Context: an optimization exercise on an open-source flow, tuned for small area and few clock cycles per item. The choices shown serve that exercise and are no tape-out recipe. Only simulation tests tie the RTL to the original design; equivalence was not proved. The series may have gaps, and a smaller design here may also do less where the tests do not look.

==> design.v <==
`timescale 1ns/1ps
module LCD_CTRL(clk, reset, datain, cmd, cmd_valid, dataout, output_valid, busy);
input           clk;
input           reset;
input   [7:0]   datain;
input   [2:0]   cmd;
input           cmd_valid;
output reg  [7:0]   dataout;
output reg         output_valid;
output reg         busy;
reg [7:0]buffer[107:0];
reg [8:0] x,y,addr;
reg [9:0] load_cnt;
reg [2:0] cmd_reg,state,cur,next; 
always @(*) begin
  case (cur)
    0:begin
      if(cmd_valid == 0)begin
        next = 0;
      end
      else begin
        next = 1;
      end
    end
    1:begin
      if((cmd_reg == 1||cmd_reg==2)&&load_cnt == 15)begin
        next = 0;
      end
      else begin
        next = 1;
      end
    end
    default: next = 0;
  endcase
end
always @(posedge clk or posedge reset) begin
    if(reset)begin
      x <= 4;
      y <= 3;
      load_cnt <= 0;
      output_valid <= 0;
      busy <= 0;
      cur <= 0;
      state <= 1;
    end
    else begin
      cur <= next;
      if(cur == 0)begin
        if (cmd_valid == 1) begin
          busy <= 1;
          cmd_reg <= cmd;
        end
        output_valid <= 0;
      end
      else begin
        case(cmd_reg)
        0:begin 
          load_cnt <= load_cnt + 1;
          buffer[load_cnt] <= datain;
          if(load_cnt == 107)begin
            load_cnt <= 0;
            cmd_reg <= 2;
          end
        end
        1:begin
          state <= 0;
          load_cnt <= load_cnt + 10'd1;
          output_valid <= 1'd1;
          dataout <= buffer[addr];
          if(load_cnt == 10'd1 || load_cnt == 2 ||load_cnt == 0||load_cnt == 6||load_cnt==4||load_cnt==5||load_cnt==8 || load_cnt == 9||load_cnt == 10||load_cnt == 12||load_cnt==13||load_cnt==14)begin
            x <= x + 1;
          end
          else if (load_cnt == 3||load_cnt == 7||load_cnt == 11) begin
            y <= y + 1;
            x <= x - 3;
          end
          else if (load_cnt == 15) begin
              load_cnt <= 10'd0;
              busy <= 1'd0;
              x <= x -3;
              y <= y -3;
          end  
        end
        2:begin
          x <= 4;
          y <= 3;
          state <= 1;
          load_cnt <= load_cnt + 1;
          output_valid <= 1'd1;
          if (load_cnt == 0) begin
            dataout <= buffer[13];
          end 
          else if(load_cnt == 1)begin
            dataout <= buffer[16];
          end
          else if(load_cnt == 2)begin
            dataout <= buffer[19];
          end
          else if(load_cnt == 3)begin
            dataout <= buffer[22];
          end
          else if(load_cnt == 4)begin
            dataout <= buffer[37];
          end
          else if(load_cnt == 5)begin
            dataout <= buffer[40];
          end
          else if(load_cnt == 6)begin
            dataout <= buffer[43];
          end
          else if(load_cnt == 7)begin
            dataout <= buffer[46];
          end
          else if(load_cnt == 8)begin
            dataout <= buffer[61];
          end
          else if(load_cnt == 9)begin
            dataout <= buffer[64];
          end
          else if(load_cnt == 10)begin
            dataout <= buffer[67];
          end
          else if(load_cnt == 11)begin
            dataout <= buffer[70];
          end
          else if(load_cnt == 12)begin
            dataout <= buffer[85];
          end
          else if(load_cnt == 13)begin
            dataout <= buffer[88];
          end
          else if(load_cnt == 14)begin
            dataout <= buffer[91];
          end
          else if(load_cnt == 15)begin
            dataout <= buffer[94];
            load_cnt <= 10'd0;
            busy <= 1'd0;
          end
        end
        3:begin
          if (state == 0) begin 
            if(x<8)begin
              x <= x+1;
            end
            cmd_reg <= 1;
          end
          else begin
            cmd_reg <= 2;
          end
        end
        4:begin
          if (state == 0) begin 
            if(x>0)begin
              x <= x-1;
            end
            cmd_reg <= 1;
          end
          else begin
            cmd_reg <= 2;
          end
        end
        5:begin
          if (state == 0) begin 
            if(y>0)begin
              y <= y-1;
            end
            cmd_reg <= 1;
          end
          else begin
            cmd_reg <= 2;
          end
        end
        6:begin
          if (state == 0) begin 
            if(y<5)begin
              y <= y+1;
            end
            cmd_reg <= 1;
          end
          else begin
            cmd_reg <= 2;
          end
        end
        endcase
      end
    end
end
always @(*) begin
  addr = y*12+x;
end
endmodule
==> run.sh <==
#!/bin/bash
# synth_recipe.tcl (not shown) runs the flow's synth.tcl, then flattens the netlist and writes it again
# the make line also repeats each setting of config.mk as NAME=value (left out here)
make -C /OpenROAD-flow-scripts/flow DESIGN_CONFIG=/design/flow/config.mk WORK_HOME=/design/flow/orfs CLKGATE_MAP_FILE= SYNTH_SCRIPT=/design/flow/synth_recipe.tcl finish
==> config.mk <==
export PLATFORM = sky130hd
export DESIGN_NAME = LCD_CTRL
export DESIGN_NICKNAME = LCD_CTRL
export VERILOG_FILES = /design/flow/design.v
export SDC_FILE = /design/flow/constraint.sdc
export NUM_CORES = 4
export LEC_CHECK = 0
export CAP_MARGIN = 20
export CORE_MARGIN = 2
export CORE_UTILIZATION = 40
export SLEW_MARGIN = 20
==> constraint.sdc <==
create_clock -name core_clock -period 8.0 [get_ports {clk}]
set_input_delay 1.6000 -clock core_clock [delete_from_list [all_inputs] [get_ports {clk}]]
set_output_delay 1.6000 -clock core_clock [all_outputs]
set_load 0.01 [all_outputs]
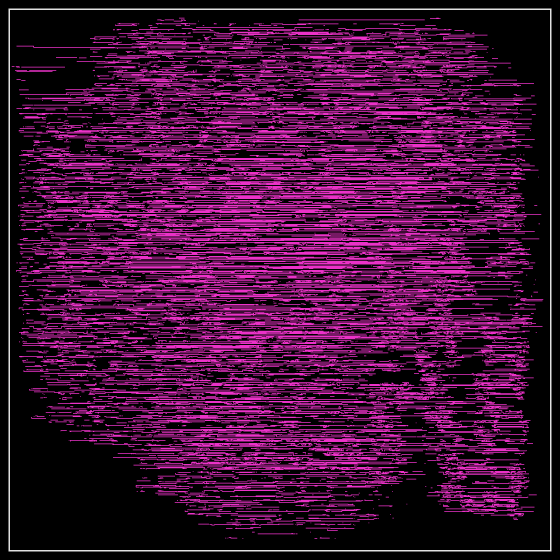
run_1/met1.png
The wires run mostly horizontal. 2756 nets have wire on it. The layer carries 68.9 mm of wire. The layer holds 37% of the routed length.

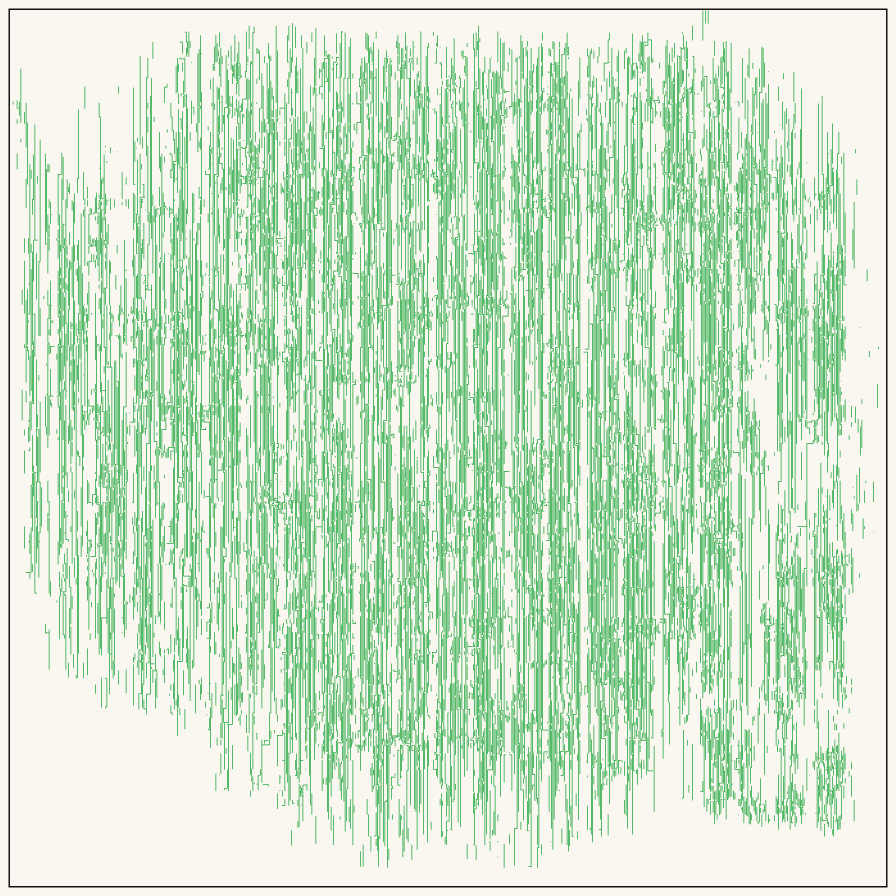
run_1/met2.png
2449 nets have wire on it. The longest straight run is 174 um. The layer holds 42% of the routed length. The layer carries 77.1 mm of wire. The wires run mostly vertical.

==> run summary, run 1 <==
clock tree from TritonCTS built; number of buffers created by CTS 96; Post-Place Cells 4003; final core area utilization roughly 46%; Chip Height between 300 and 400 um; outcome no timing/DRC/antenna violations; global-route layer with the greatest usage met2; clock edge transition at the registers on the reported setup and hold paths approximately 0.060 ns; data arrival time of the critical path roughly 7 ns; Synth Register Bits approximately 900; placement row count about 110; post-DP HPWL ~130000 um; final layout net count ~2900; total clock sinks approximately 910; count of flip-flops with a built-in enable after synthesis 875; Max-Slew Margin vs Limit between 10 and 15%; worst hold path cell count 2; Synth area leaders sky130_fd_sc_hd__edfxtp_1 (68%), sky130_fd_sc_hd__a22oi_1 (4.2%), sky130_fd_sc_hd__nor2_1 (2.1%); cell count along the critical path 15; top cells by count, synth sky130_fd_sc_hd__edfxtp_1 (875), sky130_fd_sc_hd__nor2_1 (216), sky130_fd_sc_hd__a22oi_1 (215); last weighted congestion value of the routability-driven placer ~1.1; CTS Root Cell sky130_fd_sc_hd__clkbuf_16; routed metal-1 wire length 68900 um; violation count after the first detailed-routing iteration around 5700; Worst Tran Pin Value ~1.3 ns; Hold Crit Endpoint output_valid; area share of the leading cell type in the synthesized netlist 68.2%; number of post-CTS setup repair buffers 0; maximum clock skew at final layout roughly 0.069 ns; Overflow after GRT 0; final critical-path required period between 6 and 7 ns; average size of a mapped cell about 14 um^2; layout cells sized above 1 about 13%; biggest area consumer among synthesized cells sky130_fd_sc_hd__edfxtp_1; Distinct cells, synth between 80 and 90; setup repair after global routing missed its margin no; die outline width 314 um; per-cell routed wire length roughly 44 um; met2 wire len between 70000 and 80000 um; area of all placed cells without fillers 43900 um^2; Top-Level Pins 24; Fillers between 8000 and 9000; per-cell via count in the routed design just over 7; slowest stage cell, crit path sky130_fd_sc_hd__or4_1; Post-synth ARST share under 10%; first-pass GRT wire length 246000 um; number of flip-flops in the largest register 864; final setup margin between 1 and 1.5 ns; fraction of the yosys area taken by sequential cells 70.3%; total buffers and inverters traversed by the critical path 3; capturing element of the worst setup path dataout[1]; initial core utilization about two fifths; minimum setup slack among reg-to-reg paths ~1.3 ns; GR met1 Demand/Resource 49.3%; path type of the worst setup path reg2reg
Testbench counts for the RTL of run 1, summed over its fixed seeds: cycles 19,247, commands 768.
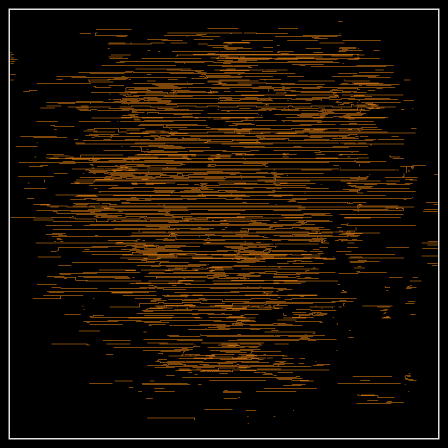
run_1/met3.png
651 nets have wire on it. The layer holds 15% of the routed length. The layer carries 28.1 mm of wire. The longest straight run is 220 um. The wires run mostly horizontal.
via count: 29529
aggregate routed wire length: 185000 um
GR Layer Usage met3: 14.7%

## run 1: logic make-up (layout without fill, tap and decap cells)
kind of cell,count (synthesis),count (layout),synth area share [%]
buffers and inverters,241,358,2.61
AO/OA/AOI/OAI,824,824,15.5
XOR/XNOR,27,27,0.633
AND/OR/NAND/NOR,758,758,9.48
adder cells (fa/ha/maj),27,27,0.916
flip-flops,907,907,70.3
other,0,4,0
multiplexers,19,19,0.555
## run 1: layout make-up
type | instances | area (um^2) | share of cell area [%]
Tap cell | 1265 | 1580 | 3.61
Clock inverter | 64 | 774 | 1.76
Multi-Input combinational cell | 1655 | 10600 | 24.2
Sequential cell | 907 | 27100 | 61.7
Timing Repair Buffer | 148 | 1220 | 2.77
Antenna cell | 4 | 10.0 | 0.0228
Clock buffer | 115 | 2520 | 5.73
Inverter | 31 | 116 | 0.265
==> inputs of run 2 (changes only) <==
==> design.v (replaced) <==
`timescale 1ns/1ps
module LCD_CTRL(clk, reset, datain, cmd, cmd_valid, dataout, output_valid, busy);
input           clk;
input           reset;
input   [7:0]   datain;
input   [2:0]   cmd;
input           cmd_valid;
output  [7:0]   dataout;
output          output_valid;
output reg      busy;
reg        ov;           
reg        ld;           
reg  [3:0] p;            
reg  [3:0] x;            
reg  [2:0] y;            
reg        fit;          
reg  [3:0] i;            
reg  [3:0] rsel;         
reg  [3:0] jsel;         
assign output_valid = ov;
wire [95:0] ring [0:8];
genvar r;
generate
  for (r = 0; r < 9; r = r + 1) begin : g_row
    reg [95:0] q;
    wire we = ld && (x == r);
    always @(posedge clk)
      q <= {(we ? datain : q[7:0]), q[95:8]};
    assign ring[r] = q;
  end
endgenerate
reg [95:0] rowq;
always @(*) begin
  case (rsel)
    4'd0: rowq = ring[0];
    4'd1: rowq = ring[1];
    4'd2: rowq = ring[2];
    4'd3: rowq = ring[3];
    4'd4: rowq = ring[4];
    4'd5: rowq = ring[5];
    4'd6: rowq = ring[6];
    4'd7: rowq = ring[7];
    default: rowq = ring[8];
  endcase
end
reg [7:0] pix;
always @(*) begin
  case (jsel)
    4'd0:  pix = rowq[7:0];
    4'd1:  pix = rowq[15:8];
    4'd2:  pix = rowq[23:16];
    4'd3:  pix = rowq[31:24];
    4'd4:  pix = rowq[39:32];
    4'd5:  pix = rowq[47:40];
    4'd6:  pix = rowq[55:48];
    4'd7:  pix = rowq[63:56];
    4'd8:  pix = rowq[71:64];
    4'd9:  pix = rowq[79:72];
    4'd10: pix = rowq[87:80];
    default: pix = rowq[95:88];
  endcase
end
assign dataout = pix;
wire accept = cmd_valid && !busy;
wire [3:0] p1 = (p == 4'd11) ? 4'd0 : p + 4'd1;
reg        nfit;
reg  [3:0] nx;
reg  [2:0] ny;
always @(*) begin
  nfit = fit; nx = x; ny = y;
  case (cmd)
    3'd1: nfit = 1'b0;
    3'd2: begin nfit = 1'b1; nx = 4'd4; ny = 3'd3; end
    3'd3: if (!fit && x != 4'd8) nx = x + 4'd1;
    3'd4: if (!fit && x != 4'd0) nx = x - 4'd1;
    3'd5: if (!fit && y != 3'd0) ny = y - 3'd1;
    3'd6: if (!fit && y != 3'd5) ny = y + 3'd1;
    default: ;
  endcase
end
wire [3:0] c0 = nfit ? 4'd1 : nx;
wire [4:0] d0 = {1'b0, c0} - {1'b0, p1};
wire [3:0] j0 = d0[4] ? d0[3:0] + 4'd12 : d0[3:0];
wire [3:0] jm4 = (jsel < 4'd4) ? jsel + 4'd8 : jsel - 4'd4;
wire [3:0] jp2 = (jsel >= 4'd10) ? jsel - 4'd10 : jsel + 4'd2;
wire fitcol = (p == 4'd1) || (p == 4'd4) || (p == 4'd7) || (p == 4'd10);
always @(posedge clk or posedge reset) begin
  if (reset) begin
    busy <= 1'b0;
    ov   <= 1'b0;
    ld   <= 1'b0;
  end else begin
    if (accept) begin
      busy <= 1'b1;
      if (cmd == 3'd0) begin
        ld <= 1'b1;
        ov <= 1'b0;
      end else begin
        ov <= 1'b1;
      end
    end else if (ld) begin
      ov <= x[0] && fitcol;
      if (x == 4'd8 && p == 4'd11) begin
        ld   <= 1'b0;
        busy <= 1'b0;
      end
    end else if (ov) begin
      if (i == 4'd14) busy <= 1'b0;
      if (i == 4'd15) ov <= 1'b0;
    end
  end
end
always @(posedge clk) begin
  p <= p1;
  if (accept) begin
    i <= 4'd0;
    if (cmd == 3'd0) begin
      p <= 4'd0;
      x <= 4'd0;
      jsel <= 4'd11;
    end else begin
      fit  <= nfit;
      x    <= nx;
      y    <= ny;
      rsel <= nfit ? 4'd1 : {1'b0, ny};
      jsel <= j0;
    end
  end else if (ld) begin
    rsel <= x;
    if (p == 4'd11) x <= x + 4'd1;
    if (x == 4'd8 && p == 4'd11) begin
      x <= 4'd4;
      y <= 3'd3;
      fit <= 1'b1;
    end
  end else begin
    i <= i + 4'd1;
    if (fit) begin
      jsel <= jp2;
      if (i[1:0] == 2'd3) rsel <= rsel + 4'd2;
    end else if (i[1:0] == 2'd3) begin
      jsel <= jm4;
      rsel <= rsel + 4'd1;
    end
  end
end
endmodule
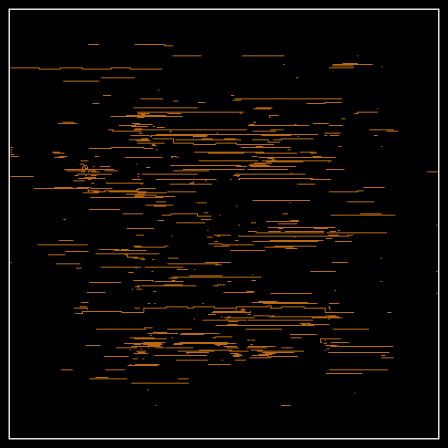
run_2/met3.png
The longest straight run is 99.4 um. The wires run mostly horizontal. The layer holds 7.7% of the routed length.
GR Layer Usage met3: 4.06%
via count: 18162
aggregate routed wire length: 74000 um

==> run summary, run 2 <==
outcome no timing/DRC/antenna violations (unchanged); first-pass GRT wire length 112000 um (was 246000 um); tap cell instance count 864 (was 1265); initial core utilization 40.6% (was 40.5%); top cells by count, synth sky130_fd_sc_hd__dfxtp_1 (872), sky130_fd_sc_hd__a22oi_1 (263), sky130_fd_sc_hd__a21oi_1 (128) (was sky130_fd_sc_hd__edfxtp_1 (875), sky130_fd_sc_hd__nor2_1 (216), sky130_fd_sc_hd__a22oi_1 (215)); biggest area consumer among synthesized cells sky130_fd_sc_hd__dfxtp_1 (was sky130_fd_sc_hd__edfxtp_1); routed metal-1 wire length 32100 um (was 68900 um); number of post-CTS setup repair buffers 0 (unchanged); worst hold path cell count 0 (was 2); Max-Slew Margin vs Limit 18.8% (was 15.0%); capturing element of the worst setup path dataout[2] (was dataout[1]); Fillers 5914 (was 8325); Seq/total area 58.7% (was 61.7%); layout cells sized above 1 11.3% (was 12.6%); total buffers and inverters traversed by the critical path 4 (was 3); total clock sinks 891 (was 907); footprint of the multi-input gates 8100 um^2 (was 10600 um^2); Storage cell area 18000 um^2 (was 27100 um^2); number of inserted diodes 1 (was 4); Worst Tran Pin Value 1.21 ns (was 1.26 ns); Chip Height 263 um (was 314 um); slowest stage cell, crit path sky130_fd_sc_hd__buf_4 (was sky130_fd_sc_hd__or4_1); post-synthesis simple-gate area fraction 6.34% (was 9.48%); largest family of logic cells by synthesized area compound AO/OA/AOI/OAI gates (unchanged); per-cell routed wire length 23.7 um (was 44.1 um); cell count along the critical path 10 (was 15); CTS Root Cell sky130_fd_sc_hd__clkbuf_16 (unchanged); final setup margin 1.54 ns (was 1.34 ns); Synth area leaders sky130_fd_sc_hd__dfxtp_1 (65%), sky130_fd_sc_hd__a22oi_1 (7.4%), sky130_fd_sc_hd__mux2_2 (3.2%) (was sky130_fd_sc_hd__edfxtp_1 (68%), sky130_fd_sc_hd__a22oi_1 (4.2%), sky130_fd_sc_hd__nor2_1 (2.1%)); non-clock buffer count in the final layout 43 (was 148); count of clock buffers in the final design 119 (was 115); final layout net count 2238 (was 2880); average size of a mapped cell 12.1 um^2 (was 13.7 um^2); Post-Place Cells 2968 (was 4003); mux share of post-synthesis cell area 3.49% (was 0.555%); placement row count 94 (was 113); die outline width 263 um (was 314 um); number of flip-flops in the largest register 864 (unchanged); post-DP HPWL 44800 um (was 128000 um); multi-input combinational gate total 1144 (was 1655); fraction of the yosys area taken by sequential cells 67.1% (was 70.3%); data arrival time of the critical path 4.86 ns (was 7.07 ns); fraction of area in non-clock buffers 1.39% (was 2.77%); Synth Register Bits 891 (was 907); count of non-CTS inverters in the layout 27 (was 31); GR met1 Demand/Resource 28.7% (was 49.3%)
Testbench counts for the RTL of run 2, summed over its fixed seeds: cycles 17,217, commands 768.
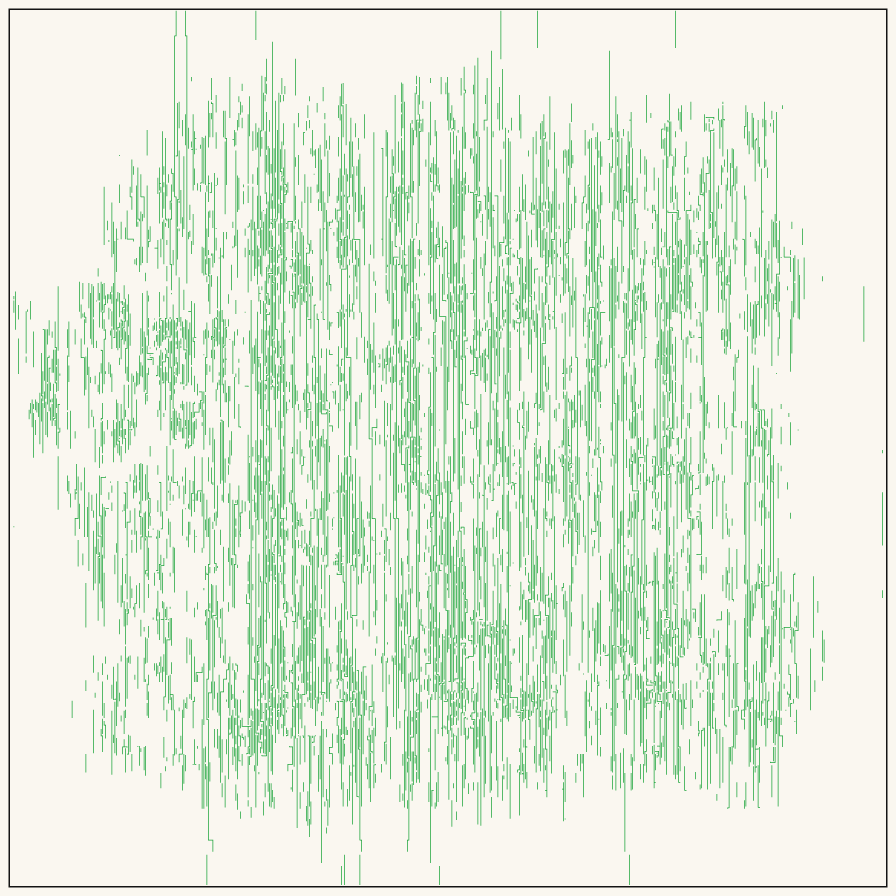
run_2/met2.png
GR Util met2: 32.3%

[run 2: changes by cell type after synthesis, sizes merged, moves of 19 or more]
cell | previous run | this run
dfxtp | 0 | 872
edfxtp | 875 | 16
nor2 | 219 | 55
nand2 | 194 | 94
clkbuf | 140 | 48
mux2 | 9 | 76
o21ai | 100 | 44
nand3 | 103 | 52
a22oi | 215 | 263
a31oi | 51 | 11
buf | 70 | 109
dfrtp | 28 | 3
and2 | 28 | 5
nor3 | 48 | 29
[run 2: kinds of logic (layout without fill, tap and decap cells)]
| family | after synthesis | count (layout) |
|---|---|---|
| muxes | 84 | 84 |
| other | 0 | 1 |
| adders and majority gates | 32 | 32 |
| DFF | 891 | 891 |
| xor gates and xnor gates | 9 | 9 |
| AOI/OAI and AO/OA | 682 | 682 |
| buffers and inverters | 184 | 221 |
| and+or+nand+nor | 337 | 337 |
[run 2: through the flow]
stage	utilization (%)	hold slack, ns	instance area [um^2]
2_1_floorplan	-	0.323	26900
3_3_place_gp	41.9	0.327	27700
3_5_place_dp	41.9	0.329	27700
4_1_cts	46.4	0.329	30700
5_1_grt	46.4	0.339	30700
6_report	46.4	0.328	30700
==> inputs of run 3 (changes only) <==
==> design.v (replaced) <==
`timescale 1ns/1ps
module LCD_CTRL(clk, reset, datain, cmd, cmd_valid, dataout, output_valid, busy);
input           clk;
input           reset;
input   [7:0]   datain;
input   [2:0]   cmd;
input           cmd_valid;
output  [7:0]   dataout;
output          output_valid;
output reg      busy;
reg        ov;           
reg        ld;           
reg        wt;           
reg  [3:0] pa;           
reg  [3:0] pb;           
reg  [3:0] x;            
reg  [2:0] y;            
reg        fit;          
reg  [3:0] i;            
reg  [3:0] sa;           
reg  [2:0] sh;           
assign output_valid = ov;
reg [863:0] q;           
always @(posedge clk)
  q <= {(ld ? datain : q[7:0]), q[863:8]};
reg [95:0] rowq;
always @(*) begin
  case (sa)
    4'd0: rowq = q[95:0];
    4'd1: rowq = q[191:96];
    4'd2: rowq = q[287:192];
    4'd3: rowq = q[383:288];
    4'd4: rowq = q[479:384];
    4'd5: rowq = q[575:480];
    4'd6: rowq = q[671:576];
    4'd7: rowq = q[767:672];
    default: rowq = q[863:768];
  endcase
end
reg [7:0] pix;
always @(*) begin
  case (sh)
    3'd0: pix = rowq[7:0];
    3'd1: pix = rowq[23:16];
    3'd2: pix = rowq[39:32];
    3'd3: pix = rowq[55:48];
    3'd4: pix = rowq[71:64];
    default: pix = rowq[87:80];
  endcase
end
assign dataout = pix;
wire accept = cmd_valid && !busy;
reg        nfit;
reg  [3:0] nx;
reg  [2:0] ny;
always @(*) begin
  nfit = fit; nx = x; ny = y;
  case (cmd)
    3'd1: nfit = 1'b0;
    3'd2: begin nfit = 1'b1; nx = 4'd4; ny = 3'd3; end
    3'd3: if (!fit && x != 4'd8) nx = x + 4'd1;
    3'd4: if (!fit && x != 4'd0) nx = x - 4'd1;
    3'd5: if (!fit && y != 3'd0) ny = y - 3'd1;
    3'd6: if (!fit && y != 3'd5) ny = y + 3'd1;
    default: ;
  endcase
end
wire [3:0] r0 = nfit ? 4'd1 : {1'b0, ny};
wire [3:0] c0 = nfit ? 4'd1 : nx;
wire [4:0] nb = {1'b0, c0} - {1'b0, pb} - 5'd1;
wire [3:0] b0 = nb[4] ? nb[3:0] + 4'd12 : nb[3:0];
wire [4:0] na = {1'b0, r0} - {1'b0, pa} - {4'd0, nb[4]};
wire [3:0] a0 = na[4] ? na[3:0] + 4'd9 : na[3:0];
reg        da;
reg  [2:0] dh;
always @(*) begin
  if (fit) begin
    da = (i[1:0] == 2'd3);
    dh = 3'd1;                        
  end else begin
    da = 1'b0;
    dh = (i[1:0] == 2'd3) ? 3'd4 : 3'd0;    
  end
end
wire [3:0] hs = {1'b0, sh} + {1'b0, dh};
wire       hc = (hs >= 4'd6);
wire [2:0] h1 = hc ? hs[2:0] - 3'd6 : hs[2:0];
wire [3:0] as = sa + {3'd0, da} + {3'd0, hc};
wire [3:0] a1 = (as >= 4'd9) ? as - 4'd9 : as;
wire ph_end = (pa == 4'd8) && (pb == 4'd11);
always @(posedge clk or posedge reset) begin
  if (reset) begin
    busy <= 1'b0;
    ov   <= 1'b0;
    ld   <= 1'b0;
    wt   <= 1'b0;
  end else begin
    if (accept) begin
      busy <= 1'b1;
      if (cmd == 3'd0) begin
        ld <= 1'b1;
        ov <= 1'b0;
        wt <= 1'b0;
      end else begin
        ov <= !b0[0];
        wt <= b0[0];
      end
    end else if (ld) begin
      ov <= pa[0] && (pb == 4'd2 || pb == 4'd5 || pb == 4'd8 || pb == 4'd11);
      if (ph_end) begin
        ld   <= 1'b0;
        busy <= 1'b0;
      end
    end else if (wt) begin
      wt <= 1'b0;
      ov <= 1'b1;
    end else if (ov) begin
      if (i == 4'd14) busy <= 1'b0;
      if (i == 4'd15) ov <= 1'b0;
    end
  end
end
always @(posedge clk) begin
  if (accept && cmd == 3'd0) begin
    pa <= 4'd0;
    pb <= 4'd0;
  end else if (pb == 4'd11) begin
    pb <= 4'd0;
    pa <= (pa == 4'd8) ? 4'd0 : pa + 4'd1;
  end else begin
    pb <= pb + 4'd1;
  end
  if (accept) begin
    i <= 4'd0;
    if (cmd != 3'd0) begin
      fit <= nfit;
      x   <= nx;
      y   <= ny;
      sa  <= a0;
      sh  <= b0[3:1];
    end
  end else if (ld) begin
    sa <= 4'd8;
    sh <= 3'd5;
    if (ph_end) begin
      x <= 4'd4;
      y <= 3'd3;
      fit <= 1'b1;
    end
  end else if (!wt) begin
    i  <= i + 4'd1;
    sa <= a1;
    sh <= h1;
  end
end
endmodule
--- a/config.mk
+++ b/config.mk
@@ -7,5 +7,6 @@
 export LEC_CHECK = 0
 export CAP_MARGIN = 20
 export CORE_MARGIN = 2
-export CORE_UTILIZATION = 40
+export CORE_UTILIZATION = 60
+export CTS_BUF_LIST = sky130_fd_sc_hd__clkbuf_4 sky130_fd_sc_hd__clkbuf_2
 export SLEW_MARGIN = 20
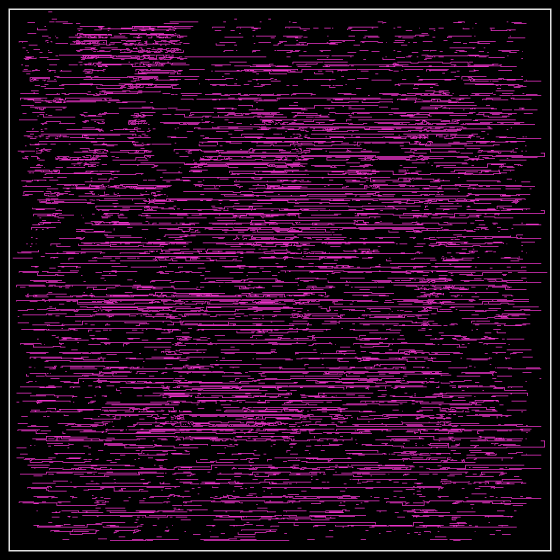
run_3/met1.png
via count: 13759
GR met1 Demand/Resource: 34.3%
aggregate routed wire length: 53000 um

==> run summary, run 3 <==
GR Util met2 41.2% (was 32.3%); Seq/total area 66.3% (was 58.7%); Synth Area in Adders 1.79% (was 1.52%); met2 wire len 24800 um (was 33500 um); complex-gate fraction of the synthesized area 8.74% (was 18.2%); clock network area share 9.56% (was 9.67%); sequential cell count 895 (was 891); initial core utilization 60.7% (was 40.6%); GR Layer Usage met3 7.91% (was 4.06%); Synth area leaders sky130_fd_sc_hd__dfxtp_1 (73%), sky130_fd_sc_hd__mux2i_1 (2.4%), sky130_fd_sc_hd__mux4_2 (2.2%) (was sky130_fd_sc_hd__dfxtp_1 (65%), sky130_fd_sc_hd__a22oi_1 (7.4%), sky130_fd_sc_hd__mux2_2 (3.2%)); first-pass GRT wire length 80000 um (was 112000 um); Max-Slew Margin vs Limit 31.9% (was 18.8%); clock tree from TritonCTS built (unchanged); Fillers 2934 (was 5914); total clock sinks 895 (was 891); outcome no timing/DRC/antenna violations (unchanged); CTS Root Cell sky130_fd_sc_hd__clkbuf_4 (was sky130_fd_sc_hd__clkbuf_16); mux share of post-synthesis cell area 5.90% (was 3.49%); share of the final layout cell area in multi-input gates 19.8% (was 26.4%); number of flip-flops in the largest register 864 (unchanged); count of flip-flops with a built-in enable after synthesis 15 (was 16); final routed DRC violation total 0 (unchanged); DP Area 24700 um^2 (was 27700 um^2); Chip Height 204 um (was 263 um); top cell category flip-flops and latches (unchanged); fraction of area in non-clock buffers 1.50% (was 1.39%); number of inserted diodes 1 (unchanged); placement row count 73 (was 94); violation count after the first detailed-routing iteration 1039 (was 1979); number of buffers created by CTS 203 (was 85); clock edge transition at the registers on the reported setup and hold paths 0.07 ns (about the same); area of all placed cells without fillers 27300 um^2 (was 30700 um^2); post-synthesis simple-gate area fraction 5.24% (was 6.34%); count of non-CTS inverters in the layout 30 (was 27); Storage cell area 18100 um^2 (was 18000 um^2); largest family of logic cells by synthesized area compound AO/OA/AOI/OAI gates (unchanged); Most common cell on crit path sky130_fd_sc_hd__a21oi_1 (was sky130_fd_sc_hd__buf_4); data arrival time of the critical path 4.48 ns (was 4.86 ns); fraction of the yosys area taken by sequential cells 75.2% (was 67.1%); final hold slack 0.295 ns (was 0.328 ns); Top-Level Pins 24 (unchanged); Distinct cells, synth 74 (was 78); die outline width 204 um (was 263 um); tap cell instance count 525 (was 864); footprint of the multi-input gates 5410 um^2 (was 8100 um^2); count of clock buffers in the final design 313 (was 119); non-clock buffer count in the final layout 46 (was 43); slowest stage cell, crit path sky130_fd_sc_hd__nor2b_1 (was sky130_fd_sc_hd__buf_4); Post-Place Cells 2214 (was 2968); fraction of synthesized cell area in xor and xnor cells 0.765% (was 0.294%); top cells by count, synth sky130_fd_sc_hd__dfxtp_1 (876), sky130_fd_sc_hd__nand2_1 (74), sky130_fd_sc_hd__nor2_1 (66) (was sky130_fd_sc_hd__dfxtp_1 (872), sky130_fd_sc_hd__a22oi_1 (263), sky130_fd_sc_hd__a21oi_1 (128)); final layout net count 1941 (was 2238); multi-input combinational gate total 719 (was 1144); routed metal-1 wire length 24000 um (was 32100 um); setup repair after global routing missed its margin no (unchanged)
Testbench counts for the RTL of run 3, summed over its fixed seeds: cycles 17,449, commands 768.
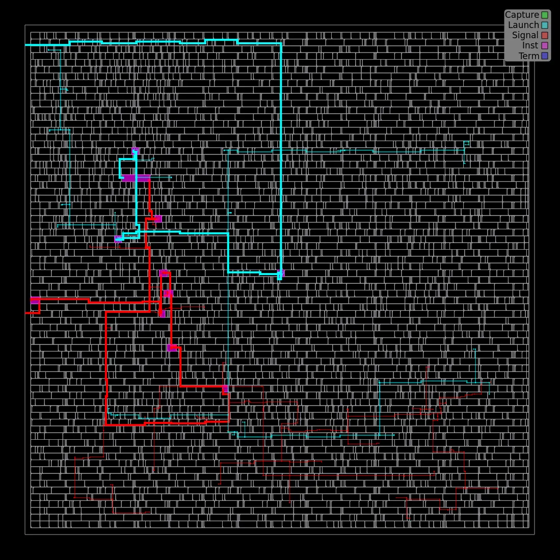
run_3/final_worst_path.png
final setup margin: 1.92 ns
final core area utilization: 68.8%
final sum of negative setup slack: 0 ns
final critical-path required period: 6.08 ns
Cell Count, Final, Fillers Out: 2572

[run 3: cell types whose count changed in the layout (fill, tap and decap cells not counted), moves of 28 or more]
cell and change:
sky130_fd_sc_hd__clkbuf_4 +313, sky130_fd_sc_hd__mux2_2 -50, sky130_fd_sc_hd__clkinv_1 +31, sky130_fd_sc_hd__clkbuf_16 -91
sky130_fd_sc_hd__nand4_1 -28, sky130_fd_sc_hd__a22oi_1 -224, sky130_fd_sc_hd__a21oi_1 -73, sky130_fd_sc_hd__mux2i_1 +50
[run 3: final timing paths]
kind | to | slack [ns] | cells past startpoint
max | dataout[7] | 1.92 | 8
min | q[853] | 0.29 | 0
max reg2reg | sa[3] | 2.54 | 21
min reg2reg | q[853] | 0.29 | 0
max in group asynchronous | busy | 6.92 | 2
min in group asynchronous | ov | 0.91 | 2
[run 3: kinds of logic after synthesis]
group | Yosys count
compound gates | 298
xor+xnor | 21
mux | 109
flops | 895
buf+inv | 105
simple gates | 259
fa+ha+maj | 32
run_3/met3.png
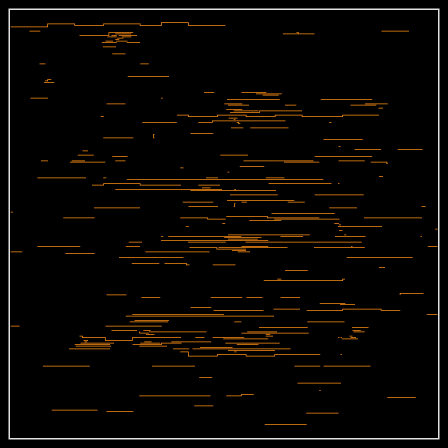

==> inputs of run 4 (changes only) <==
--- a/config.mk
+++ b/config.mk
@@ -8,5 +8,6 @@
 export CAP_MARGIN = 20
 export CORE_MARGIN = 2
 export CORE_UTILIZATION = 60
-export CTS_BUF_LIST = sky130_fd_sc_hd__clkbuf_4 sky130_fd_sc_hd__clkbuf_2
+export CTS_CLUSTER_DIAMETER = 60
+export CTS_CLUSTER_SIZE = 20
 export SLEW_MARGIN = 20
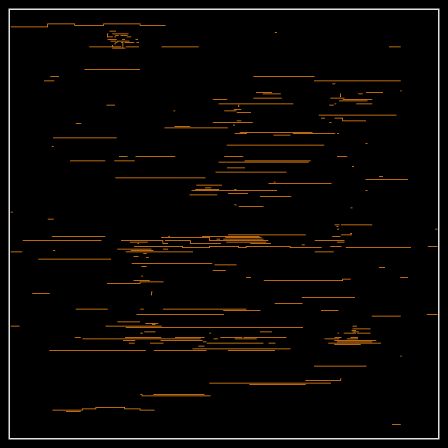
run_4/met3.png
121 nets have wire on it. The layer carries 2860 um of wire. The longest straight run is 84.2 um. The layer holds 5.6% of the routed length.

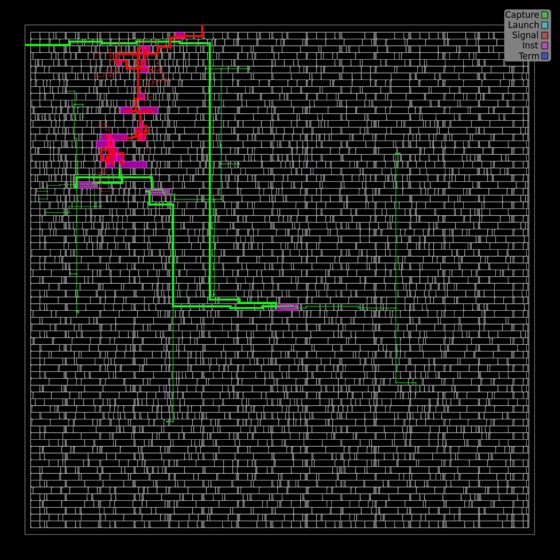
run_4/final_worst_path.png
final critical-path required period: 6.27 ns
final setup margin: 1.73 ns
final core area utilization: 65.9%
Cell Count, Final, Fillers Out: 2280

==> run summary, run 4 <==
outcome no timing/DRC/antenna violations (unchanged); complex-gate fraction of the synthesized area 8.74% (unchanged); post-synthesis simple-gate area fraction 5.24% (unchanged); number of post-CTS setup repair buffers 0 (unchanged); minimum setup slack among reg-to-reg paths 2.54 ns (about the same); Distinct cells, synth 74 (unchanged); initial core utilization 60.7% (unchanged); DP Area 24700 um^2 (unchanged); footprint of the multi-input gates 5410 um^2 (unchanged); GR met1 Demand/Resource 35.2% (was 34.3%); per-cell via count in the routed design 5.61 (was 5.35); GR Util met2 39.8% (was 41.2%); die outline width 204 um (unchanged); count of non-CTS inverters in the layout 30 (unchanged); Synth Area in Adders 1.79% (unchanged); number of inserted diodes 0 (was 1); Fillers 2968 (was 2934); capturing element of the worst setup path sa[3] (was dataout[7]); area of all placed cells without fillers 26100 um^2 (was 27300 um^2); clock tree from TritonCTS built (unchanged); post-DP HPWL 33400 um (unchanged); Post-synth ARST share 0.447% (unchanged); Top-Level Pins 24 (unchanged); Synth area leaders sky130_fd_sc_hd__dfxtp_1 (73%), sky130_fd_sc_hd__mux2i_1 (2.4%), sky130_fd_sc_hd__mux4_2 (2.2%) (unchanged); path type of the worst setup path in2reg (was reg2out); final routed DRC violation total 0 (unchanged); endpoint of the most critical register-to-register path sa[3] (unchanged); area share of the leading cell type in the synthesized netlist 72.9% (unchanged); final sum of negative setup slack 0 ns (unchanged); mux share of post-synthesis cell area 5.90% (unchanged); average size of a mapped cell 14.0 um^2 (unchanged); fraction of the yosys area taken by sequential cells 75.2% (unchanged); aggregate routed wire length 51300 um (was 53000 um); non-clock buffer count in the final layout 45 (was 46)
-- run 4: cell types whose count changed in the layout (fill, tap and decap cells not counted), sizes merged --
| cell | delta |
|---|---|
| clkbuf | -257 |
| clkinv | -29 |
| bufinv | -3 |
| buf | -1 |
| clkinvlp | -1 |
| diode | -1 |
-- run 4: critical path: stages --
cell and delay (ns):
sky130_fd_sc_hd__clkdlybuf4s50_1 0.90, sky130_fd_sc_hd__inv_1 0.26, sky130_fd_sc_hd__o21a_1 0.16, sky130_fd_sc_hd__o21ai_0 0.15, sky130_fd_sc_hd__o311ai_0 0.21, sky130_fd_sc_hd__nand2b_1 0.21, sky130_fd_sc_hd__ha_1 0.24, sky130_fd_sc_hd__fa_1 0.46
sky130_fd_sc_hd__nand2_1 0.13, sky130_fd_sc_hd__nand2b_1 0.06, sky130_fd_sc_hd__a21o_1 0.21, sky130_fd_sc_hd__fa_1 0.44, sky130_fd_sc_hd__fa_1 0.60, sky130_fd_sc_hd__nand2_1 0.13, sky130_fd_sc_hd__a22o_1 0.26, sky130_fd_sc_hd__a32oi_1 0.19
sky130_fd_sc_hd__o221ai_1 0.15, sky130_fd_sc_hd__xnor2_1 0.18, sky130_fd_sc_hd__a21boi_1 0.08
run_4/met4.png
Bar = 50 um. Cells faint in the background.
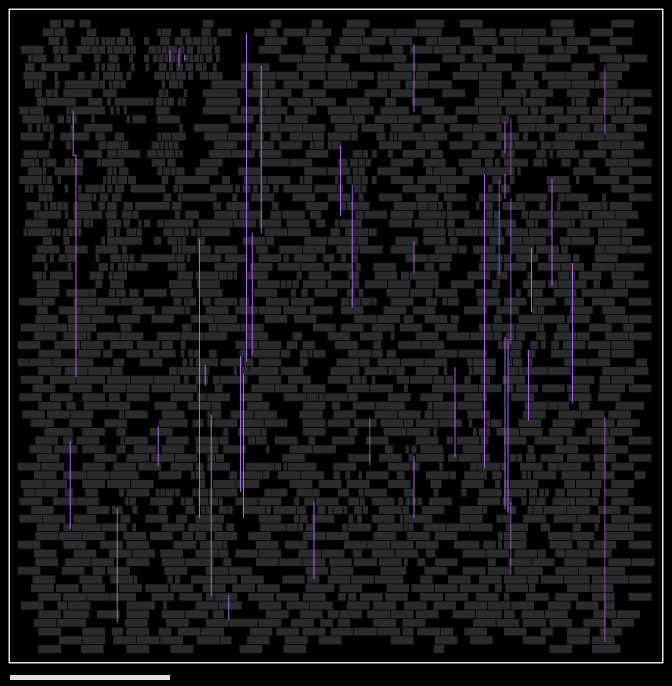

==> inputs of run 5 (changes only) <==
--- a/config.mk
+++ b/config.mk
@@ -7,7 +7,5 @@
 export LEC_CHECK = 0
 export CAP_MARGIN = 20
 export CORE_MARGIN = 2
-export CORE_UTILIZATION = 60
-export CTS_CLUSTER_DIAMETER = 60
-export CTS_CLUSTER_SIZE = 20
+export CORE_UTILIZATION = 40
 export SLEW_MARGIN = 20
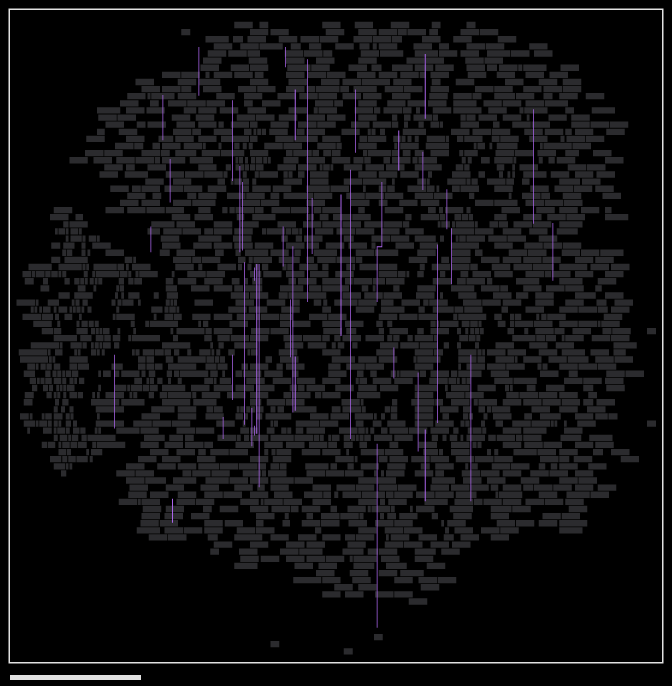
run_5/met4.png
Bar = 50 um. Cells faint in the background.
24 nets have wire on it. The layer holds 2.5% of the routed length. The wires run mostly vertical. The longest straight run is 103 um.

==> run summary, run 5 <==
outcome no timing/DRC/antenna violations (unchanged); setup repair after global routing missed its margin no (unchanged); count of flip-flops with a built-in enable after synthesis 15 (unchanged); Chip Height 249 um (was 204 um); biggest area consumer among synthesized cells sky130_fd_sc_hd__dfxtp_1 (unchanged); path type of the worst setup path reg2out (was in2reg); GR Util met2 26.9% (was 39.8%); final sum of negative setup slack 0 ns (unchanged); Max-Slew Margin vs Limit 29.4% (was 27.3%); met2 wire len 24100 um (was 23400 um); GR met1 Demand/Resource 23.8% (was 35.2%); Most common cell on crit path sky130_fd_sc_hd__buf_4 (was sky130_fd_sc_hd__fa_1); slowest stage cell, crit path sky130_fd_sc_hd__edfxtp_1 (was sky130_fd_sc_hd__clkdlybuf4s50_1); placement row count 89 (was 73); number of post-CTS setup repair buffers 0 (unchanged); die outline width 249 um (was 204 um); Top-Level Pins 24 (unchanged); post-DP HPWL 34100 um (was 33400 um); GR Layer Usage met3 3.46% (was 4.13%); Cell Count, Final, Fillers Out 2618 (was 2280); initial core utilization 40.6% (was 60.7%); final routed DRC violation total 0 (unchanged); Synth Area in Adders 1.79% (unchanged); Overflow after GRT 0 (unchanged); final hold slack 0.300 ns (was 0.308 ns); final layout net count 1824 (was 1790); violation count after the first detailed-routing iteration 1049 (was 1034); routed metal-1 wire length 25000 um (was 23700 um); clock tree from TritonCTS built (unchanged); biggest cell delay along the critical path 0.77 ns (was 0.90 ns); fraction of the yosys area taken by sequential cells 75.2% (unchanged); clock edge transition at the registers on the reported setup and hold paths 0.07 ns (was 0.08 ns)
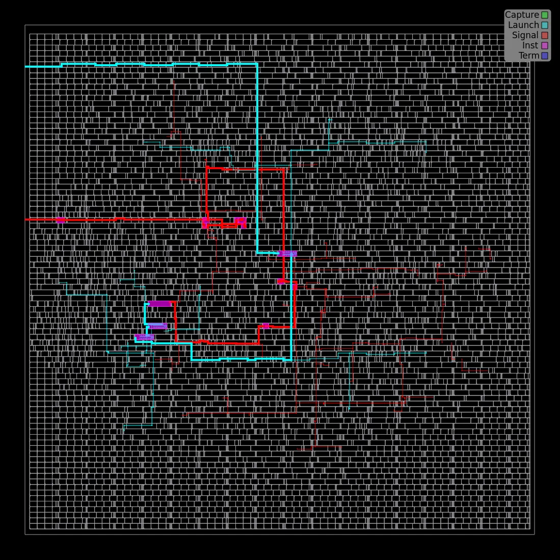
run_5/final_worst_path.png
final core area utilization: 47.2%
final setup margin: 1.77 ns
final critical-path required period: 6.23 ns

run 5: cell counts after synthesis:
Identical to the previous run, type by type.
run 5: cell families (layout without fill, tap and decap cells):
group,after synthesis,count (layout)
AO/OA/AOI/OAI,298,298
other,0,1
buffers and inverters,105,230
flip-flops,895,895
multiplexers,109,109
XOR/XNOR,21,21
adder cells (fa/ha/maj),32,32
AND/OR/NAND/NOR,259,259
run 5: path summary, 6_finish.rpt:
path	endpoint	slack [ns]	depth (start not counted)
min in group asynchronous	busy	1.15	2
worst max register to register	sa[3]	2.61	21
worst min register to register	q[243]	0.30	0
worst max-delay path	dataout[3]	1.77	9
max in group asynchronous	ld	6.70	2
worst min-delay path	q[243]	0.30	0
run 5: layout make-up:
cell class	instances	area, um^2
antenna	1	2.50
clock buffer	114	2410
clock inverter	38	541
fill	5161	31300
inverter	30	113
multi-input combinational	719	5410
sequential	895	18100
tap	773	967
timing repair buffer	48	418
==> inputs of run 6 (changes only) <==
--- a/design.v
+++ b/design.v
@@ -17,36 +17,23 @@
 reg  [2:0] y;            
 reg        fit;          
 reg  [3:0] i;            
-reg  [3:0] sa;           
-reg  [2:0] sh;           
+reg  [8:0] ra;           
+reg  [5:0] hb;           
 assign output_valid = ov;
 reg [863:0] q;           
 always @(posedge clk)
   q <= {(ld ? datain : q[7:0]), q[863:8]};
-reg [95:0] rowq;
+reg [7:0] pix;
+reg [7:0] rowpix;
+integer ia, ih;
 always @(*) begin
-  case (sa)
-    4'd0: rowq = q[95:0];
-    4'd1: rowq = q[191:96];
-    4'd2: rowq = q[287:192];
-    4'd3: rowq = q[383:288];
-    4'd4: rowq = q[479:384];
-    4'd5: rowq = q[575:480];
-    4'd6: rowq = q[671:576];
-    4'd7: rowq = q[767:672];
-    default: rowq = q[863:768];
-  endcase
-end
-reg [7:0] pix;
-always @(*) begin
-  case (sh)
-    3'd0: pix = rowq[7:0];
-    3'd1: pix = rowq[23:16];
-    3'd2: pix = rowq[39:32];
-    3'd3: pix = rowq[55:48];
-    3'd4: pix = rowq[71:64];
-    default: pix = rowq[87:80];
-  endcase
+  pix = 8'd0;
+  for (ia = 0; ia < 9; ia = ia + 1) begin
+    rowpix = 8'd0;
+    for (ih = 0; ih < 6; ih = ih + 1)
+      rowpix = rowpix | ({8{hb[ih]}} & q[96*ia + 16*ih +: 8]);
+    pix = pix | ({8{ra[ia]}} & rowpix);
+  end
 end
 assign dataout = pix;
 wire accept = cmd_valid && !busy;
@@ -71,22 +58,13 @@
 wire [3:0] b0 = nb[4] ? nb[3:0] + 4'd12 : nb[3:0];
 wire [4:0] na = {1'b0, r0} - {1'b0, pa} - {4'd0, nb[4]};
 wire [3:0] a0 = na[4] ? na[3:0] + 4'd9 : na[3:0];
-reg        da;
-reg  [2:0] dh;
-always @(*) begin
-  if (fit) begin
-    da = (i[1:0] == 2'd3);
-    dh = 3'd1;                        
-  end else begin
-    da = 1'b0;
-    dh = (i[1:0] == 2'd3) ? 3'd4 : 3'd0;    
-  end
-end
-wire [3:0] hs = {1'b0, sh} + {1'b0, dh};
-wire       hc = (hs >= 4'd6);
-wire [2:0] h1 = hc ? hs[2:0] - 3'd6 : hs[2:0];
-wire [3:0] as = sa + {3'd0, da} + {3'd0, hc};
-wire [3:0] a1 = (as >= 4'd9) ? as - 4'd9 : as;
+wire rowch = (i[1:0] == 2'd3);
+wire hstep = fit | rowch;
+wire [5:0] hn = fit ? {hb[4:0], hb[5]} : {hb[1:0], hb[5:2]};
+wire hc = fit ? hb[5] : (hb[2] | hb[3] | hb[4] | hb[5]);
+wire [8:0] ra1 = {ra[7:0], ra[8]};
+wire [8:0] ra2 = {ra[6:0], ra[8:7]};
+wire [1:0] astep = (hstep ? {1'b0, hc} : 2'd0) + {1'b0, fit & rowch};
 wire ph_end = (pa == 4'd8) && (pb == 4'd11);
 always @(posedge clk or posedge reset) begin
   if (reset) begin
@@ -136,12 +114,12 @@
       fit <= nfit;
       x   <= nx;
       y   <= ny;
-      sa  <= a0;
-      sh  <= b0[3:1];
+      ra  <= 9'd1 << a0;
+      hb  <= 6'd1 << b0[3:1];
     end
   end else if (ld) begin
-    sa <= 4'd8;
-    sh <= 3'd5;
+    ra <= 9'b100000000;
+    hb <= 6'b100000;
     if (ph_end) begin
       x <= 4'd4;
       y <= 3'd3;
@@ -149,8 +127,9 @@
     end
   end else if (!wt) begin
     i  <= i + 4'd1;
-    sa <= a1;
-    sh <= h1;
+    if (hstep) hb <= hn;
+    if (astep == 2'd1) ra <= ra1;
+    else if (astep == 2'd2) ra <= ra2;
   end
 end
 endmodule
--- a/config.mk
+++ b/config.mk
@@ -7,5 +7,8 @@
 export LEC_CHECK = 0
 export CAP_MARGIN = 20
 export CORE_MARGIN = 2
-export CORE_UTILIZATION = 40
+export CORE_UTILIZATION = 60
+export CTS_BUF_LIST = sky130_fd_sc_hd__clkbuf_16
+export CTS_CLUSTER_DIAMETER = 80
+export CTS_CLUSTER_SIZE = 36
 export SLEW_MARGIN = 20
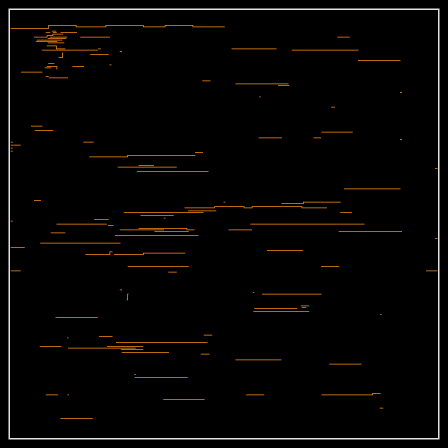
run_6/met3.png
aggregate routed wire length: 42000 um
via count: 11531
GR Layer Usage met3: 2.63%

==> run summary, run 6 <==
cell count along the critical path 20 (was 9); maximum clock skew at final layout 0.0221 ns (was 0.0268 ns); endpoint of the most critical register-to-register path ra[1] (was sa[3]); top cells by count, synth sky130_fd_sc_hd__dfxtp_1 (876), sky130_fd_sc_hd__a22oi_1 (241), sky130_fd_sc_hd__nand3_1 (85) (was sky130_fd_sc_hd__dfxtp_1 (876), sky130_fd_sc_hd__nand2_1 (74), sky130_fd_sc_hd__nor2_1 (66)); initial core utilization 60.9% (was 40.6%); Max-Slew Margin vs Limit 24.8% (was 29.4%); final hold slack 0.322 ns (was 0.300 ns); routed metal-1 wire length 20900 um (was 25000 um); clock edge transition at the registers on the reported setup and hold paths 0.12 ns (was 0.07 ns); slowest stage cell, crit path sky130_fd_sc_hd__clkdlybuf4s50_1 (was sky130_fd_sc_hd__edfxtp_1); GR met1 Demand/Resource 31.9% (was 23.8%); worst hold path cell count 0 (unchanged); final routed DRC violation total 0 (unchanged); Chip Height 199 um (was 249 um); number of post-CTS setup repair buffers 0 (unchanged); number of buffers created by CTS 31 (was 84); kind of cell adding the most delay to the critical path simple AND/OR/NAND/NOR gates (was buffers and inverters); number of inserted diodes 0 (was 1); final sum of negative setup slack 0 ns (unchanged); outcome no timing/DRC/antenna violations (unchanged); number of flip-flops in the largest register 864 (unchanged); path type of the worst setup path in2reg (was reg2out); DP Area 23600 um^2 (was 25000 um^2); final layout net count 1632 (was 1824); Synth area leaders sky130_fd_sc_hd__dfxtp_1 (77%), sky130_fd_sc_hd__a22oi_1 (7.9%), sky130_fd_sc_hd__edfxtp_1 (3.0%) (was sky130_fd_sc_hd__dfxtp_1 (73%), sky130_fd_sc_hd__mux2i_1 (2.4%), sky130_fd_sc_hd__mux4_2 (2.2%)); Hold Crit Endpoint q[38] (was q[243]); Post-Place Cells 2070 (was 2465); worst-case reg-to-reg path depth 23 (was 21); last weighted congestion value of the routability-driven placer 0.819 (was 0.820); count of flip-flops with a built-in enable after synthesis 23 (was 15); largest family of logic cells by synthesized area compound AO/OA/AOI/OAI gates (unchanged); Distinct cells, synth 59 (was 74); fraction of the yosys area taken by sequential cells 80.1% (was 75.2%); clock tree from TritonCTS built (unchanged); setup repair after global routing missed its margin no (unchanged); per-cell routed wire length 19.9 um (was 20.4 um); violation count after the first detailed-routing iteration 729 (was 1049); Synth Register Bits 903 (was 895); per-cell via count in the routed design 5.45 (was 5.02); Post-synth ARST share 0.443% (was 0.447%); biggest cell delay along the critical path 0.67 ns (was 0.77 ns); minimum setup slack among reg-to-reg paths 2.59 ns (was 2.61 ns); placement row count 71 (was 89); total clock sinks 903 (was 895); post-synthesis simple-gate area fraction 4.29% (was 5.24%); average size of a mapped cell 14.4 um^2 (was 14.0 um^2); Top-Level Pins 24 (unchanged); mux share of post-synthesis cell area 1.19% (was 5.90%); biggest area consumer among synthesized cells sky130_fd_sc_hd__dfxtp_1 (unchanged); Synth Area in Adders 1.52% (was 1.79%); fraction of synthesized cell area in xor and xnor cells 0.563% (was 0.765%); CTS Root Cell sky130_fd_sc_hd__clkbuf_16 (unchanged)
Testbench counts for the RTL of run 6, summed over its fixed seeds: cycles 17,449, commands 768.
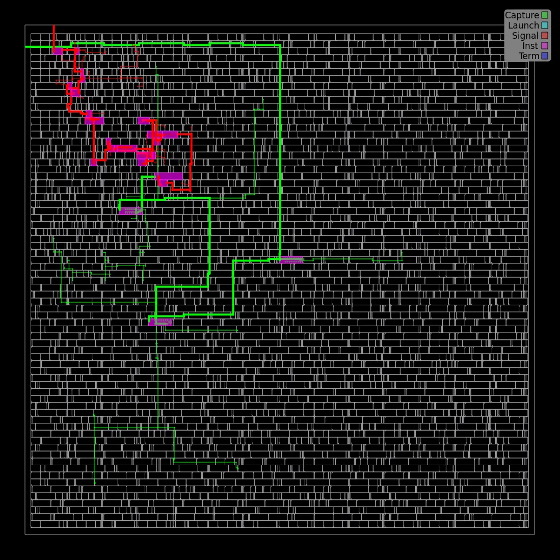
run_6/final_worst_path.png
final critical-path required period: 6.37 ns
final setup margin: 1.63 ns
Cell Count, Final, Fillers Out: 2114
final core area utilization: 65.4%

## run 6: changes by cell type after synthesis, moves of 12 or more
cell	before	now
sky130_fd_sc_hd__a221oi_1	29	1
sky130_fd_sc_hd__clkbuf_1	23	43
sky130_fd_sc_hd__nand2_1	74	22
sky130_fd_sc_hd__buf_1	2	26
sky130_fd_sc_hd__buf_4	12	0
sky130_fd_sc_hd__nand3_1	26	85
sky130_fd_sc_hd__a22oi_1	39	241
sky130_fd_sc_hd__mux2i_1	58	16
sky130_fd_sc_hd__o21ai_0	51	18
sky130_fd_sc_hd__mux2_2	26	10
sky130_fd_sc_hd__buf_2	27	2
sky130_fd_sc_hd__nor2_1	66	30
sky130_fd_sc_hd__a21oi_1	55	15
sky130_fd_sc_hd__mux4_2	23	0
## run 6: layout make-up
cell class / count / area (um^2)
flip-flops and latches: 903 / 18300
fillers: 2814 / 13000
multi-input cells: 591 / 4180
clock buffers: 31 / 776
well taps: 511 / 639
repair buffers: 37 / 348
clock inverters: 13 / 190
inverters: 28 / 105
run_6/met1.png
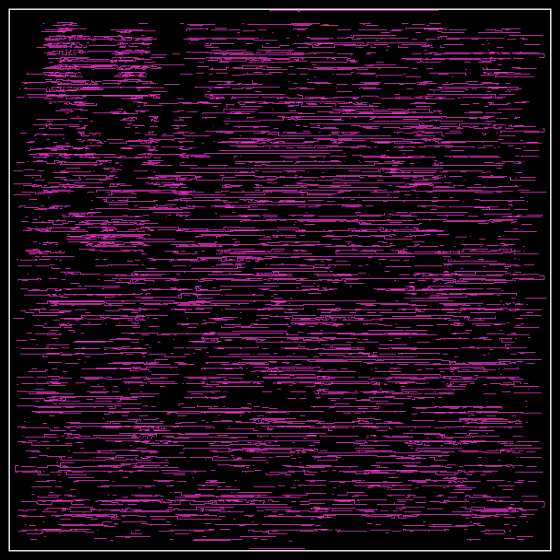

==> inputs of run 7 (changes only) <==
--- a/config.mk
+++ b/config.mk
@@ -8,7 +8,7 @@
 export CAP_MARGIN = 20
 export CORE_MARGIN = 2
 export CORE_UTILIZATION = 60
-export CTS_BUF_LIST = sky130_fd_sc_hd__clkbuf_16
-export CTS_CLUSTER_DIAMETER = 80
-export CTS_CLUSTER_SIZE = 36
+export CTS_BUF_LIST = sky130_fd_sc_hd__clkbuf_8
+export CTS_CLUSTER_DIAMETER = 60
+export CTS_CLUSTER_SIZE = 20
 export SLEW_MARGIN = 20
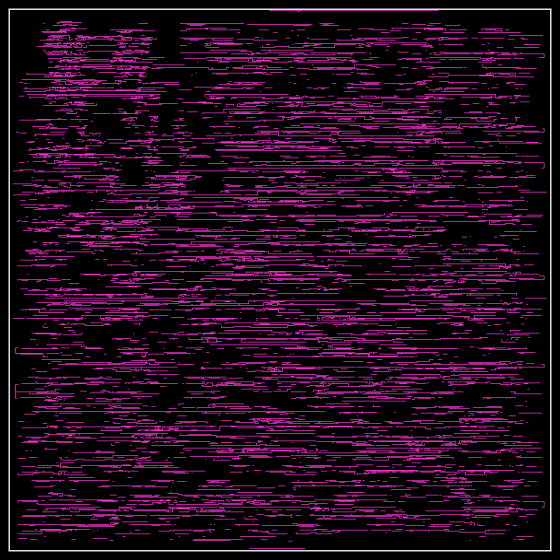
run_7/met1.png
via count: 11592
aggregate routed wire length: 42500 um
GR met1 Demand/Resource: 32.0%

==> run summary, run 7 <==
outcome no timing/DRC/antenna violations (unchanged); final core area utilization 64.9% (was 65.4%); top cells by count, synth sky130_fd_sc_hd__dfxtp_1 (876), sky130_fd_sc_hd__a22oi_1 (241), sky130_fd_sc_hd__nand3_1 (85) (unchanged); Overflow after GRT 0 (unchanged); total clock sinks 903 (unchanged); Synth Register Bits 903 (unchanged); maximum clock skew at final layout 0.0156 ns (was 0.0221 ns); per-cell routed wire length 19.9 um (about the same); die outline width 199 um (unchanged); number of post-CTS setup repair buffers 0 (unchanged); CTS Root Cell sky130_fd_sc_hd__clkbuf_8 (was sky130_fd_sc_hd__clkbuf_16); number of inserted diodes 0 (unchanged); GR Layer Usage met3 3.14% (was 2.63%); final setup margin 1.67 ns (was 1.63 ns); fraction of the yosys area taken by sequential cells 80.1% (unchanged); area share of the leading cell type in the synthesized netlist 76.7% (unchanged); Top-Level Pins 24 (unchanged); data arrival time of the critical path 6.73 ns (was 6.72 ns); met2 wire len 18800 um (was 18900 um); Chip Height 199 um (unchanged); placement row count 71 (unchanged); Storage cell area 18300 um^2 (unchanged); Most common cell on crit path sky130_fd_sc_hd__fa_1 (unchanged); biggest cell delay along the critical path 0.66 ns (was 0.67 ns); violation count after the first detailed-routing iteration 769 (was 729); Cell Count, Final, Fillers Out 2131 (was 2114); Distinct cells, synth 59 (unchanged); total buffers and inverters traversed by the critical path 2 (unchanged); Fillers 2822 (was 2814); Max-Slew Margin vs Limit 26.1% (was 24.8%); DP Area 23600 um^2 (unchanged); final sum of negative setup slack 0 ns (unchanged); global-route layer with the greatest usage met2 (unchanged); average size of a mapped cell 14.4 um^2 (unchanged); kind of cell adding the most delay to the critical path simple AND/OR/NAND/NOR gates (unchanged); Post-Place Cells 2070 (unchanged); path type of the worst setup path in2reg (unchanged); routed metal-1 wire length 21100 um (was 20900 um); number of flip-flops in the largest register 864 (unchanged); count of flip-flops with a built-in enable after synthesis 23 (unchanged); GR Util met2 33.5% (was 33.7%)
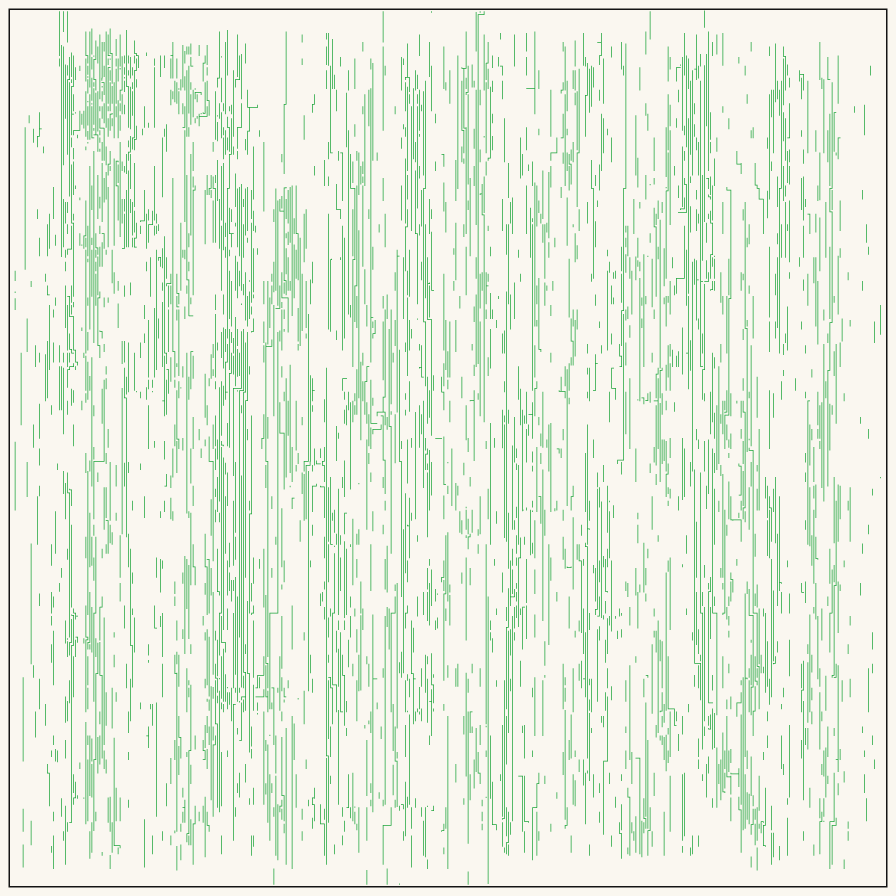
run_7/met2.png
The layer holds 44% of the routed length. The layer carries 18800 um of wire. The wires run mostly vertical. 1426 nets have wire on it. The longest straight run is 88.2 um.

run 7: cell counts after synthesis:
Identical to the previous run, type by type.
run 7: kinds of logic (layout without fill, tap and decap cells):
kind of cell / after synthesis / count (layout) / share of synthesized area, %
flip-flops: 903 / 903 / 80.1
AO/OA/AOI/OAI: 331 / 331 / 10.7
AND/OR/NAND/NOR: 195 / 195 / 4.29
buffers and inverters: 99 / 126 / 1.64
adder cells (fa/ha/maj): 26 / 26 / 1.52
multiplexers: 26 / 26 / 1.19
XOR/XNOR: 13 / 13 / 0.563
run 7: area by class of cell:
cell class,instances,share of cell area (%)
Clock buffer,53,2.99
Clock inverter,8,0.272
Inverter,28,0.431
Multi-Input combinational cell,591,17.1
Sequential cell,903,75.1
Tap cell,511,2.62
Timing Repair Buffer,37,1.43
run 7: final timing paths:
path                          end  slack, ns  cells after the start    from
max                         ra[4]       1.67                     20  cmd[0]
min                        q[562]       0.33                      0  q[570]
max reg2reg                 ra[4]       2.59                     23    x[0]
min reg2reg                q[562]       0.33                      0  q[570]
max in group asynchronous      ld       6.74                      2   reset
min in group asynchronous    busy       1.10                      2   reset
==> inputs of run 8 (changes only) <==
==> design.v (replaced) <==
`timescale 1ns/1ps
module LCD_CTRL(clk, reset, datain, cmd, cmd_valid, dataout, output_valid, busy);
input           clk;
input           reset;
input   [7:0]   datain;
input   [2:0]   cmd;
input           cmd_valid;
output  [7:0]   dataout;
output          output_valid;
output reg      busy;
reg        ov;           
reg        ld;           
reg  [3:0] pa;           
reg  [3:0] pb;           
reg  [3:0] x;            
reg  [2:0] y;            
reg        fit;          
reg  [3:0] i;            
reg  [8:0] ra;           
reg  [5:0] hb;           
assign output_valid = ov;
wire wt = busy & ~ov & ~ld;      
reg [863:0] q;           
always @(posedge clk)
  q <= {(ld ? datain : q[7:0]), q[863:8]};
reg [7:0] pix;
reg [7:0] rowpix;
integer ia, ih;
always @(*) begin
  pix = 8'd0;
  for (ia = 0; ia < 9; ia = ia + 1) begin
    rowpix = 8'd0;
    for (ih = 0; ih < 6; ih = ih + 1)
      rowpix = rowpix | ({8{hb[ih]}} & q[96*ia + 16*ih +: 8]);
    pix = pix | ({8{ra[ia]}} & rowpix);
  end
end
assign dataout = pix;
wire accept = cmd_valid & ~busy;
wire cload = (cmd == 3'd0);
wire c_r = (cmd == 3'd3), c_l = (cmd == 3'd4), c_u = (cmd == 3'd5), c_d = (cmd == 3'd6);
wire xinc = c_r & (x != 4'd8), xdec = c_l & (x != 4'd0);
wire yinc = c_d & (y != 3'd5), ydec = c_u & (y != 3'd0);
wire tofit = ~(c_r | c_l | c_u | c_d | (cmd == 3'd1));
wire nfit = tofit | (fit & (cmd != 3'd1));
wire [3:0] xs = x + {xdec, xdec, xdec, xinc | xdec};
wire [2:0] ys = y + {ydec, ydec, ydec | yinc};
wire [3:0] nx = (fit | tofit) ? 4'd4 : xs;
wire [2:0] ny = (fit | tofit) ? 3'd3 : ys;
wire [3:0] r0 = nfit ? 4'd1 : {1'b0, ny};
wire [3:0] c0 = nfit ? 4'd1 : nx;
wire [4:0] nb = {1'b0, c0} - {1'b0, pb} - 5'd1;
wire [3:0] b0 = nb[4] ? nb[3:0] + 4'd12 : nb[3:0];
wire [4:0] na = {1'b0, r0} - {1'b0, pa} - {4'd0, nb[4]};
wire [3:0] a0 = na[4] ? na[3:0] + 4'd9 : na[3:0];
wire rowch = (i[1:0] == 2'd3);
wire hstep = fit | rowch;
wire [5:0] hn = fit ? {hb[4:0], hb[5]} : {hb[1:0], hb[5:2]};
wire hc = fit ? hb[5] : ~(hb[0] | hb[1]);
wire a1 = hstep & (hc ^ (fit & rowch));
wire a2 = fit & rowch & hc;
wire ph_end = (pa == 4'd8) && (pb == 4'd11);
always @(posedge clk or posedge reset) begin
  if (reset) begin
    busy <= 1'b0;
    ov   <= 1'b0;
    ld   <= 1'b0;
  end else if (accept) begin
    busy <= 1'b1;
    ld   <= cload;
    ov   <= ~cload & ~b0[0];
  end else if (ld) begin
    ov <= pa[0] && (pb == 4'd2 || pb == 4'd5 || pb == 4'd8 || pb == 4'd11);
    if (ph_end) begin
      ld   <= 1'b0;
      busy <= 1'b0;
    end
  end else if (wt) begin
    ov <= 1'b1;
  end else if (ov) begin
    if (i == 4'd14) busy <= 1'b0;
    if (i == 4'd15) ov <= 1'b0;
  end
end
always @(posedge clk) begin
  if (accept && cload) begin
    pa <= 4'd0;
    pb <= 4'd0;
  end else if (pb == 4'd11) begin
    pb <= 4'd0;
    pa <= (pa == 4'd8) ? 4'd0 : pa + 4'd1;
  end else begin
    pb <= pb + 4'd1;
  end
  if (accept) begin
    i   <= 4'd0;
    fit <= nfit;
    x   <= nx;
    y   <= ny;
    ra  <= cload ? 9'b100000000 : 9'd1 << a0;
    hb  <= cload ? 6'b100000 : 6'd1 << b0[3:1];
  end else if (ov & ~ld) begin
    i <= i + 4'd1;
    if (hstep) hb <= hn;
    if (a1) ra <= {ra[7:0], ra[8]};
    else if (a2) ra <= {ra[6:0], ra[8:7]};
  end
end
endmodule
--- a/config.mk
+++ b/config.mk
@@ -8,7 +8,7 @@
 export CAP_MARGIN = 20
 export CORE_MARGIN = 2
 export CORE_UTILIZATION = 60
-export CTS_BUF_LIST = sky130_fd_sc_hd__clkbuf_8
-export CTS_CLUSTER_DIAMETER = 60
-export CTS_CLUSTER_SIZE = 20
+export CTS_BUF_LIST = sky130_fd_sc_hd__clkbuf_4
+export CTS_CLUSTER_DIAMETER = 40
+export CTS_CLUSTER_SIZE = 10
 export SLEW_MARGIN = 20
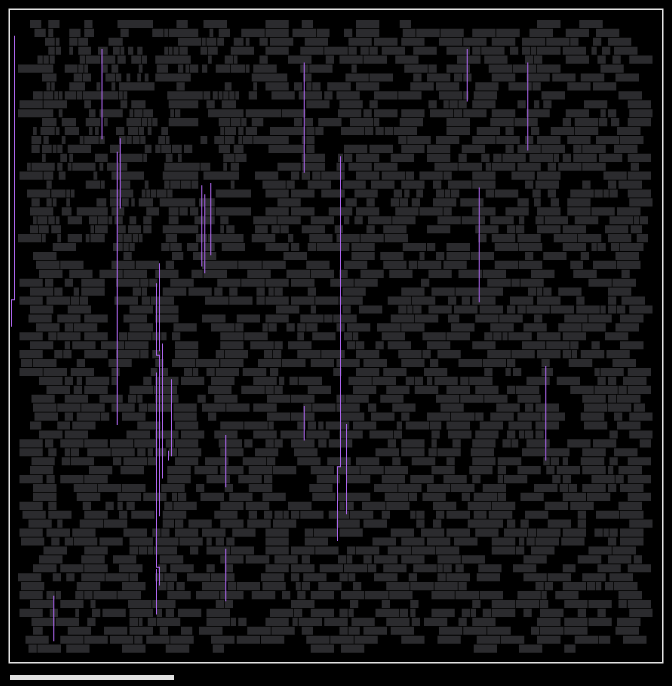
run_8/met4.png
Bar = 50 um. Cells faint in the background.
aggregate routed wire length: 42100 um
via count: 11591

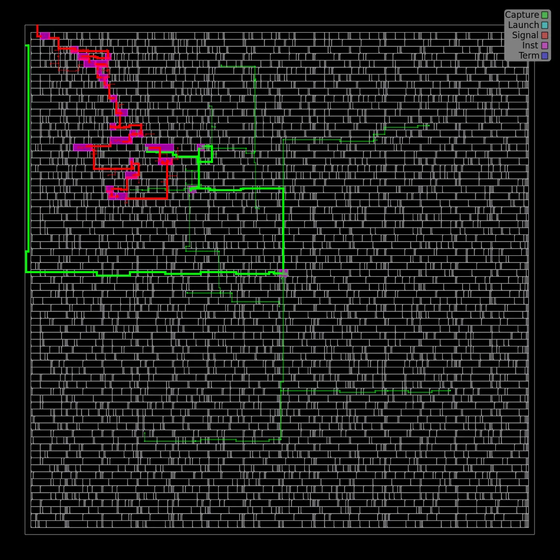
run_8/final_worst_path.png
Cell Count, Final, Fillers Out: 2168
final core area utilization: 65.2%
final setup margin: 1.38 ns
final critical-path required period: 6.62 ns

==> run summary, run 8 <==
last weighted congestion value of the routability-driven placer 0.805 (was 0.819); mux share of post-synthesis cell area 1.15% (was 1.19%); number of buffers created by CTS 105 (was 52); Synth area leaders sky130_fd_sc_hd__dfxtp_1 (77%), sky130_fd_sc_hd__a22oi_1 (7.9%), sky130_fd_sc_hd__edfxtp_1 (3.0%) (unchanged); kind of cell adding the most delay to the critical path adder cells (was simple AND/OR/NAND/NOR gates); per-cell routed wire length 19.4 um (was 19.9 um); total buffers and inverters traversed by the critical path 3 (was 2); final routed DRC violation total 0 (unchanged); Setup crit start cmd[1] (was cmd[0]); biggest area consumer among synthesized cells sky130_fd_sc_hd__dfxtp_1 (unchanged); fraction of the yosys area taken by sequential cells 80.4% (was 80.1%); final layout net count 1669 (was 1653); fraction of synthesized cell area in xor and xnor cells 0.693% (was 0.563%); cell count along the critical path 24 (was 20); Hold Crit Endpoint q[263] (was q[562]); slowest stage cell, crit path sky130_fd_sc_hd__clkdlybuf4s50_1 (unchanged); top cells by count, synth sky130_fd_sc_hd__dfxtp_1 (876), sky130_fd_sc_hd__a22oi_1 (240), sky130_fd_sc_hd__nand3_1 (78) (was sky130_fd_sc_hd__dfxtp_1 (876), sky130_fd_sc_hd__a22oi_1 (241), sky130_fd_sc_hd__nand3_1 (85)); per-cell via count in the routed design 5.35 (was 5.44); data arrival time of the critical path 7.25 ns (was 6.73 ns); worst hold path cell count 0 (unchanged); number of flip-flops in the largest register 864 (unchanged); number of post-CTS setup repair buffers 0 (unchanged); setup repair after global routing missed its margin no (unchanged); area share of the leading cell type in the synthesized netlist 77.1% (was 76.7%); Distinct cells, synth 67 (was 59); crit path cell chain clkdlybuf4s50_1 > nor3b_1 > and2_1 > a41o_2 > ha_1 > ha_1 > a21oi_1 > xor2_1 > nand2_1 > and2_1 > ha_1 > nor2b_1 > o21ai_0 > nand2b_1 > inv_1 > fa_1 > fa_1 > inv_1 > ha_1 > nor3b_1 > o21a_1 > a221o_2 > or3_1 > o32ai_1 (was clkdlybuf4s50_1 > nor2_1 > nand2_1 > nor3_1 > mux2i_1 > a21oi_1 > or2_1 > fa_1 > nor2b_1 > o21ai_0 > nand2b_1 > inv_1 > fa_1 > fa_1 > and3b_1 > o22ai_2 > o31ai_1 > xnor2_2 > xnor2_2 > o32ai_1); Chip Height 199 um (about the same); worst-case reg-to-reg path depth 23 (unchanged); path type of the worst setup path in2reg (unchanged); clock tree from TritonCTS built (unchanged); Synth Register Bits 902 (was 903); biggest cell delay along the critical path 0.65 ns (was 0.66 ns); layout cells sized above 1 10.5% (was 5.68%); Synth Area in Adders 1.51% (was 1.52%); minimum setup slack among reg-to-reg paths 1.94 ns (was 2.59 ns); Worst Tran Pin Value 0.976 ns (was 1.11 ns); initial core utilization 60.7% (was 60.9%); Post-Place Cells 2033 (was 2070); count of flip-flops with a built-in enable after synthesis 23 (unchanged); Overflow after GRT 0 (unchanged); die outline width 199 um (about the same); first-pass GRT wire length 65900 um (about the same); largest family of logic cells by synthesized area compound AO/OA/AOI/OAI gates (unchanged); outcome no timing/DRC/antenna violations (unchanged); complex-gate fraction of the synthesized area 10.5% (was 10.7%); capturing element of the worst setup path ra[4] (unchanged); maximum clock skew at final layout 0.0620 ns (was 0.0156 ns)
Testbench counts for the RTL of run 8, summed over its fixed seeds: cycles 17,449, commands 768.
-- run 8: cell count changes after synthesis, moves of 5 or more --
cell / change
sky130_fd_sc_hd__nand2b_1: -5
sky130_fd_sc_hd__nand3_1: -7
sky130_fd_sc_hd__o21ai_0: -5
sky130_fd_sc_hd__nor2_1: -7
sky130_fd_sc_hd__o22ai_1: -5
sky130_fd_sc_hd__and2_1: +5
-- run 8: cell type report --
| class | instances | area [um^2] |
|---|---|---|
| antenna | 1 | 2.50 |
| clock buffer | 119 | 893 |
| clock inverter | 14 | 106 |
| fill | 2864 | 13000 |
| inverter | 29 | 109 |
| multi-input combinational | 555 | 4060 |
| sequential | 902 | 18300 |
| tap | 511 | 639 |
| timing repair buffer | 37 | 335 |
-- run 8: layer usage --
layer / up-vias / GRT usage (%) / routed length, um
met5: - / 0 / 0
met4: 0 / 7.57 / 873
met3: 61 / 5.10 / 1830
met2: 222 / 32.8 / 18400
met1: 5651 / 31.6 / 21000
li1: 5657 / - / -
-- run 8: metrics by stage --
step	utilization, %	area [um^2]
6_report	65.2	24500
5_1_grt	65.2	24500
4_1_cts	65.2	24400
3_5_place_dp	62.5	23400
3_3_place_gp	62.5	23400
2_1_floorplan	-	22800
==> inputs of run 9 (changes only) <==
--- a/config.mk
+++ b/config.mk
@@ -8,7 +8,7 @@
 export CAP_MARGIN = 20
 export CORE_MARGIN = 2
 export CORE_UTILIZATION = 60
-export CTS_BUF_LIST = sky130_fd_sc_hd__clkbuf_4
-export CTS_CLUSTER_DIAMETER = 40
-export CTS_CLUSTER_SIZE = 10
+export CTS_BUF_LIST = sky130_fd_sc_hd__clkbuf_8
+export CTS_CLUSTER_DIAMETER = 60
+export CTS_CLUSTER_SIZE = 20
 export SLEW_MARGIN = 20
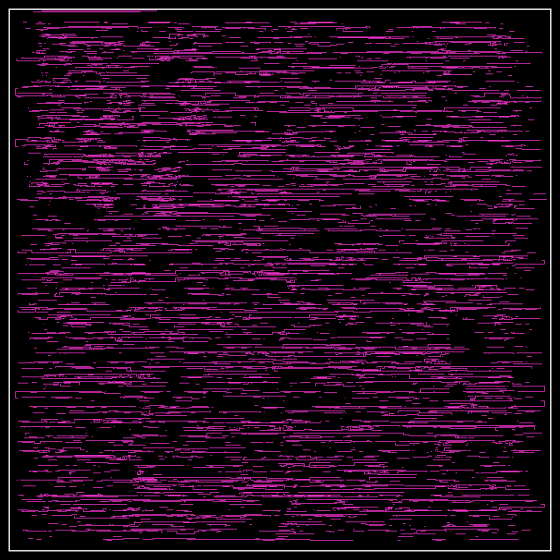
run_9/met1.png
aggregate routed wire length: 41600 um
GR met1 Demand/Resource: 31.8%
via count: 11367

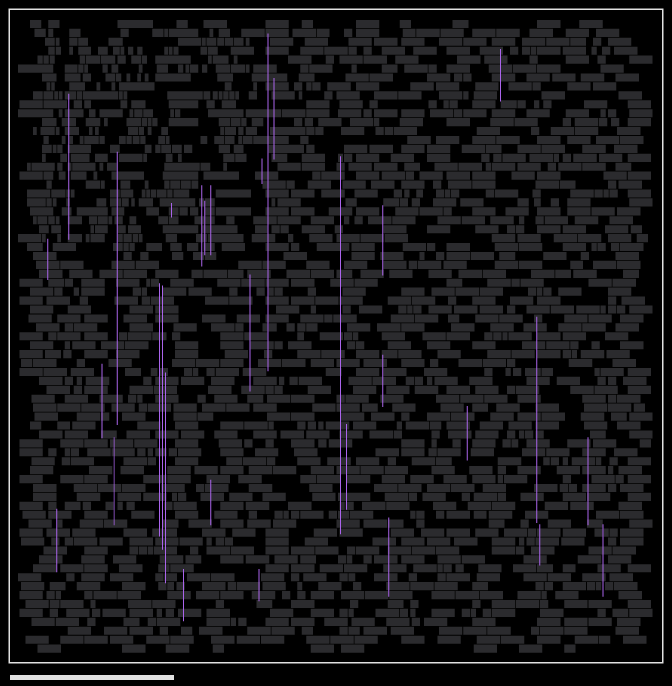
run_9/met4.png
Bar = 50 um. Cells faint in the background.

==> run summary, run 9 <==
largest family of logic cells by synthesized area compound AO/OA/AOI/OAI gates (unchanged); mux share of post-synthesis cell area 1.15% (unchanged); maximum clock skew at final layout 0.0303 ns (was 0.0620 ns); layout cells sized above 1 6.62% (was 10.5%); Setup crit start cmd[1] (unchanged); worst-case reg-to-reg path depth 23 (unchanged); final routed DRC violation total 0 (unchanged); die outline width 199 um (unchanged); final sum of negative setup slack 0 ns (unchanged); final core area utilization 64.8% (was 65.2%); violation count after the first detailed-routing iteration 552 (was 561); Most common cell on crit path sky130_fd_sc_hd__ha_1 (unchanged); minimum setup slack among reg-to-reg paths 1.99 ns (was 1.94 ns); area share of the leading cell type in the synthesized netlist 77.1% (unchanged); outcome no timing/DRC/antenna violations (unchanged); GR Layer Usage met3 4.34% (was 5.10%); critical register-to-register path startpoint x[1] (unchanged); crit path cell chain clkdlybuf4s50_1 > nor3b_1 > and2_1 > a41o_2 > ha_1 > ha_1 > a21oi_1 > xor2_1 > nand2_1 > and2_1 > ha_1 > nor2b_1 > o21ai_0 > nand2b_1 > inv_1 > fa_1 > fa_1 > inv_1 > ha_1 > nor3b_1 > o21a_1 > a221o_2 > or3_1 > o32ai_1 (unchanged); Fillers 2842 (was 2864); Worst Tran Pin Value 0.997 ns (was 0.976 ns); last weighted congestion value of the routability-driven placer 0.805 (unchanged); Cell Count, Final, Fillers Out 2098 (was 2168); Overflow after GRT 0 (unchanged); DP Area 23400 um^2 (unchanged); Top-Level Pins 24 (unchanged); Distinct cells, synth 67 (unchanged); clock tree from TritonCTS built (unchanged); fraction of synthesized cell area in xor and xnor cells 0.693% (unchanged); Storage cell area 18300 um^2 (unchanged); count of flip-flops with a built-in enable after synthesis 23 (unchanged); cell count along the critical path 24 (unchanged); Post-synth ARST share 0.333% (unchanged); clock edge transition at the registers on the reported setup and hold paths 0.12 ns (was 0.11 ns); kind of cell adding the most delay to the critical path adder cells (unchanged)
-- run 9: cell counts after synthesis --
No cell type changed its count.
-- run 9: cell type report --
class	count	share of cell area, %
clock inverter	9	0.340
inverter	29	0.448
clock buffer	55	3.12
multi-input combinational	555	16.7
sequential	902	75.4
timing repair buffer	37	1.38
tap	511	2.63
-- run 9: how the worst min path moves through the flow --
stage / startpoint / endpoint / slack [ns] / depth (start not counted)
after global placement: q[107] / q[99] / 0.31 / 0
after global routing: q[847] / q[839] / 0.33 / 0
after floorplan: q[8] / q[0] / 0.31 / 0
after detailed placement: q[11] / q[3] / 0.31 / 0
after CTS: q[812] / q[804] / 0.33 / 0
final: q[812] / q[804] / 0.33 / 0
-- run 9: layer usage --
metal	up-vias	wire [um]
met3	67	1850
met4	0	1060
met1	5587	20900
met5	-	0
li1	5491	-
met2	222	17800
==> inputs of run 10 (changes only) <==
--- a/design.v
+++ b/design.v
@@ -24,15 +24,15 @@
 always @(posedge clk)
   q <= {(ld ? datain : q[7:0]), q[863:8]};
 reg [7:0] pix;
-reg [7:0] rowpix;
+reg [7:0] colpix;
 integer ia, ih;
 always @(*) begin
   pix = 8'd0;
-  for (ia = 0; ia < 9; ia = ia + 1) begin
-    rowpix = 8'd0;
-    for (ih = 0; ih < 6; ih = ih + 1)
-      rowpix = rowpix | ({8{hb[ih]}} & q[96*ia + 16*ih +: 8]);
-    pix = pix | ({8{ra[ia]}} & rowpix);
+  for (ih = 0; ih < 6; ih = ih + 1) begin
+    colpix = 8'd0;
+    for (ia = 0; ia < 9; ia = ia + 1)
+      colpix = colpix | ({8{ra[ia]}} & q[96*ia + 16*ih +: 8]);
+    pix = pix | ({8{hb[ih]}} & colpix);
   end
 end
 assign dataout = pix;
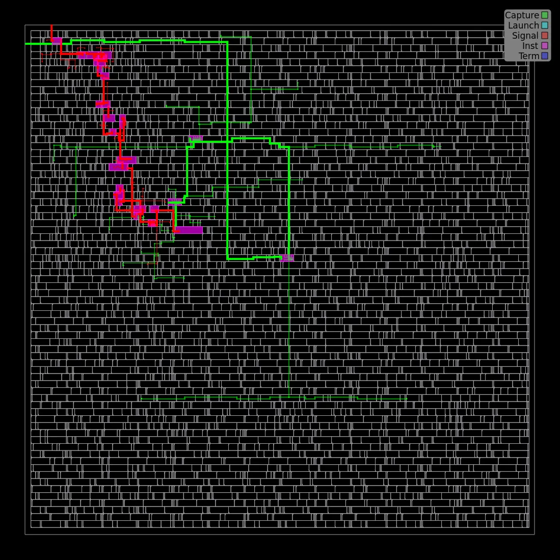
run_10/final_worst_path.png
final setup margin: 1.39 ns
final critical-path required period: 6.61 ns
Cell Count, Final, Fillers Out: 2049
final core area utilization: 64.4%

==> run summary, run 10 <==
area of all placed cells without fillers 24100 um^2 (was 24300 um^2); Worst Tran Pin Value 0.998 ns (was 0.997 ns); placement row count 71 (unchanged); outcome no timing/DRC/antenna violations (unchanged); per-cell routed wire length 20.4 um (was 19.8 um); Top Metal Used met4 (unchanged); number of buffers created by CTS 52 (was 53); Post-Place Cells 1985 (was 2033); critical register-to-register path startpoint x[1] (unchanged); Fillers 2843 (was 2842); kind of cell adding the most delay to the critical path simple AND/OR/NAND/NOR gates (was adder cells); Synth Register Bits 902 (unchanged); met2 wire len 18300 um (was 17800 um); worst-case reg-to-reg path depth 22 (was 23); Most common cell on crit path sky130_fd_sc_hd__ha_1 (unchanged); GR Layer Usage met3 4.16% (was 4.34%); post-synthesis simple-gate area fraction 3.51% (was 3.99%); GR Util met2 33.2% (was 32.1%); violation count after the first detailed-routing iteration 1030 (was 552); endpoint of the most critical register-to-register path ra[6] (was ra[4]); area share of the leading cell type in the synthesized netlist 77.6% (was 77.1%); biggest area consumer among synthesized cells sky130_fd_sc_hd__dfxtp_1 (unchanged); last weighted congestion value of the routability-driven placer 0.805 (about the same); average size of a mapped cell 15.0 um^2 (was 14.6 um^2); number of post-CTS setup repair buffers 0 (unchanged); capturing element of the worst setup path ra[6] (was ra[4]); CTS Root Cell sky130_fd_sc_hd__clkbuf_8 (unchanged); complex-gate fraction of the synthesized area 10.3% (was 10.5%); top cells by count, synth sky130_fd_sc_hd__dfxtp_1 (876), sky130_fd_sc_hd__a22oi_1 (72), sky130_fd_sc_hd__nand3_1 (60) (was sky130_fd_sc_hd__dfxtp_1 (876), sky130_fd_sc_hd__a22oi_1 (240), sky130_fd_sc_hd__nand3_1 (78)); routed metal-1 wire length 19900 um (was 20900 um); maximum clock skew at final layout 0.0285 ns (was 0.0303 ns); Hold Crit Endpoint q[853] (was q[804]); count of flip-flops with a built-in enable after synthesis 23 (unchanged); worst hold start q[861] (was q[812]); final layout net count 1567 (was 1617); final routed DRC violation total 0 (unchanged); via count 11191 (was 11367); clock edge transition at the registers on the reported setup and hold paths 0.12 ns (about the same); post-DP HPWL 25300 um (was 22900 um); initial core utilization 60.4% (was 60.7%); aggregate routed wire length 41700 um (was 41600 um); largest family of logic cells by synthesized area compound AO/OA/AOI/OAI gates (unchanged); Setup crit start cmd[1] (unchanged); Post-synth ARST share 0.333% (unchanged); layout cells sized above 1 6.18% (was 6.62%); global-route layer with the greatest usage met2 (unchanged)
Testbench counts for the RTL of run 10, summed over its fixed seeds: cycles 17,449, commands 768.
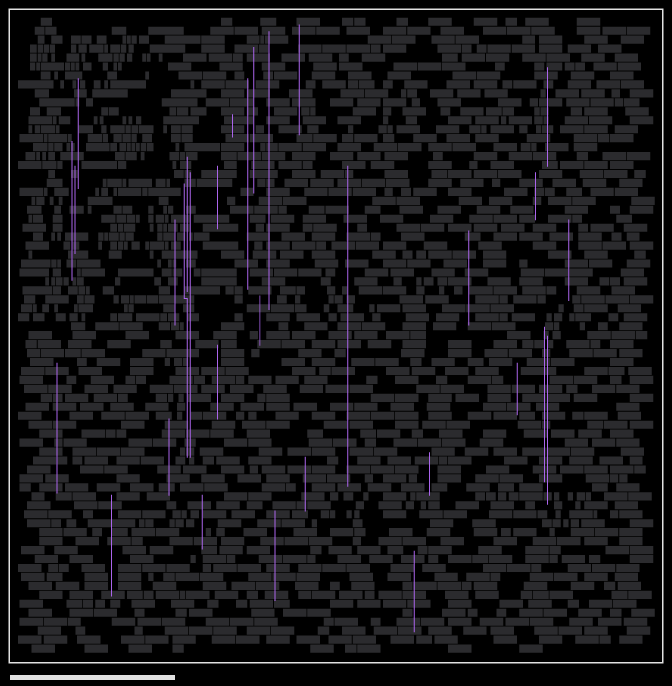
run_10/met4.png
Bar = 50 um. Cells faint in the background.
14 nets have wire on it. The wires run mostly vertical. The longest straight run is 97.2 um. The layer holds 2.7% of the routed length.

[run 10: cell count changes in the layout (fill, tap and decap cells not counted), sizes merged, moves of 4 or more]
cell    delta
nand2      +8
o211ai     +4
a221oi    +47
nand3     -18
a21oi      -5
a22oi    -168
a22o      +48
nand4      -6
o32ai      -4
inv        +4
o22ai      +5
a222oi    +40
[run 10: layout make-up]
cell class	count	area [um^2]	share of cell area, %
Inverter	31	116	0.483
Multi-Input combinational cell	505	3900	16.2
Tap cell	511	639	2.65
Timing Repair Buffer	36	328	1.36
Sequential cell	902	18300	76.0
Clock inverter	12	92.6	0.384
Clock buffer	52	716	2.97
[run 10: kinds of logic after synthesis]
kind of cell	after synthesis
and+or+nand+nor	156
adders and majority gates	25
muxes	25
DFF	902
buffers and inverters	100
AOI/OAI and AO/OA	281
xor gates and xnor gates	18
==> inputs of run 11 (changes only) <==
--- a/config.mk
+++ b/config.mk
@@ -8,7 +8,7 @@
 export CAP_MARGIN = 20
 export CORE_MARGIN = 2
 export CORE_UTILIZATION = 60
-export CTS_BUF_LIST = sky130_fd_sc_hd__clkbuf_8
+export CTS_BUF_LIST = sky130_fd_sc_hd__clkbuf_16
 export CTS_CLUSTER_DIAMETER = 60
-export CTS_CLUSTER_SIZE = 20
+export CTS_CLUSTER_SIZE = 30
 export SLEW_MARGIN = 20
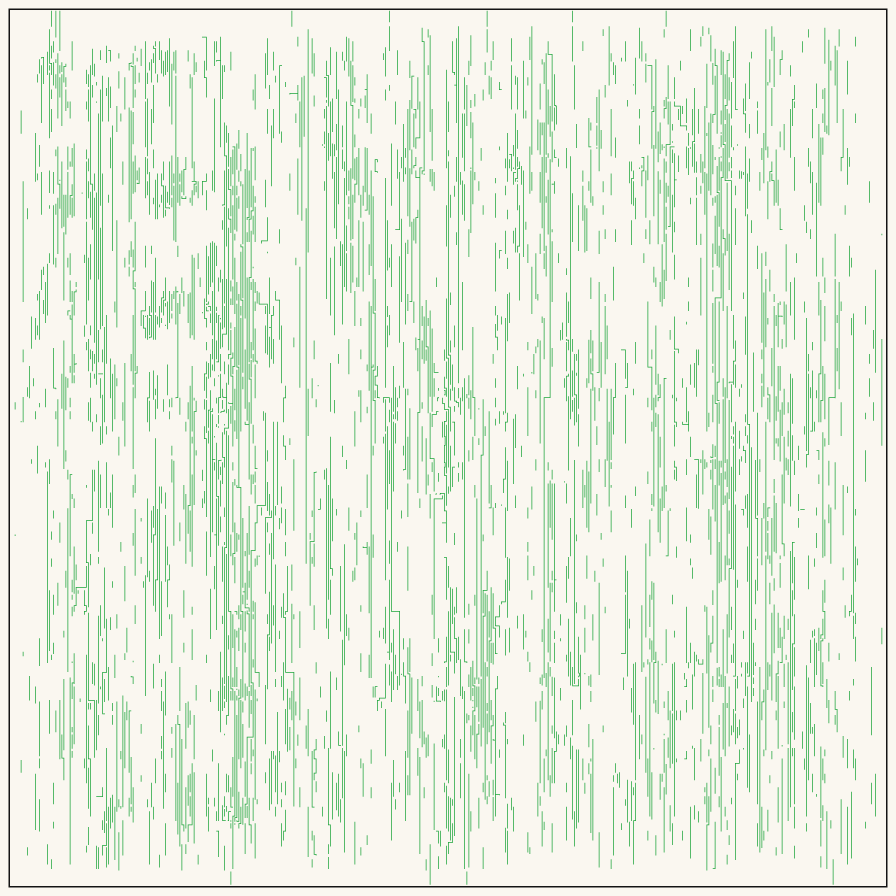
run_11/met2.png
1390 nets have wire on it. The layer holds 44% of the routed length. The longest straight run is 84.0 um. The wires run mostly vertical. The layer carries 18500 um of wire.
aggregate routed wire length: 41900 um
via count: 11220

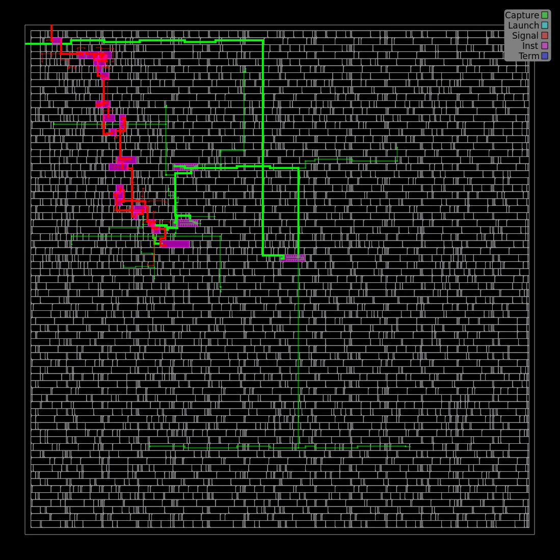
run_11/final_worst_path.png
final setup margin: 1.29 ns
final critical-path required period: 6.71 ns
final core area utilization: 66.0%
Cell Count, Final, Fillers Out: 2052

==> run summary, run 11 <==
GR met1 Demand/Resource 31.3% (about the same); met3 WL 2130 um (was 2360 um); DP Area 23300 um^2 (unchanged); complex-gate fraction of the synthesized area 10.3% (unchanged); average size of a mapped cell 15.0 um^2 (unchanged); GR Util met2 33.8% (was 33.2%); post-DP HPWL 25300 um (unchanged); clock tree from TritonCTS built (unchanged); per-cell via count in the routed design 5.47 (was 5.46); Max-Slew Margin vs Limit 33.3% (was 33.4%); fraction of the yosys area taken by sequential cells 81.0% (unchanged); maximum clock skew at final layout 0.0171 ns (was 0.0285 ns); number of inserted diodes 0 (unchanged); met2 wire len 18500 um (was 18300 um); post-synthesis simple-gate area fraction 3.51% (unchanged); Hold Crit Endpoint q[853] (unchanged); Chip Height 198 um (unchanged); Top Metal Used met4 (unchanged); per-cell routed wire length 20.4 um (about the same); critical register-to-register path startpoint x[1] (unchanged); capturing element of the worst setup path ra[4] (was ra[6]); GR Layer Usage met3 3.87% (was 4.16%); Distinct cells, synth 58 (unchanged); number of buffers created by CTS 41 (was 52); Post-synth ARST share 0.333% (unchanged); last weighted congestion value of the routability-driven placer 0.805 (unchanged); total buffers and inverters traversed by the critical path 3 (unchanged); Setup crit start cmd[1] (unchanged); crit path cell chain clkdlybuf4s50_1 > nor3b_1 > o41ai_1 > nand2_1 > ha_1 > ha_1 > a21oi_1 > xnor2_1 > nand2b_1 > and2b_2 > ha_1 > nand2b_1 > nand2b_1 > a21oi_1 > fa_1 > fa_1 > inv_1 > ha_1 > or4b_2 > o211ai_1 > o211ai_1 > nor2_1 > inv_1 > o32ai_1 (unchanged); die outline width 198 um (unchanged); path type of the worst setup path in2reg (unchanged); final hold slack 0.321 ns (was 0.314 ns); routed metal-1 wire length 20200 um (was 19900 um); data arrival time of the critical path 7.10 ns (was 7.09 ns); count of flip-flops with a built-in enable after synthesis 23 (unchanged); largest family of logic cells by synthesized area compound AO/OA/AOI/OAI gates (unchanged); number of flip-flops in the largest register 864 (unchanged); biggest cell delay along the critical path 0.59 ns (about the same); violation count after the first detailed-routing iteration 924 (was 1030); biggest area consumer among synthesized cells sky130_fd_sc_hd__dfxtp_1 (unchanged); outcome no timing/DRC/antenna violations (unchanged); first-pass GRT wire length 63700 um (was 63500 um); number of post-CTS setup repair buffers 0 (unchanged); final routed DRC violation total 0 (unchanged); Top-Level Pins 24 (unchanged); worst-case reg-to-reg path depth 22 (unchanged); worst hold start q[861] (unchanged); initial core utilization 60.4% (unchanged)
[run 11: changes by cell type in the layout (fill, tap and decap cells not counted), moves of 4 or more]
cell,previous run,this run
sky130_fd_sc_hd__inv_6,2,6
sky130_fd_sc_hd__clkbuf_16,0,42
sky130_fd_sc_hd__bufinv_16,0,4
sky130_fd_sc_hd__clkbuf_8,52,0
[run 11: layout make-up]
type / instances / share of cell area (%)
flip-flops and latches: 902 / 74.1
multi-input cells: 505 / 15.8
clock buffers: 42 / 4.26
well taps: 511 / 2.59
clock inverters: 25 / 1.43
repair buffers: 36 / 1.33
inverters: 31 / 0.471
[run 11: logic make-up (layout without fill, tap and decap cells)]
group	Yosys count	after routing
flip-flops	902	902
multiplexers	25	25
XOR/XNOR	18	18
AND/OR/NAND/NOR	156	156
AO/OA/AOI/OAI	281	281
buffers and inverters	100	134
adder cells (fa/ha/maj)	25	25
[run 11: stage by stage]
step	instances
3_5_place_dp	1985
2_1_floorplan	1507
3_3_place_gp	1985
6_report	2052
4_1_cts	2052
5_1_grt	2052
run_11/met1.png
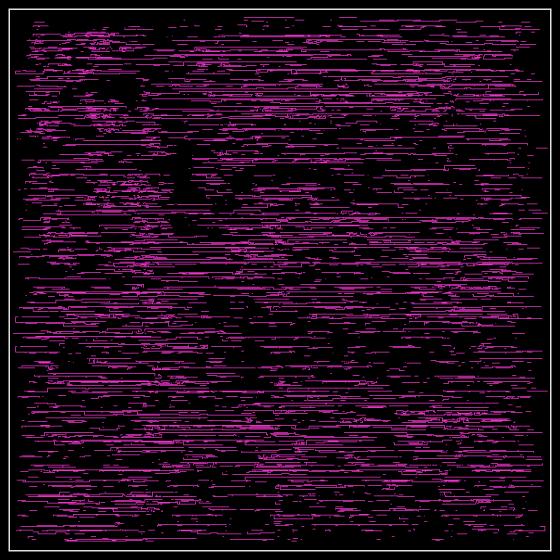

==> inputs of run 12 (changes only) <==
==> flow/run.sh (new file) <==
#!/bin/bash
# The standard layout (standard.sh, all steps), with the input and
# output port buffers made from the smallest buffer cell.
export BUFFER_PORTS_ARGS="-buffer_cell sky130_fd_sc_hd__buf_1"
bash standard.sh > standard.log 2>&1
==> standard.sh (new file) <==
#!/bin/bash
# synth_recipe.tcl (not shown) runs the flow's synth.tcl, then flattens the netlist and writes it again
# the make line also repeats each setting of config.mk as NAME=value (left out here)
make -C /OpenROAD-flow-scripts/flow DESIGN_CONFIG=/design/flow/config.mk WORK_HOME=/design/flow/orfs CLKGATE_MAP_FILE= SYNTH_SCRIPT=/design/flow/synth_recipe.tcl "${@:-finish}"
--- a/config.mk
+++ b/config.mk
@@ -8,7 +8,7 @@
 export CAP_MARGIN = 20
 export CORE_MARGIN = 2
 export CORE_UTILIZATION = 60
-export CTS_BUF_LIST = sky130_fd_sc_hd__clkbuf_16
+export CTS_BUF_LIST = sky130_fd_sc_hd__clkbuf_8
 export CTS_CLUSTER_DIAMETER = 60
-export CTS_CLUSTER_SIZE = 30
+export CTS_CLUSTER_SIZE = 20
 export SLEW_MARGIN = 20
removed: run.sh
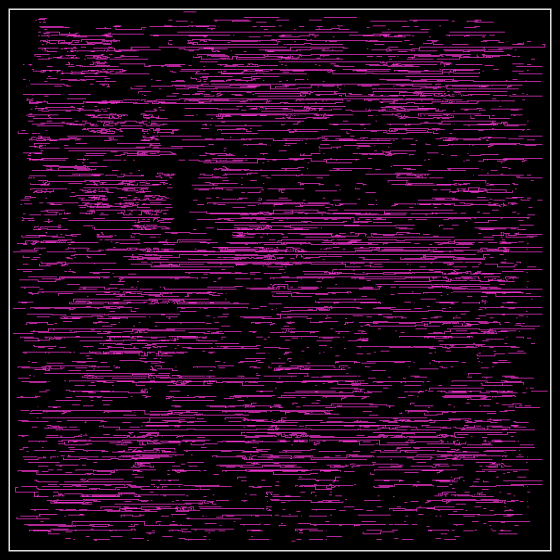
run_12/met1.png
The layer carries 20.4 mm of wire. 1519 nets have wire on it. The wires run mostly horizontal. The layer holds 49% of the routed length.
GR met1 Demand/Resource: 31.8%
aggregate routed wire length: 42000 um

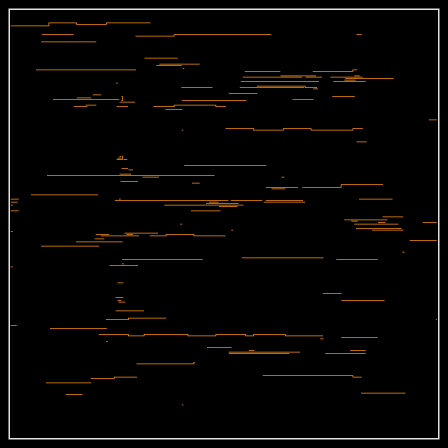
run_12/met3.png
73 nets have wire on it. The layer holds 4.8% of the routed length.
via count: 11203
GR Layer Usage met3: 4.26%

==> run summary, run 12 <==
Most common cell on crit path sky130_fd_sc_hd__ha_1 (unchanged); average size of a mapped cell 15.0 um^2 (unchanged); total buffers and inverters traversed by the critical path 3 (unchanged); Storage cell area 18300 um^2 (unchanged); Overflow after GRT 0 (unchanged); layout cells sized above 1 5.86% (was 6.36%); last weighted congestion value of the routability-driven placer 0.808 (was 0.805); first-pass GRT wire length 64900 um (was 63700 um); met2 wire len 19000 um (was 18500 um); number of flip-flops in the largest register 864 (unchanged); final routed DRC violation total 0 (unchanged); fraction of the yosys area taken by sequential cells 81.0% (unchanged); number of buffers created by CTS 51 (was 41); count of flip-flops with a built-in enable after synthesis 23 (unchanged); per-cell routed wire length 20.5 um (was 20.4 um); outcome no timing/DRC/antenna violations (unchanged); Fillers 2845 (was 2779); GR Util met2 35.1% (was 33.8%); met3 WL 2030 um (was 2130 um); area share of the leading cell type in the synthesized netlist 77.6% (unchanged); Top-Level Pins 24 (unchanged); number of post-CTS setup repair buffers 0 (unchanged); Chip Height 198 um (unchanged); maximum clock skew at final layout 0.0257 ns (was 0.0171 ns); top cells by count, synth sky130_fd_sc_hd__dfxtp_1 (876), sky130_fd_sc_hd__a22oi_1 (72), sky130_fd_sc_hd__nand3_1 (60) (unchanged); Top Metal Used met4 (unchanged); area of all placed cells without fillers 23900 um^2 (was 24700 um^2); total clock sinks 902 (unchanged); Max-Slew Margin vs Limit 29.6% (was 33.3%)
[run 12: cell counts after synthesis]
Identical to the previous run, type by type.
[run 12: cell families (layout without fill, tap and decap cells)]
logic type	Yosys count	after routing	share of synthesized area (%)
and+or+nand+nor	156	156	3.51
adders and majority gates	25	25	1.52
buffers and inverters	100	128	1.73
DFF	902	902	81.0
xor gates and xnor gates	18	18	0.814
AOI/OAI and AO/OA	281	281	10.3
muxes	25	25	1.15
[run 12: area by class of cell]
class	count	area share, %
inverters	31	0.487
well taps	511	2.67
repair buffers	35	0.738
multi-input cells	505	16.3
flip-flops and latches	902	76.6
clock inverters	11	0.283
clock buffers	51	2.94
[run 12: final timing paths]
check                        end  depth (start not counted)  slack (ns)   start
min reg2reg                q[64]                          0        0.32   q[72]
min in group asynchronous   busy                          2        0.75   reset
min                        q[64]                          0        0.32   q[72]
max                        ra[4]                         24        1.75  cmd[2]
max reg2reg                ra[4]                         22        2.21    x[1]
max in group asynchronous     ov                          2        7.12   reset
==> inputs of run 13 (changes only) <==
--- a/config.mk
+++ b/config.mk
@@ -9,6 +9,6 @@
 export CORE_MARGIN = 2
 export CORE_UTILIZATION = 60
 export CTS_BUF_LIST = sky130_fd_sc_hd__clkbuf_8
-export CTS_CLUSTER_DIAMETER = 60
+export CTS_CLUSTER_DIAMETER = 45
 export CTS_CLUSTER_SIZE = 20
 export SLEW_MARGIN = 20
==> run summary, run 13 <==
outcome no timing/DRC/antenna violations (unchanged); biggest cell delay along the critical path 0.60 ns (about the same); Cell Count, Final, Fillers Out 2080 (was 2046); total buffers and inverters traversed by the critical path 3 (unchanged); number of inserted diodes 0 (unchanged); biggest area consumer among synthesized cells sky130_fd_sc_hd__dfxtp_1 (unchanged); maximum clock skew at final layout 0.0259 ns (was 0.0257 ns); Synth Register Bits 902 (unchanged); final routed DRC violation total 0 (unchanged); last weighted congestion value of the routability-driven placer 0.808 (unchanged); final setup margin 1.72 ns (was 1.75 ns); routed metal-1 wire length 20600 um (was 20400 um); final hold slack 0.321 ns (was 0.319 ns); area share of the leading cell type in the synthesized netlist 77.6% (unchanged); top cells by count, synth sky130_fd_sc_hd__dfxtp_1 (876), sky130_fd_sc_hd__a22oi_1 (72), sky130_fd_sc_hd__nand3_1 (60) (unchanged); Most common cell on crit path sky130_fd_sc_hd__ha_1 (unchanged); GR Layer Usage met3 3.99% (was 4.26%); average size of a mapped cell 15.0 um^2 (unchanged); clock tree from TritonCTS built (unchanged); number of post-CTS setup repair buffers 0 (unchanged); final sum of negative setup slack 0 ns (unchanged); Synth area leaders sky130_fd_sc_hd__dfxtp_1 (78%), sky130_fd_sc_hd__edfxtp_1 (3.1%), sky130_fd_sc_hd__a22oi_1 (2.4%) (unchanged); GR Util met2 35.2% (was 35.1%); crit path cell chain buf_1 > nor3b_1 > o41ai_1 > nand2_1 > ha_1 > ha_1 > a21oi_1 > xnor2_1 > nand2b_1 > and2b_2 > ha_1 > nand2b_1 > nand2b_1 > a21oi_1 > fa_1 > fa_1 > inv_1 > ha_1 > or4b_2 > o211ai_1 > o211ai_1 > nor2_1 > inv_1 > o32ai_1 (unchanged); final core area utilization 65.3% (was 63.9%); post-DP HPWL 25600 um (unchanged); Top Metal Used met4 (unchanged); setup repair after global routing missed its margin no (unchanged); Post-Place Cells 1984 (unchanged); number of buffers created by CTS 60 (was 51); violation count after the first detailed-routing iteration 899 (was 935); Post-synth ARST share 0.333% (unchanged); first-pass GRT wire length 65600 um (was 64900 um); Worst Tran Pin Value 1.08 ns (was 1.05 ns); Distinct cells, synth 58 (unchanged); clock edge transition at the registers on the reported setup and hold paths 0.11 ns (was 0.12 ns); Overflow after GRT 0 (unchanged); DP Area 23100 um^2 (unchanged); placement row count 71 (unchanged)
-- run 13: cell counts after synthesis --
Identical to the previous run, type by type.
-- run 13: final timing paths --
check | start | to | slack [ns] | cells after the start
setup / recovery | cmd[2] | ra[4] | 1.72 | 24
hold / removal | q[45] | q[37] | 0.32 | 0
setup reg to reg | x[1] | ra[4] | 2.18 | 22
hold reg to reg | q[45] | q[37] | 0.32 | 0
max in group asynchronous | reset | ld | 7.10 | 2
min in group asynchronous | reset | busy | 0.76 | 2
-- run 13: final cells by class --
type / count / area [um^2] / area share [%]
tap: 511 / 639 / 2.62
multi-input combinational: 505 / 3900 / 16.0
clock inverter: 31 / 397 / 1.62
sequential: 902 / 18300 / 74.9
timing repair buffer: 35 / 176 / 0.722
inverter: 31 / 116 / 0.476
clock buffer: 65 / 895 / 3.66
-- run 13: logic make-up after synthesis --
logic type | synth area share (%)
AND/OR/NAND/NOR | 3.51
adder cells (fa/ha/maj) | 1.52
flip-flops | 81.0
multiplexers | 1.15
buffers and inverters | 1.73
AO/OA/AOI/OAI | 10.3
XOR/XNOR | 0.814
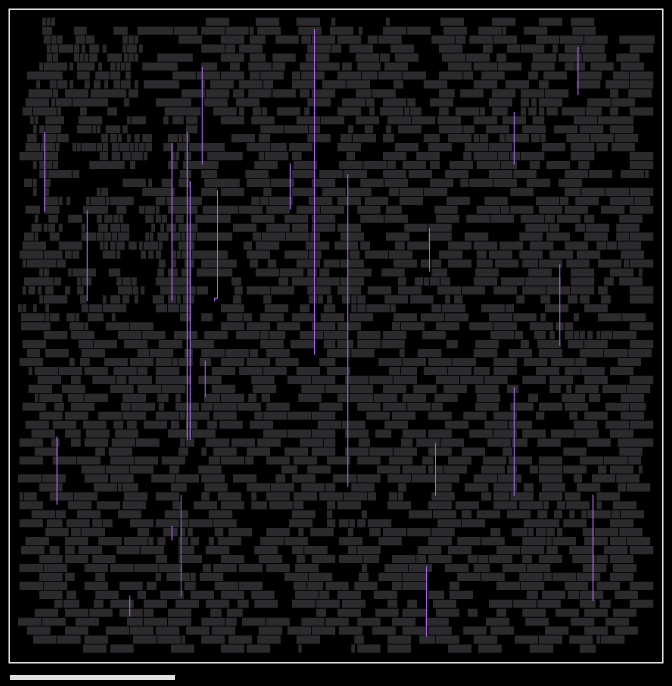
run_13/met4.png
Bar = 50 um. Cells faint in the background.
The layer holds 1.8% of the routed length. 10 nets have wire on it. The wires run mostly vertical. The layer carries 781 um of wire. The longest straight run is 98.6 um.
via count: 11395
aggregate routed wire length: 42500 um

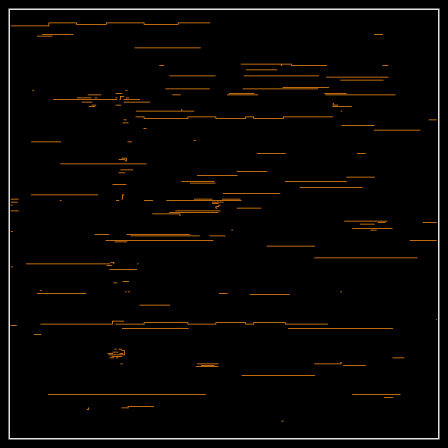
run_13/met3.png
80 nets have wire on it. The layer holds 4.7% of the routed length. The wires run mostly horizontal. The layer carries 2000 um of wire.

==> inputs of run 14 (changes only) <==
--- a/config.mk
+++ b/config.mk
@@ -7,8 +7,8 @@
 export LEC_CHECK = 0
 export CAP_MARGIN = 20
 export CORE_MARGIN = 2
-export CORE_UTILIZATION = 60
+export CORE_UTILIZATION = 70
 export CTS_BUF_LIST = sky130_fd_sc_hd__clkbuf_8
-export CTS_CLUSTER_DIAMETER = 45
+export CTS_CLUSTER_DIAMETER = 60
 export CTS_CLUSTER_SIZE = 20
 export SLEW_MARGIN = 20
==> run summary, run 14 <==
final sum of negative setup slack 0 ns (unchanged); per-cell routed wire length 20.9 um (was 20.5 um); average size of a mapped cell 15.0 um^2 (unchanged); biggest area consumer among synthesized cells sky130_fd_sc_hd__dfxtp_1 (unchanged); last weighted congestion value of the routability-driven placer 0.814 (was 0.808); first-pass GRT wire length 62600 um (was 65600 um); Hold Crit Endpoint q[179] (was q[37]); area share of the leading cell type in the synthesized netlist 77.6% (unchanged); die outline width 184 um (was 198 um); Synth Register Bits 902 (unchanged); top cells by count, synth sky130_fd_sc_hd__dfxtp_1 (876), sky130_fd_sc_hd__a22oi_1 (72), sky130_fd_sc_hd__nand3_1 (60) (unchanged); area of all placed cells without fillers 23800 um^2 (was 24400 um^2); endpoint of the most critical register-to-register path ra[6] (was ra[4]); data arrival time of the critical path 6.69 ns (was 6.76 ns); slowest stage cell, crit path sky130_fd_sc_hd__or4b_2 (unchanged); final layout net count 1563 (was 1574); clock tree from TritonCTS built (unchanged); Fillers 1989 (was 2789); violation count after the first detailed-routing iteration 1062 (was 899); CTS Root Cell sky130_fd_sc_hd__clkbuf_8 (unchanged); Synth area leaders sky130_fd_sc_hd__dfxtp_1 (78%), sky130_fd_sc_hd__edfxtp_1 (3.1%), sky130_fd_sc_hd__a22oi_1 (2.4%) (unchanged); Cell Count, Final, Fillers Out 1933 (was 2080); cell count along the critical path 24 (unchanged); Worst Tran Pin Value 1.08 ns (about the same); outcome no timing/DRC/antenna violations (unchanged); crit path cell chain buf_1 > nor3b_1 > o41ai_1 > nand2_1 > ha_1 > ha_1 > a21oi_1 > xnor2_1 > nand2b_1 > and2b_2 > ha_1 > nand2b_1 > nand2b_1 > a21oi_1 > fa_1 > fa_1 > inv_1 > ha_1 > or4b_2 > o211ai_1 > o211ai_1 > nor2_1 > inv_1 > o32ai_1 (unchanged); maximum clock skew at final layout 0.0222 ns (was 0.0259 ns); fraction of the yosys area taken by sequential cells 81.0% (unchanged); final routed DRC violation total 0 (unchanged); Post-Place Cells 1873 (was 1984); clock edge transition at the registers on the reported setup and hold paths 0.11 ns (about the same); number of buffers created by CTS 51 (was 60); via count 11253 (was 11395); total clock sinks 902 (unchanged); aggregate routed wire length 40500 um (was 42500 um); final setup margin 1.73 ns (was 1.72 ns)
## run 14: cell counts after synthesis
Identical to the previous run, type by type.
## run 14: layout make-up
cell class	count	area share [%]
Clock inverter	6	0.184
Clock buffer	54	3.13
Multi-Input combinational cell	505	16.4
Tap cell	402	2.12
Inverter	31	0.490
Sequential cell	902	77.0
Timing Repair Buffer	33	0.679
## run 14: cells by family (layout without fill, tap and decap cells)
kind of cell    count (synthesis)  after routing  share of synthesized area, %
compound gates                281            281                          10.3
xor+xnor                       18             18                         0.814
fa+ha+maj                      25             25                          1.52
buf+inv                       100            124                          1.73
flops                         902            902                          81.0
mux                            25             25                          1.15
simple gates                  156            156                          3.51
## run 14: metal layers
metal / GRT usage (%) / wire (um) / vias up
li1: - / - / 5363
met5: 0 / 0 / -
met2: 39.1 / 18500 / 305
met1: 34.9 / 19100 / 5524
met4: 6.91 / 969 / 0
met3: 3.17 / 1970 / 61
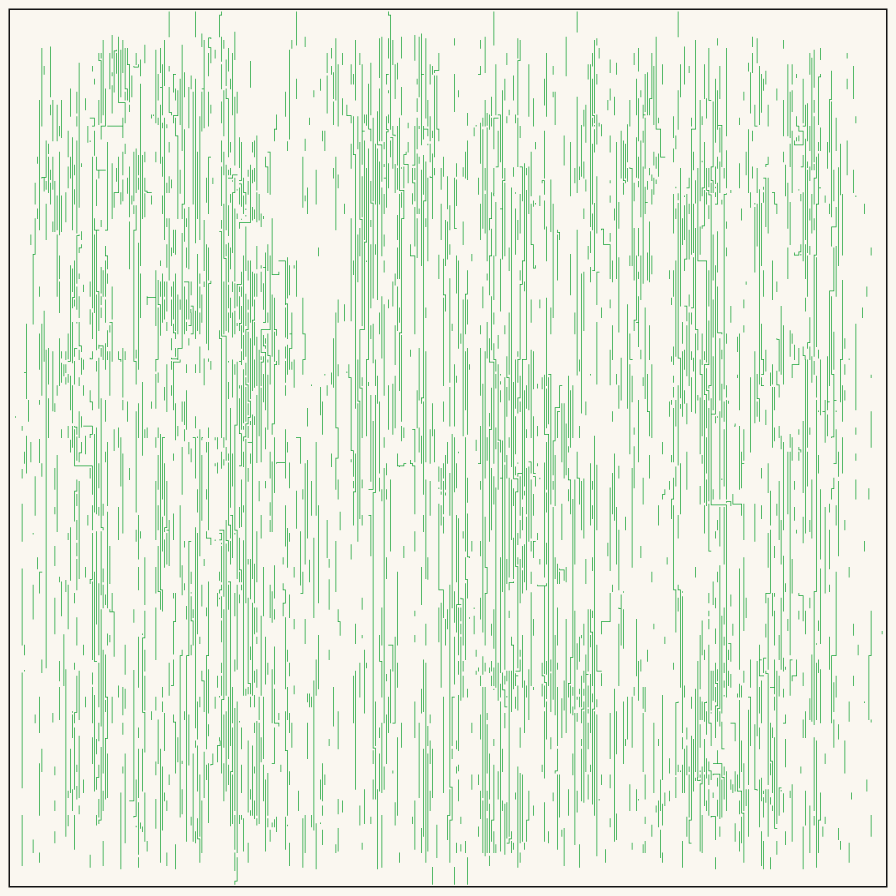
run_14/met2.png
The layer carries 18500 um of wire. 1397 nets have wire on it.

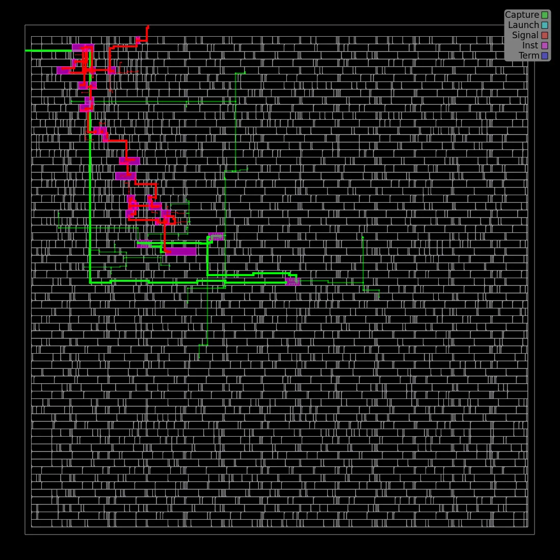
run_14/final_worst_path.png
final core area utilization: 75.1%
final critical-path required period: 6.27 ns


==> notes/layouts.md <==
Pictures saved along the way, in no particular order.

M4 wires.
Plate I
Bar = 50 um. Cells faint in the background.
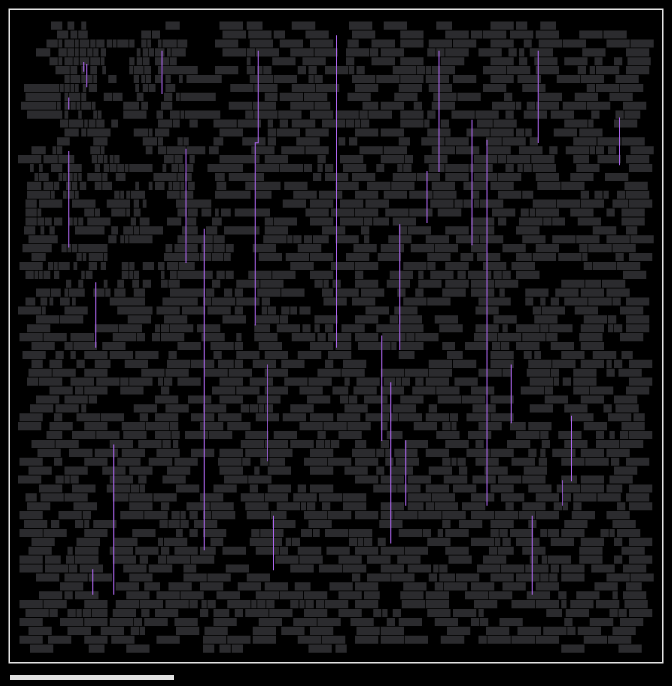
Plate II
Bar = 50 um. Cells faint in the background.
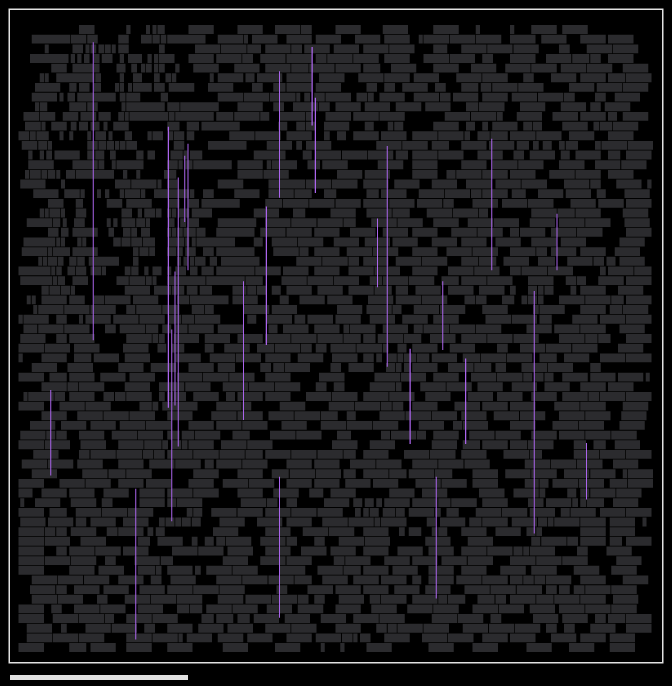
Plate III
Bar = 100 um. Cells faint in the background.
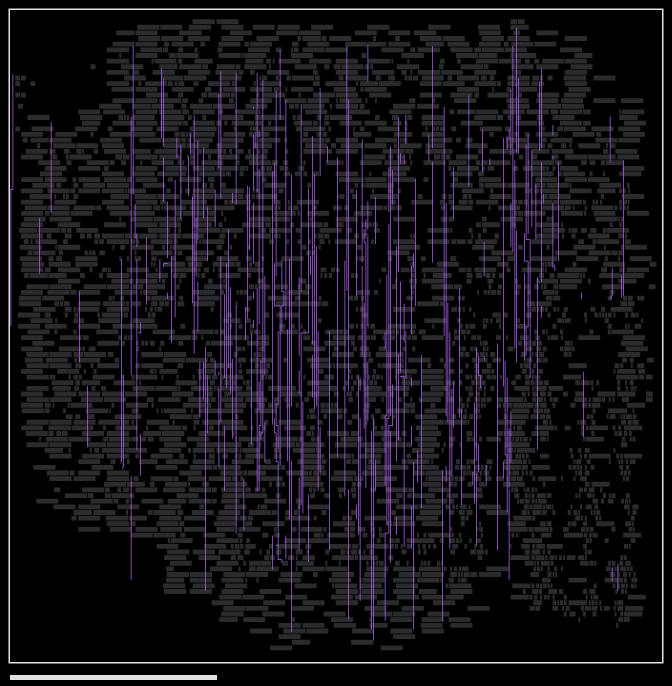
Plate IV
Bar = 100 um. Cells faint in the background.
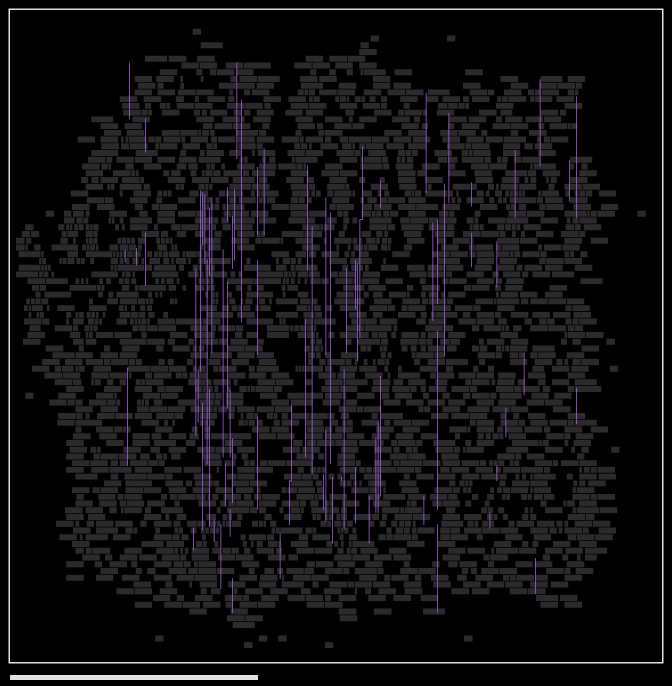
Plate V
Bar = 50 um. Cells faint in the background.
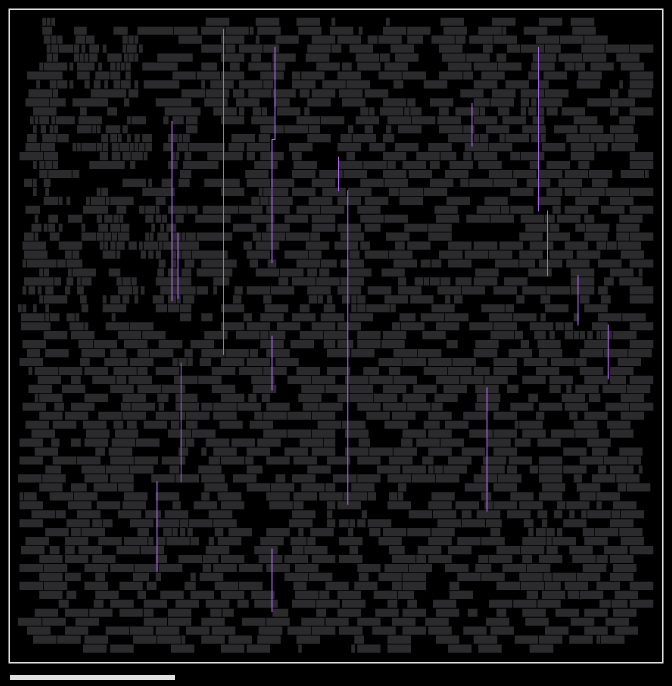
Plate VI
Bar = 50 um. Cells faint in the background.
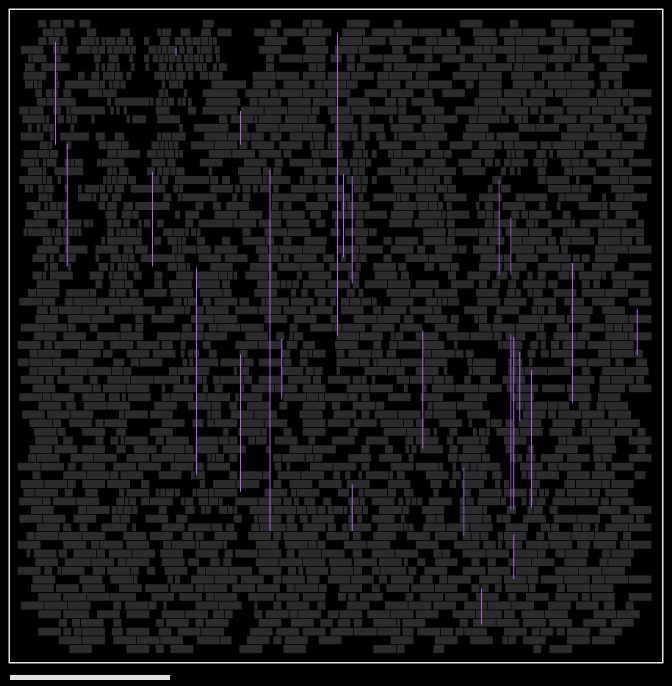
For run 2, see Plate IV.
For run 1, see Plate III.
For run 14, see Plate II.
For run 3, see Plate VI.
For run 12, see Plate V.
For run 7, see Plate I.
The one with the largest die is Plate III.
The one with the smallest die is Plate II.

Key to Plate I:
The layer carries 937 um of wire. 13 nets have wire on it. The layer holds 2.2% of the routed length. The wires run mostly vertical. The longest straight run is 112 um.


==> layout pictures side by side <==
Critical path on the layout.
(a)
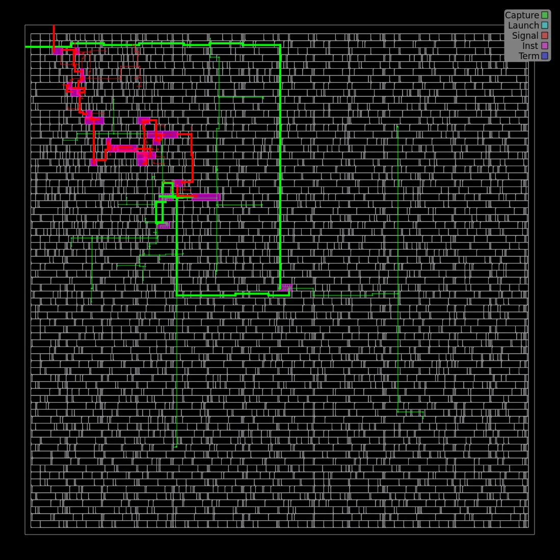
(b)
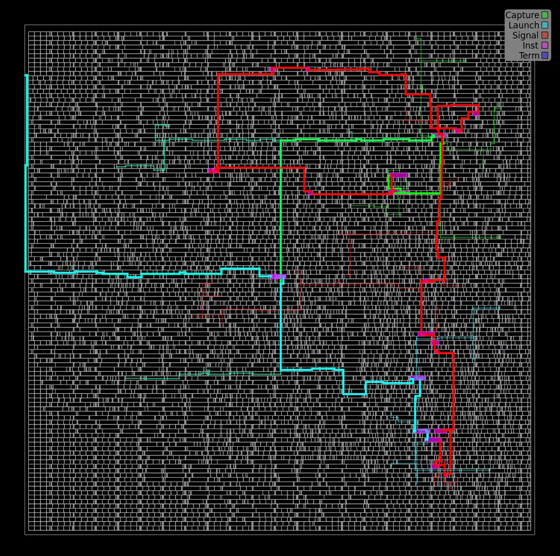
(b) comes from run 1.
(a) comes from run 7.
Of these, most cells: (b)
Of these, highest utilization: (a)

[what the ideal ports hide]
In the flow no input, the clock included, has a driving cell. The finished layouts below were timed again as built, in two steps. Step 1: set_driving_cell puts a clkbuf_16 on clk and a buf_2 on each other input, an assumption about the parent block. Step 2, shift: input delay + t, output delay - t, t = (earliest + latest rising clock arrival at the registers) / 2. This alone moves slack from input paths to output paths. Slacks: ideal / step 1 / step 2; pairs: ideal / step 1.
| run | t, ns | slack for setup (ns) | worst register clock-pin slew, ns |
|---|---|---|---|
| run 1 | 0.738 | 1.337 / 1.337 / 1.337 | 0.07 / 0.07 |
| run 2 | 0.683 | 1.539 / 1.481 / 2.165 | 0.07 / 0.07 |
| run 3 | 0.911 | 1.921 / 1.865 / 1.140 | 0.07 / 0.07 |
| run 4 | 0.665 | 1.728 / 1.758 / 1.093 | 0.08 / 0.08 |
| run 5 | 0.685 | 1.775 / 1.718 / 1.219 | 0.07 / 0.07 |
| run 6 | 0.676 | 1.630 / 1.661 / 0.985 | 0.12 / 0.12 |
| run 7 | 0.714 | 1.670 / 1.699 / 0.985 | 0.12 / 0.12 |
| run 8 | 0.846 | 1.375 / 1.399 / 0.553 | 0.11 / 0.11 |
| run 9 | 0.712 | 1.255 / 1.284 / 0.572 | 0.12 / 0.12 |
| run 10 | 0.716 | 1.388 / 1.414 / 0.698 | 0.12 / 0.12 |
| run 11 | 0.638 | 1.295 / 1.326 / 0.688 | 0.10 / 0.10 |
| run 12 | 0.712 | 1.752 / 1.781 / 1.069 | 0.12 / 0.12 |
| run 13 | 0.716 | 1.720 / 1.752 / 1.037 | 0.12 / 0.12 |
| run 14 | 0.649 | 1.732 / 1.757 / 1.108 | 0.12 / 0.12 |
After both steps setup and hold are still met in every run listed. For run 8, which loses most, drivers alone change the setup slack by +0.024 ns; drivers and shift together by -0.822 ns.
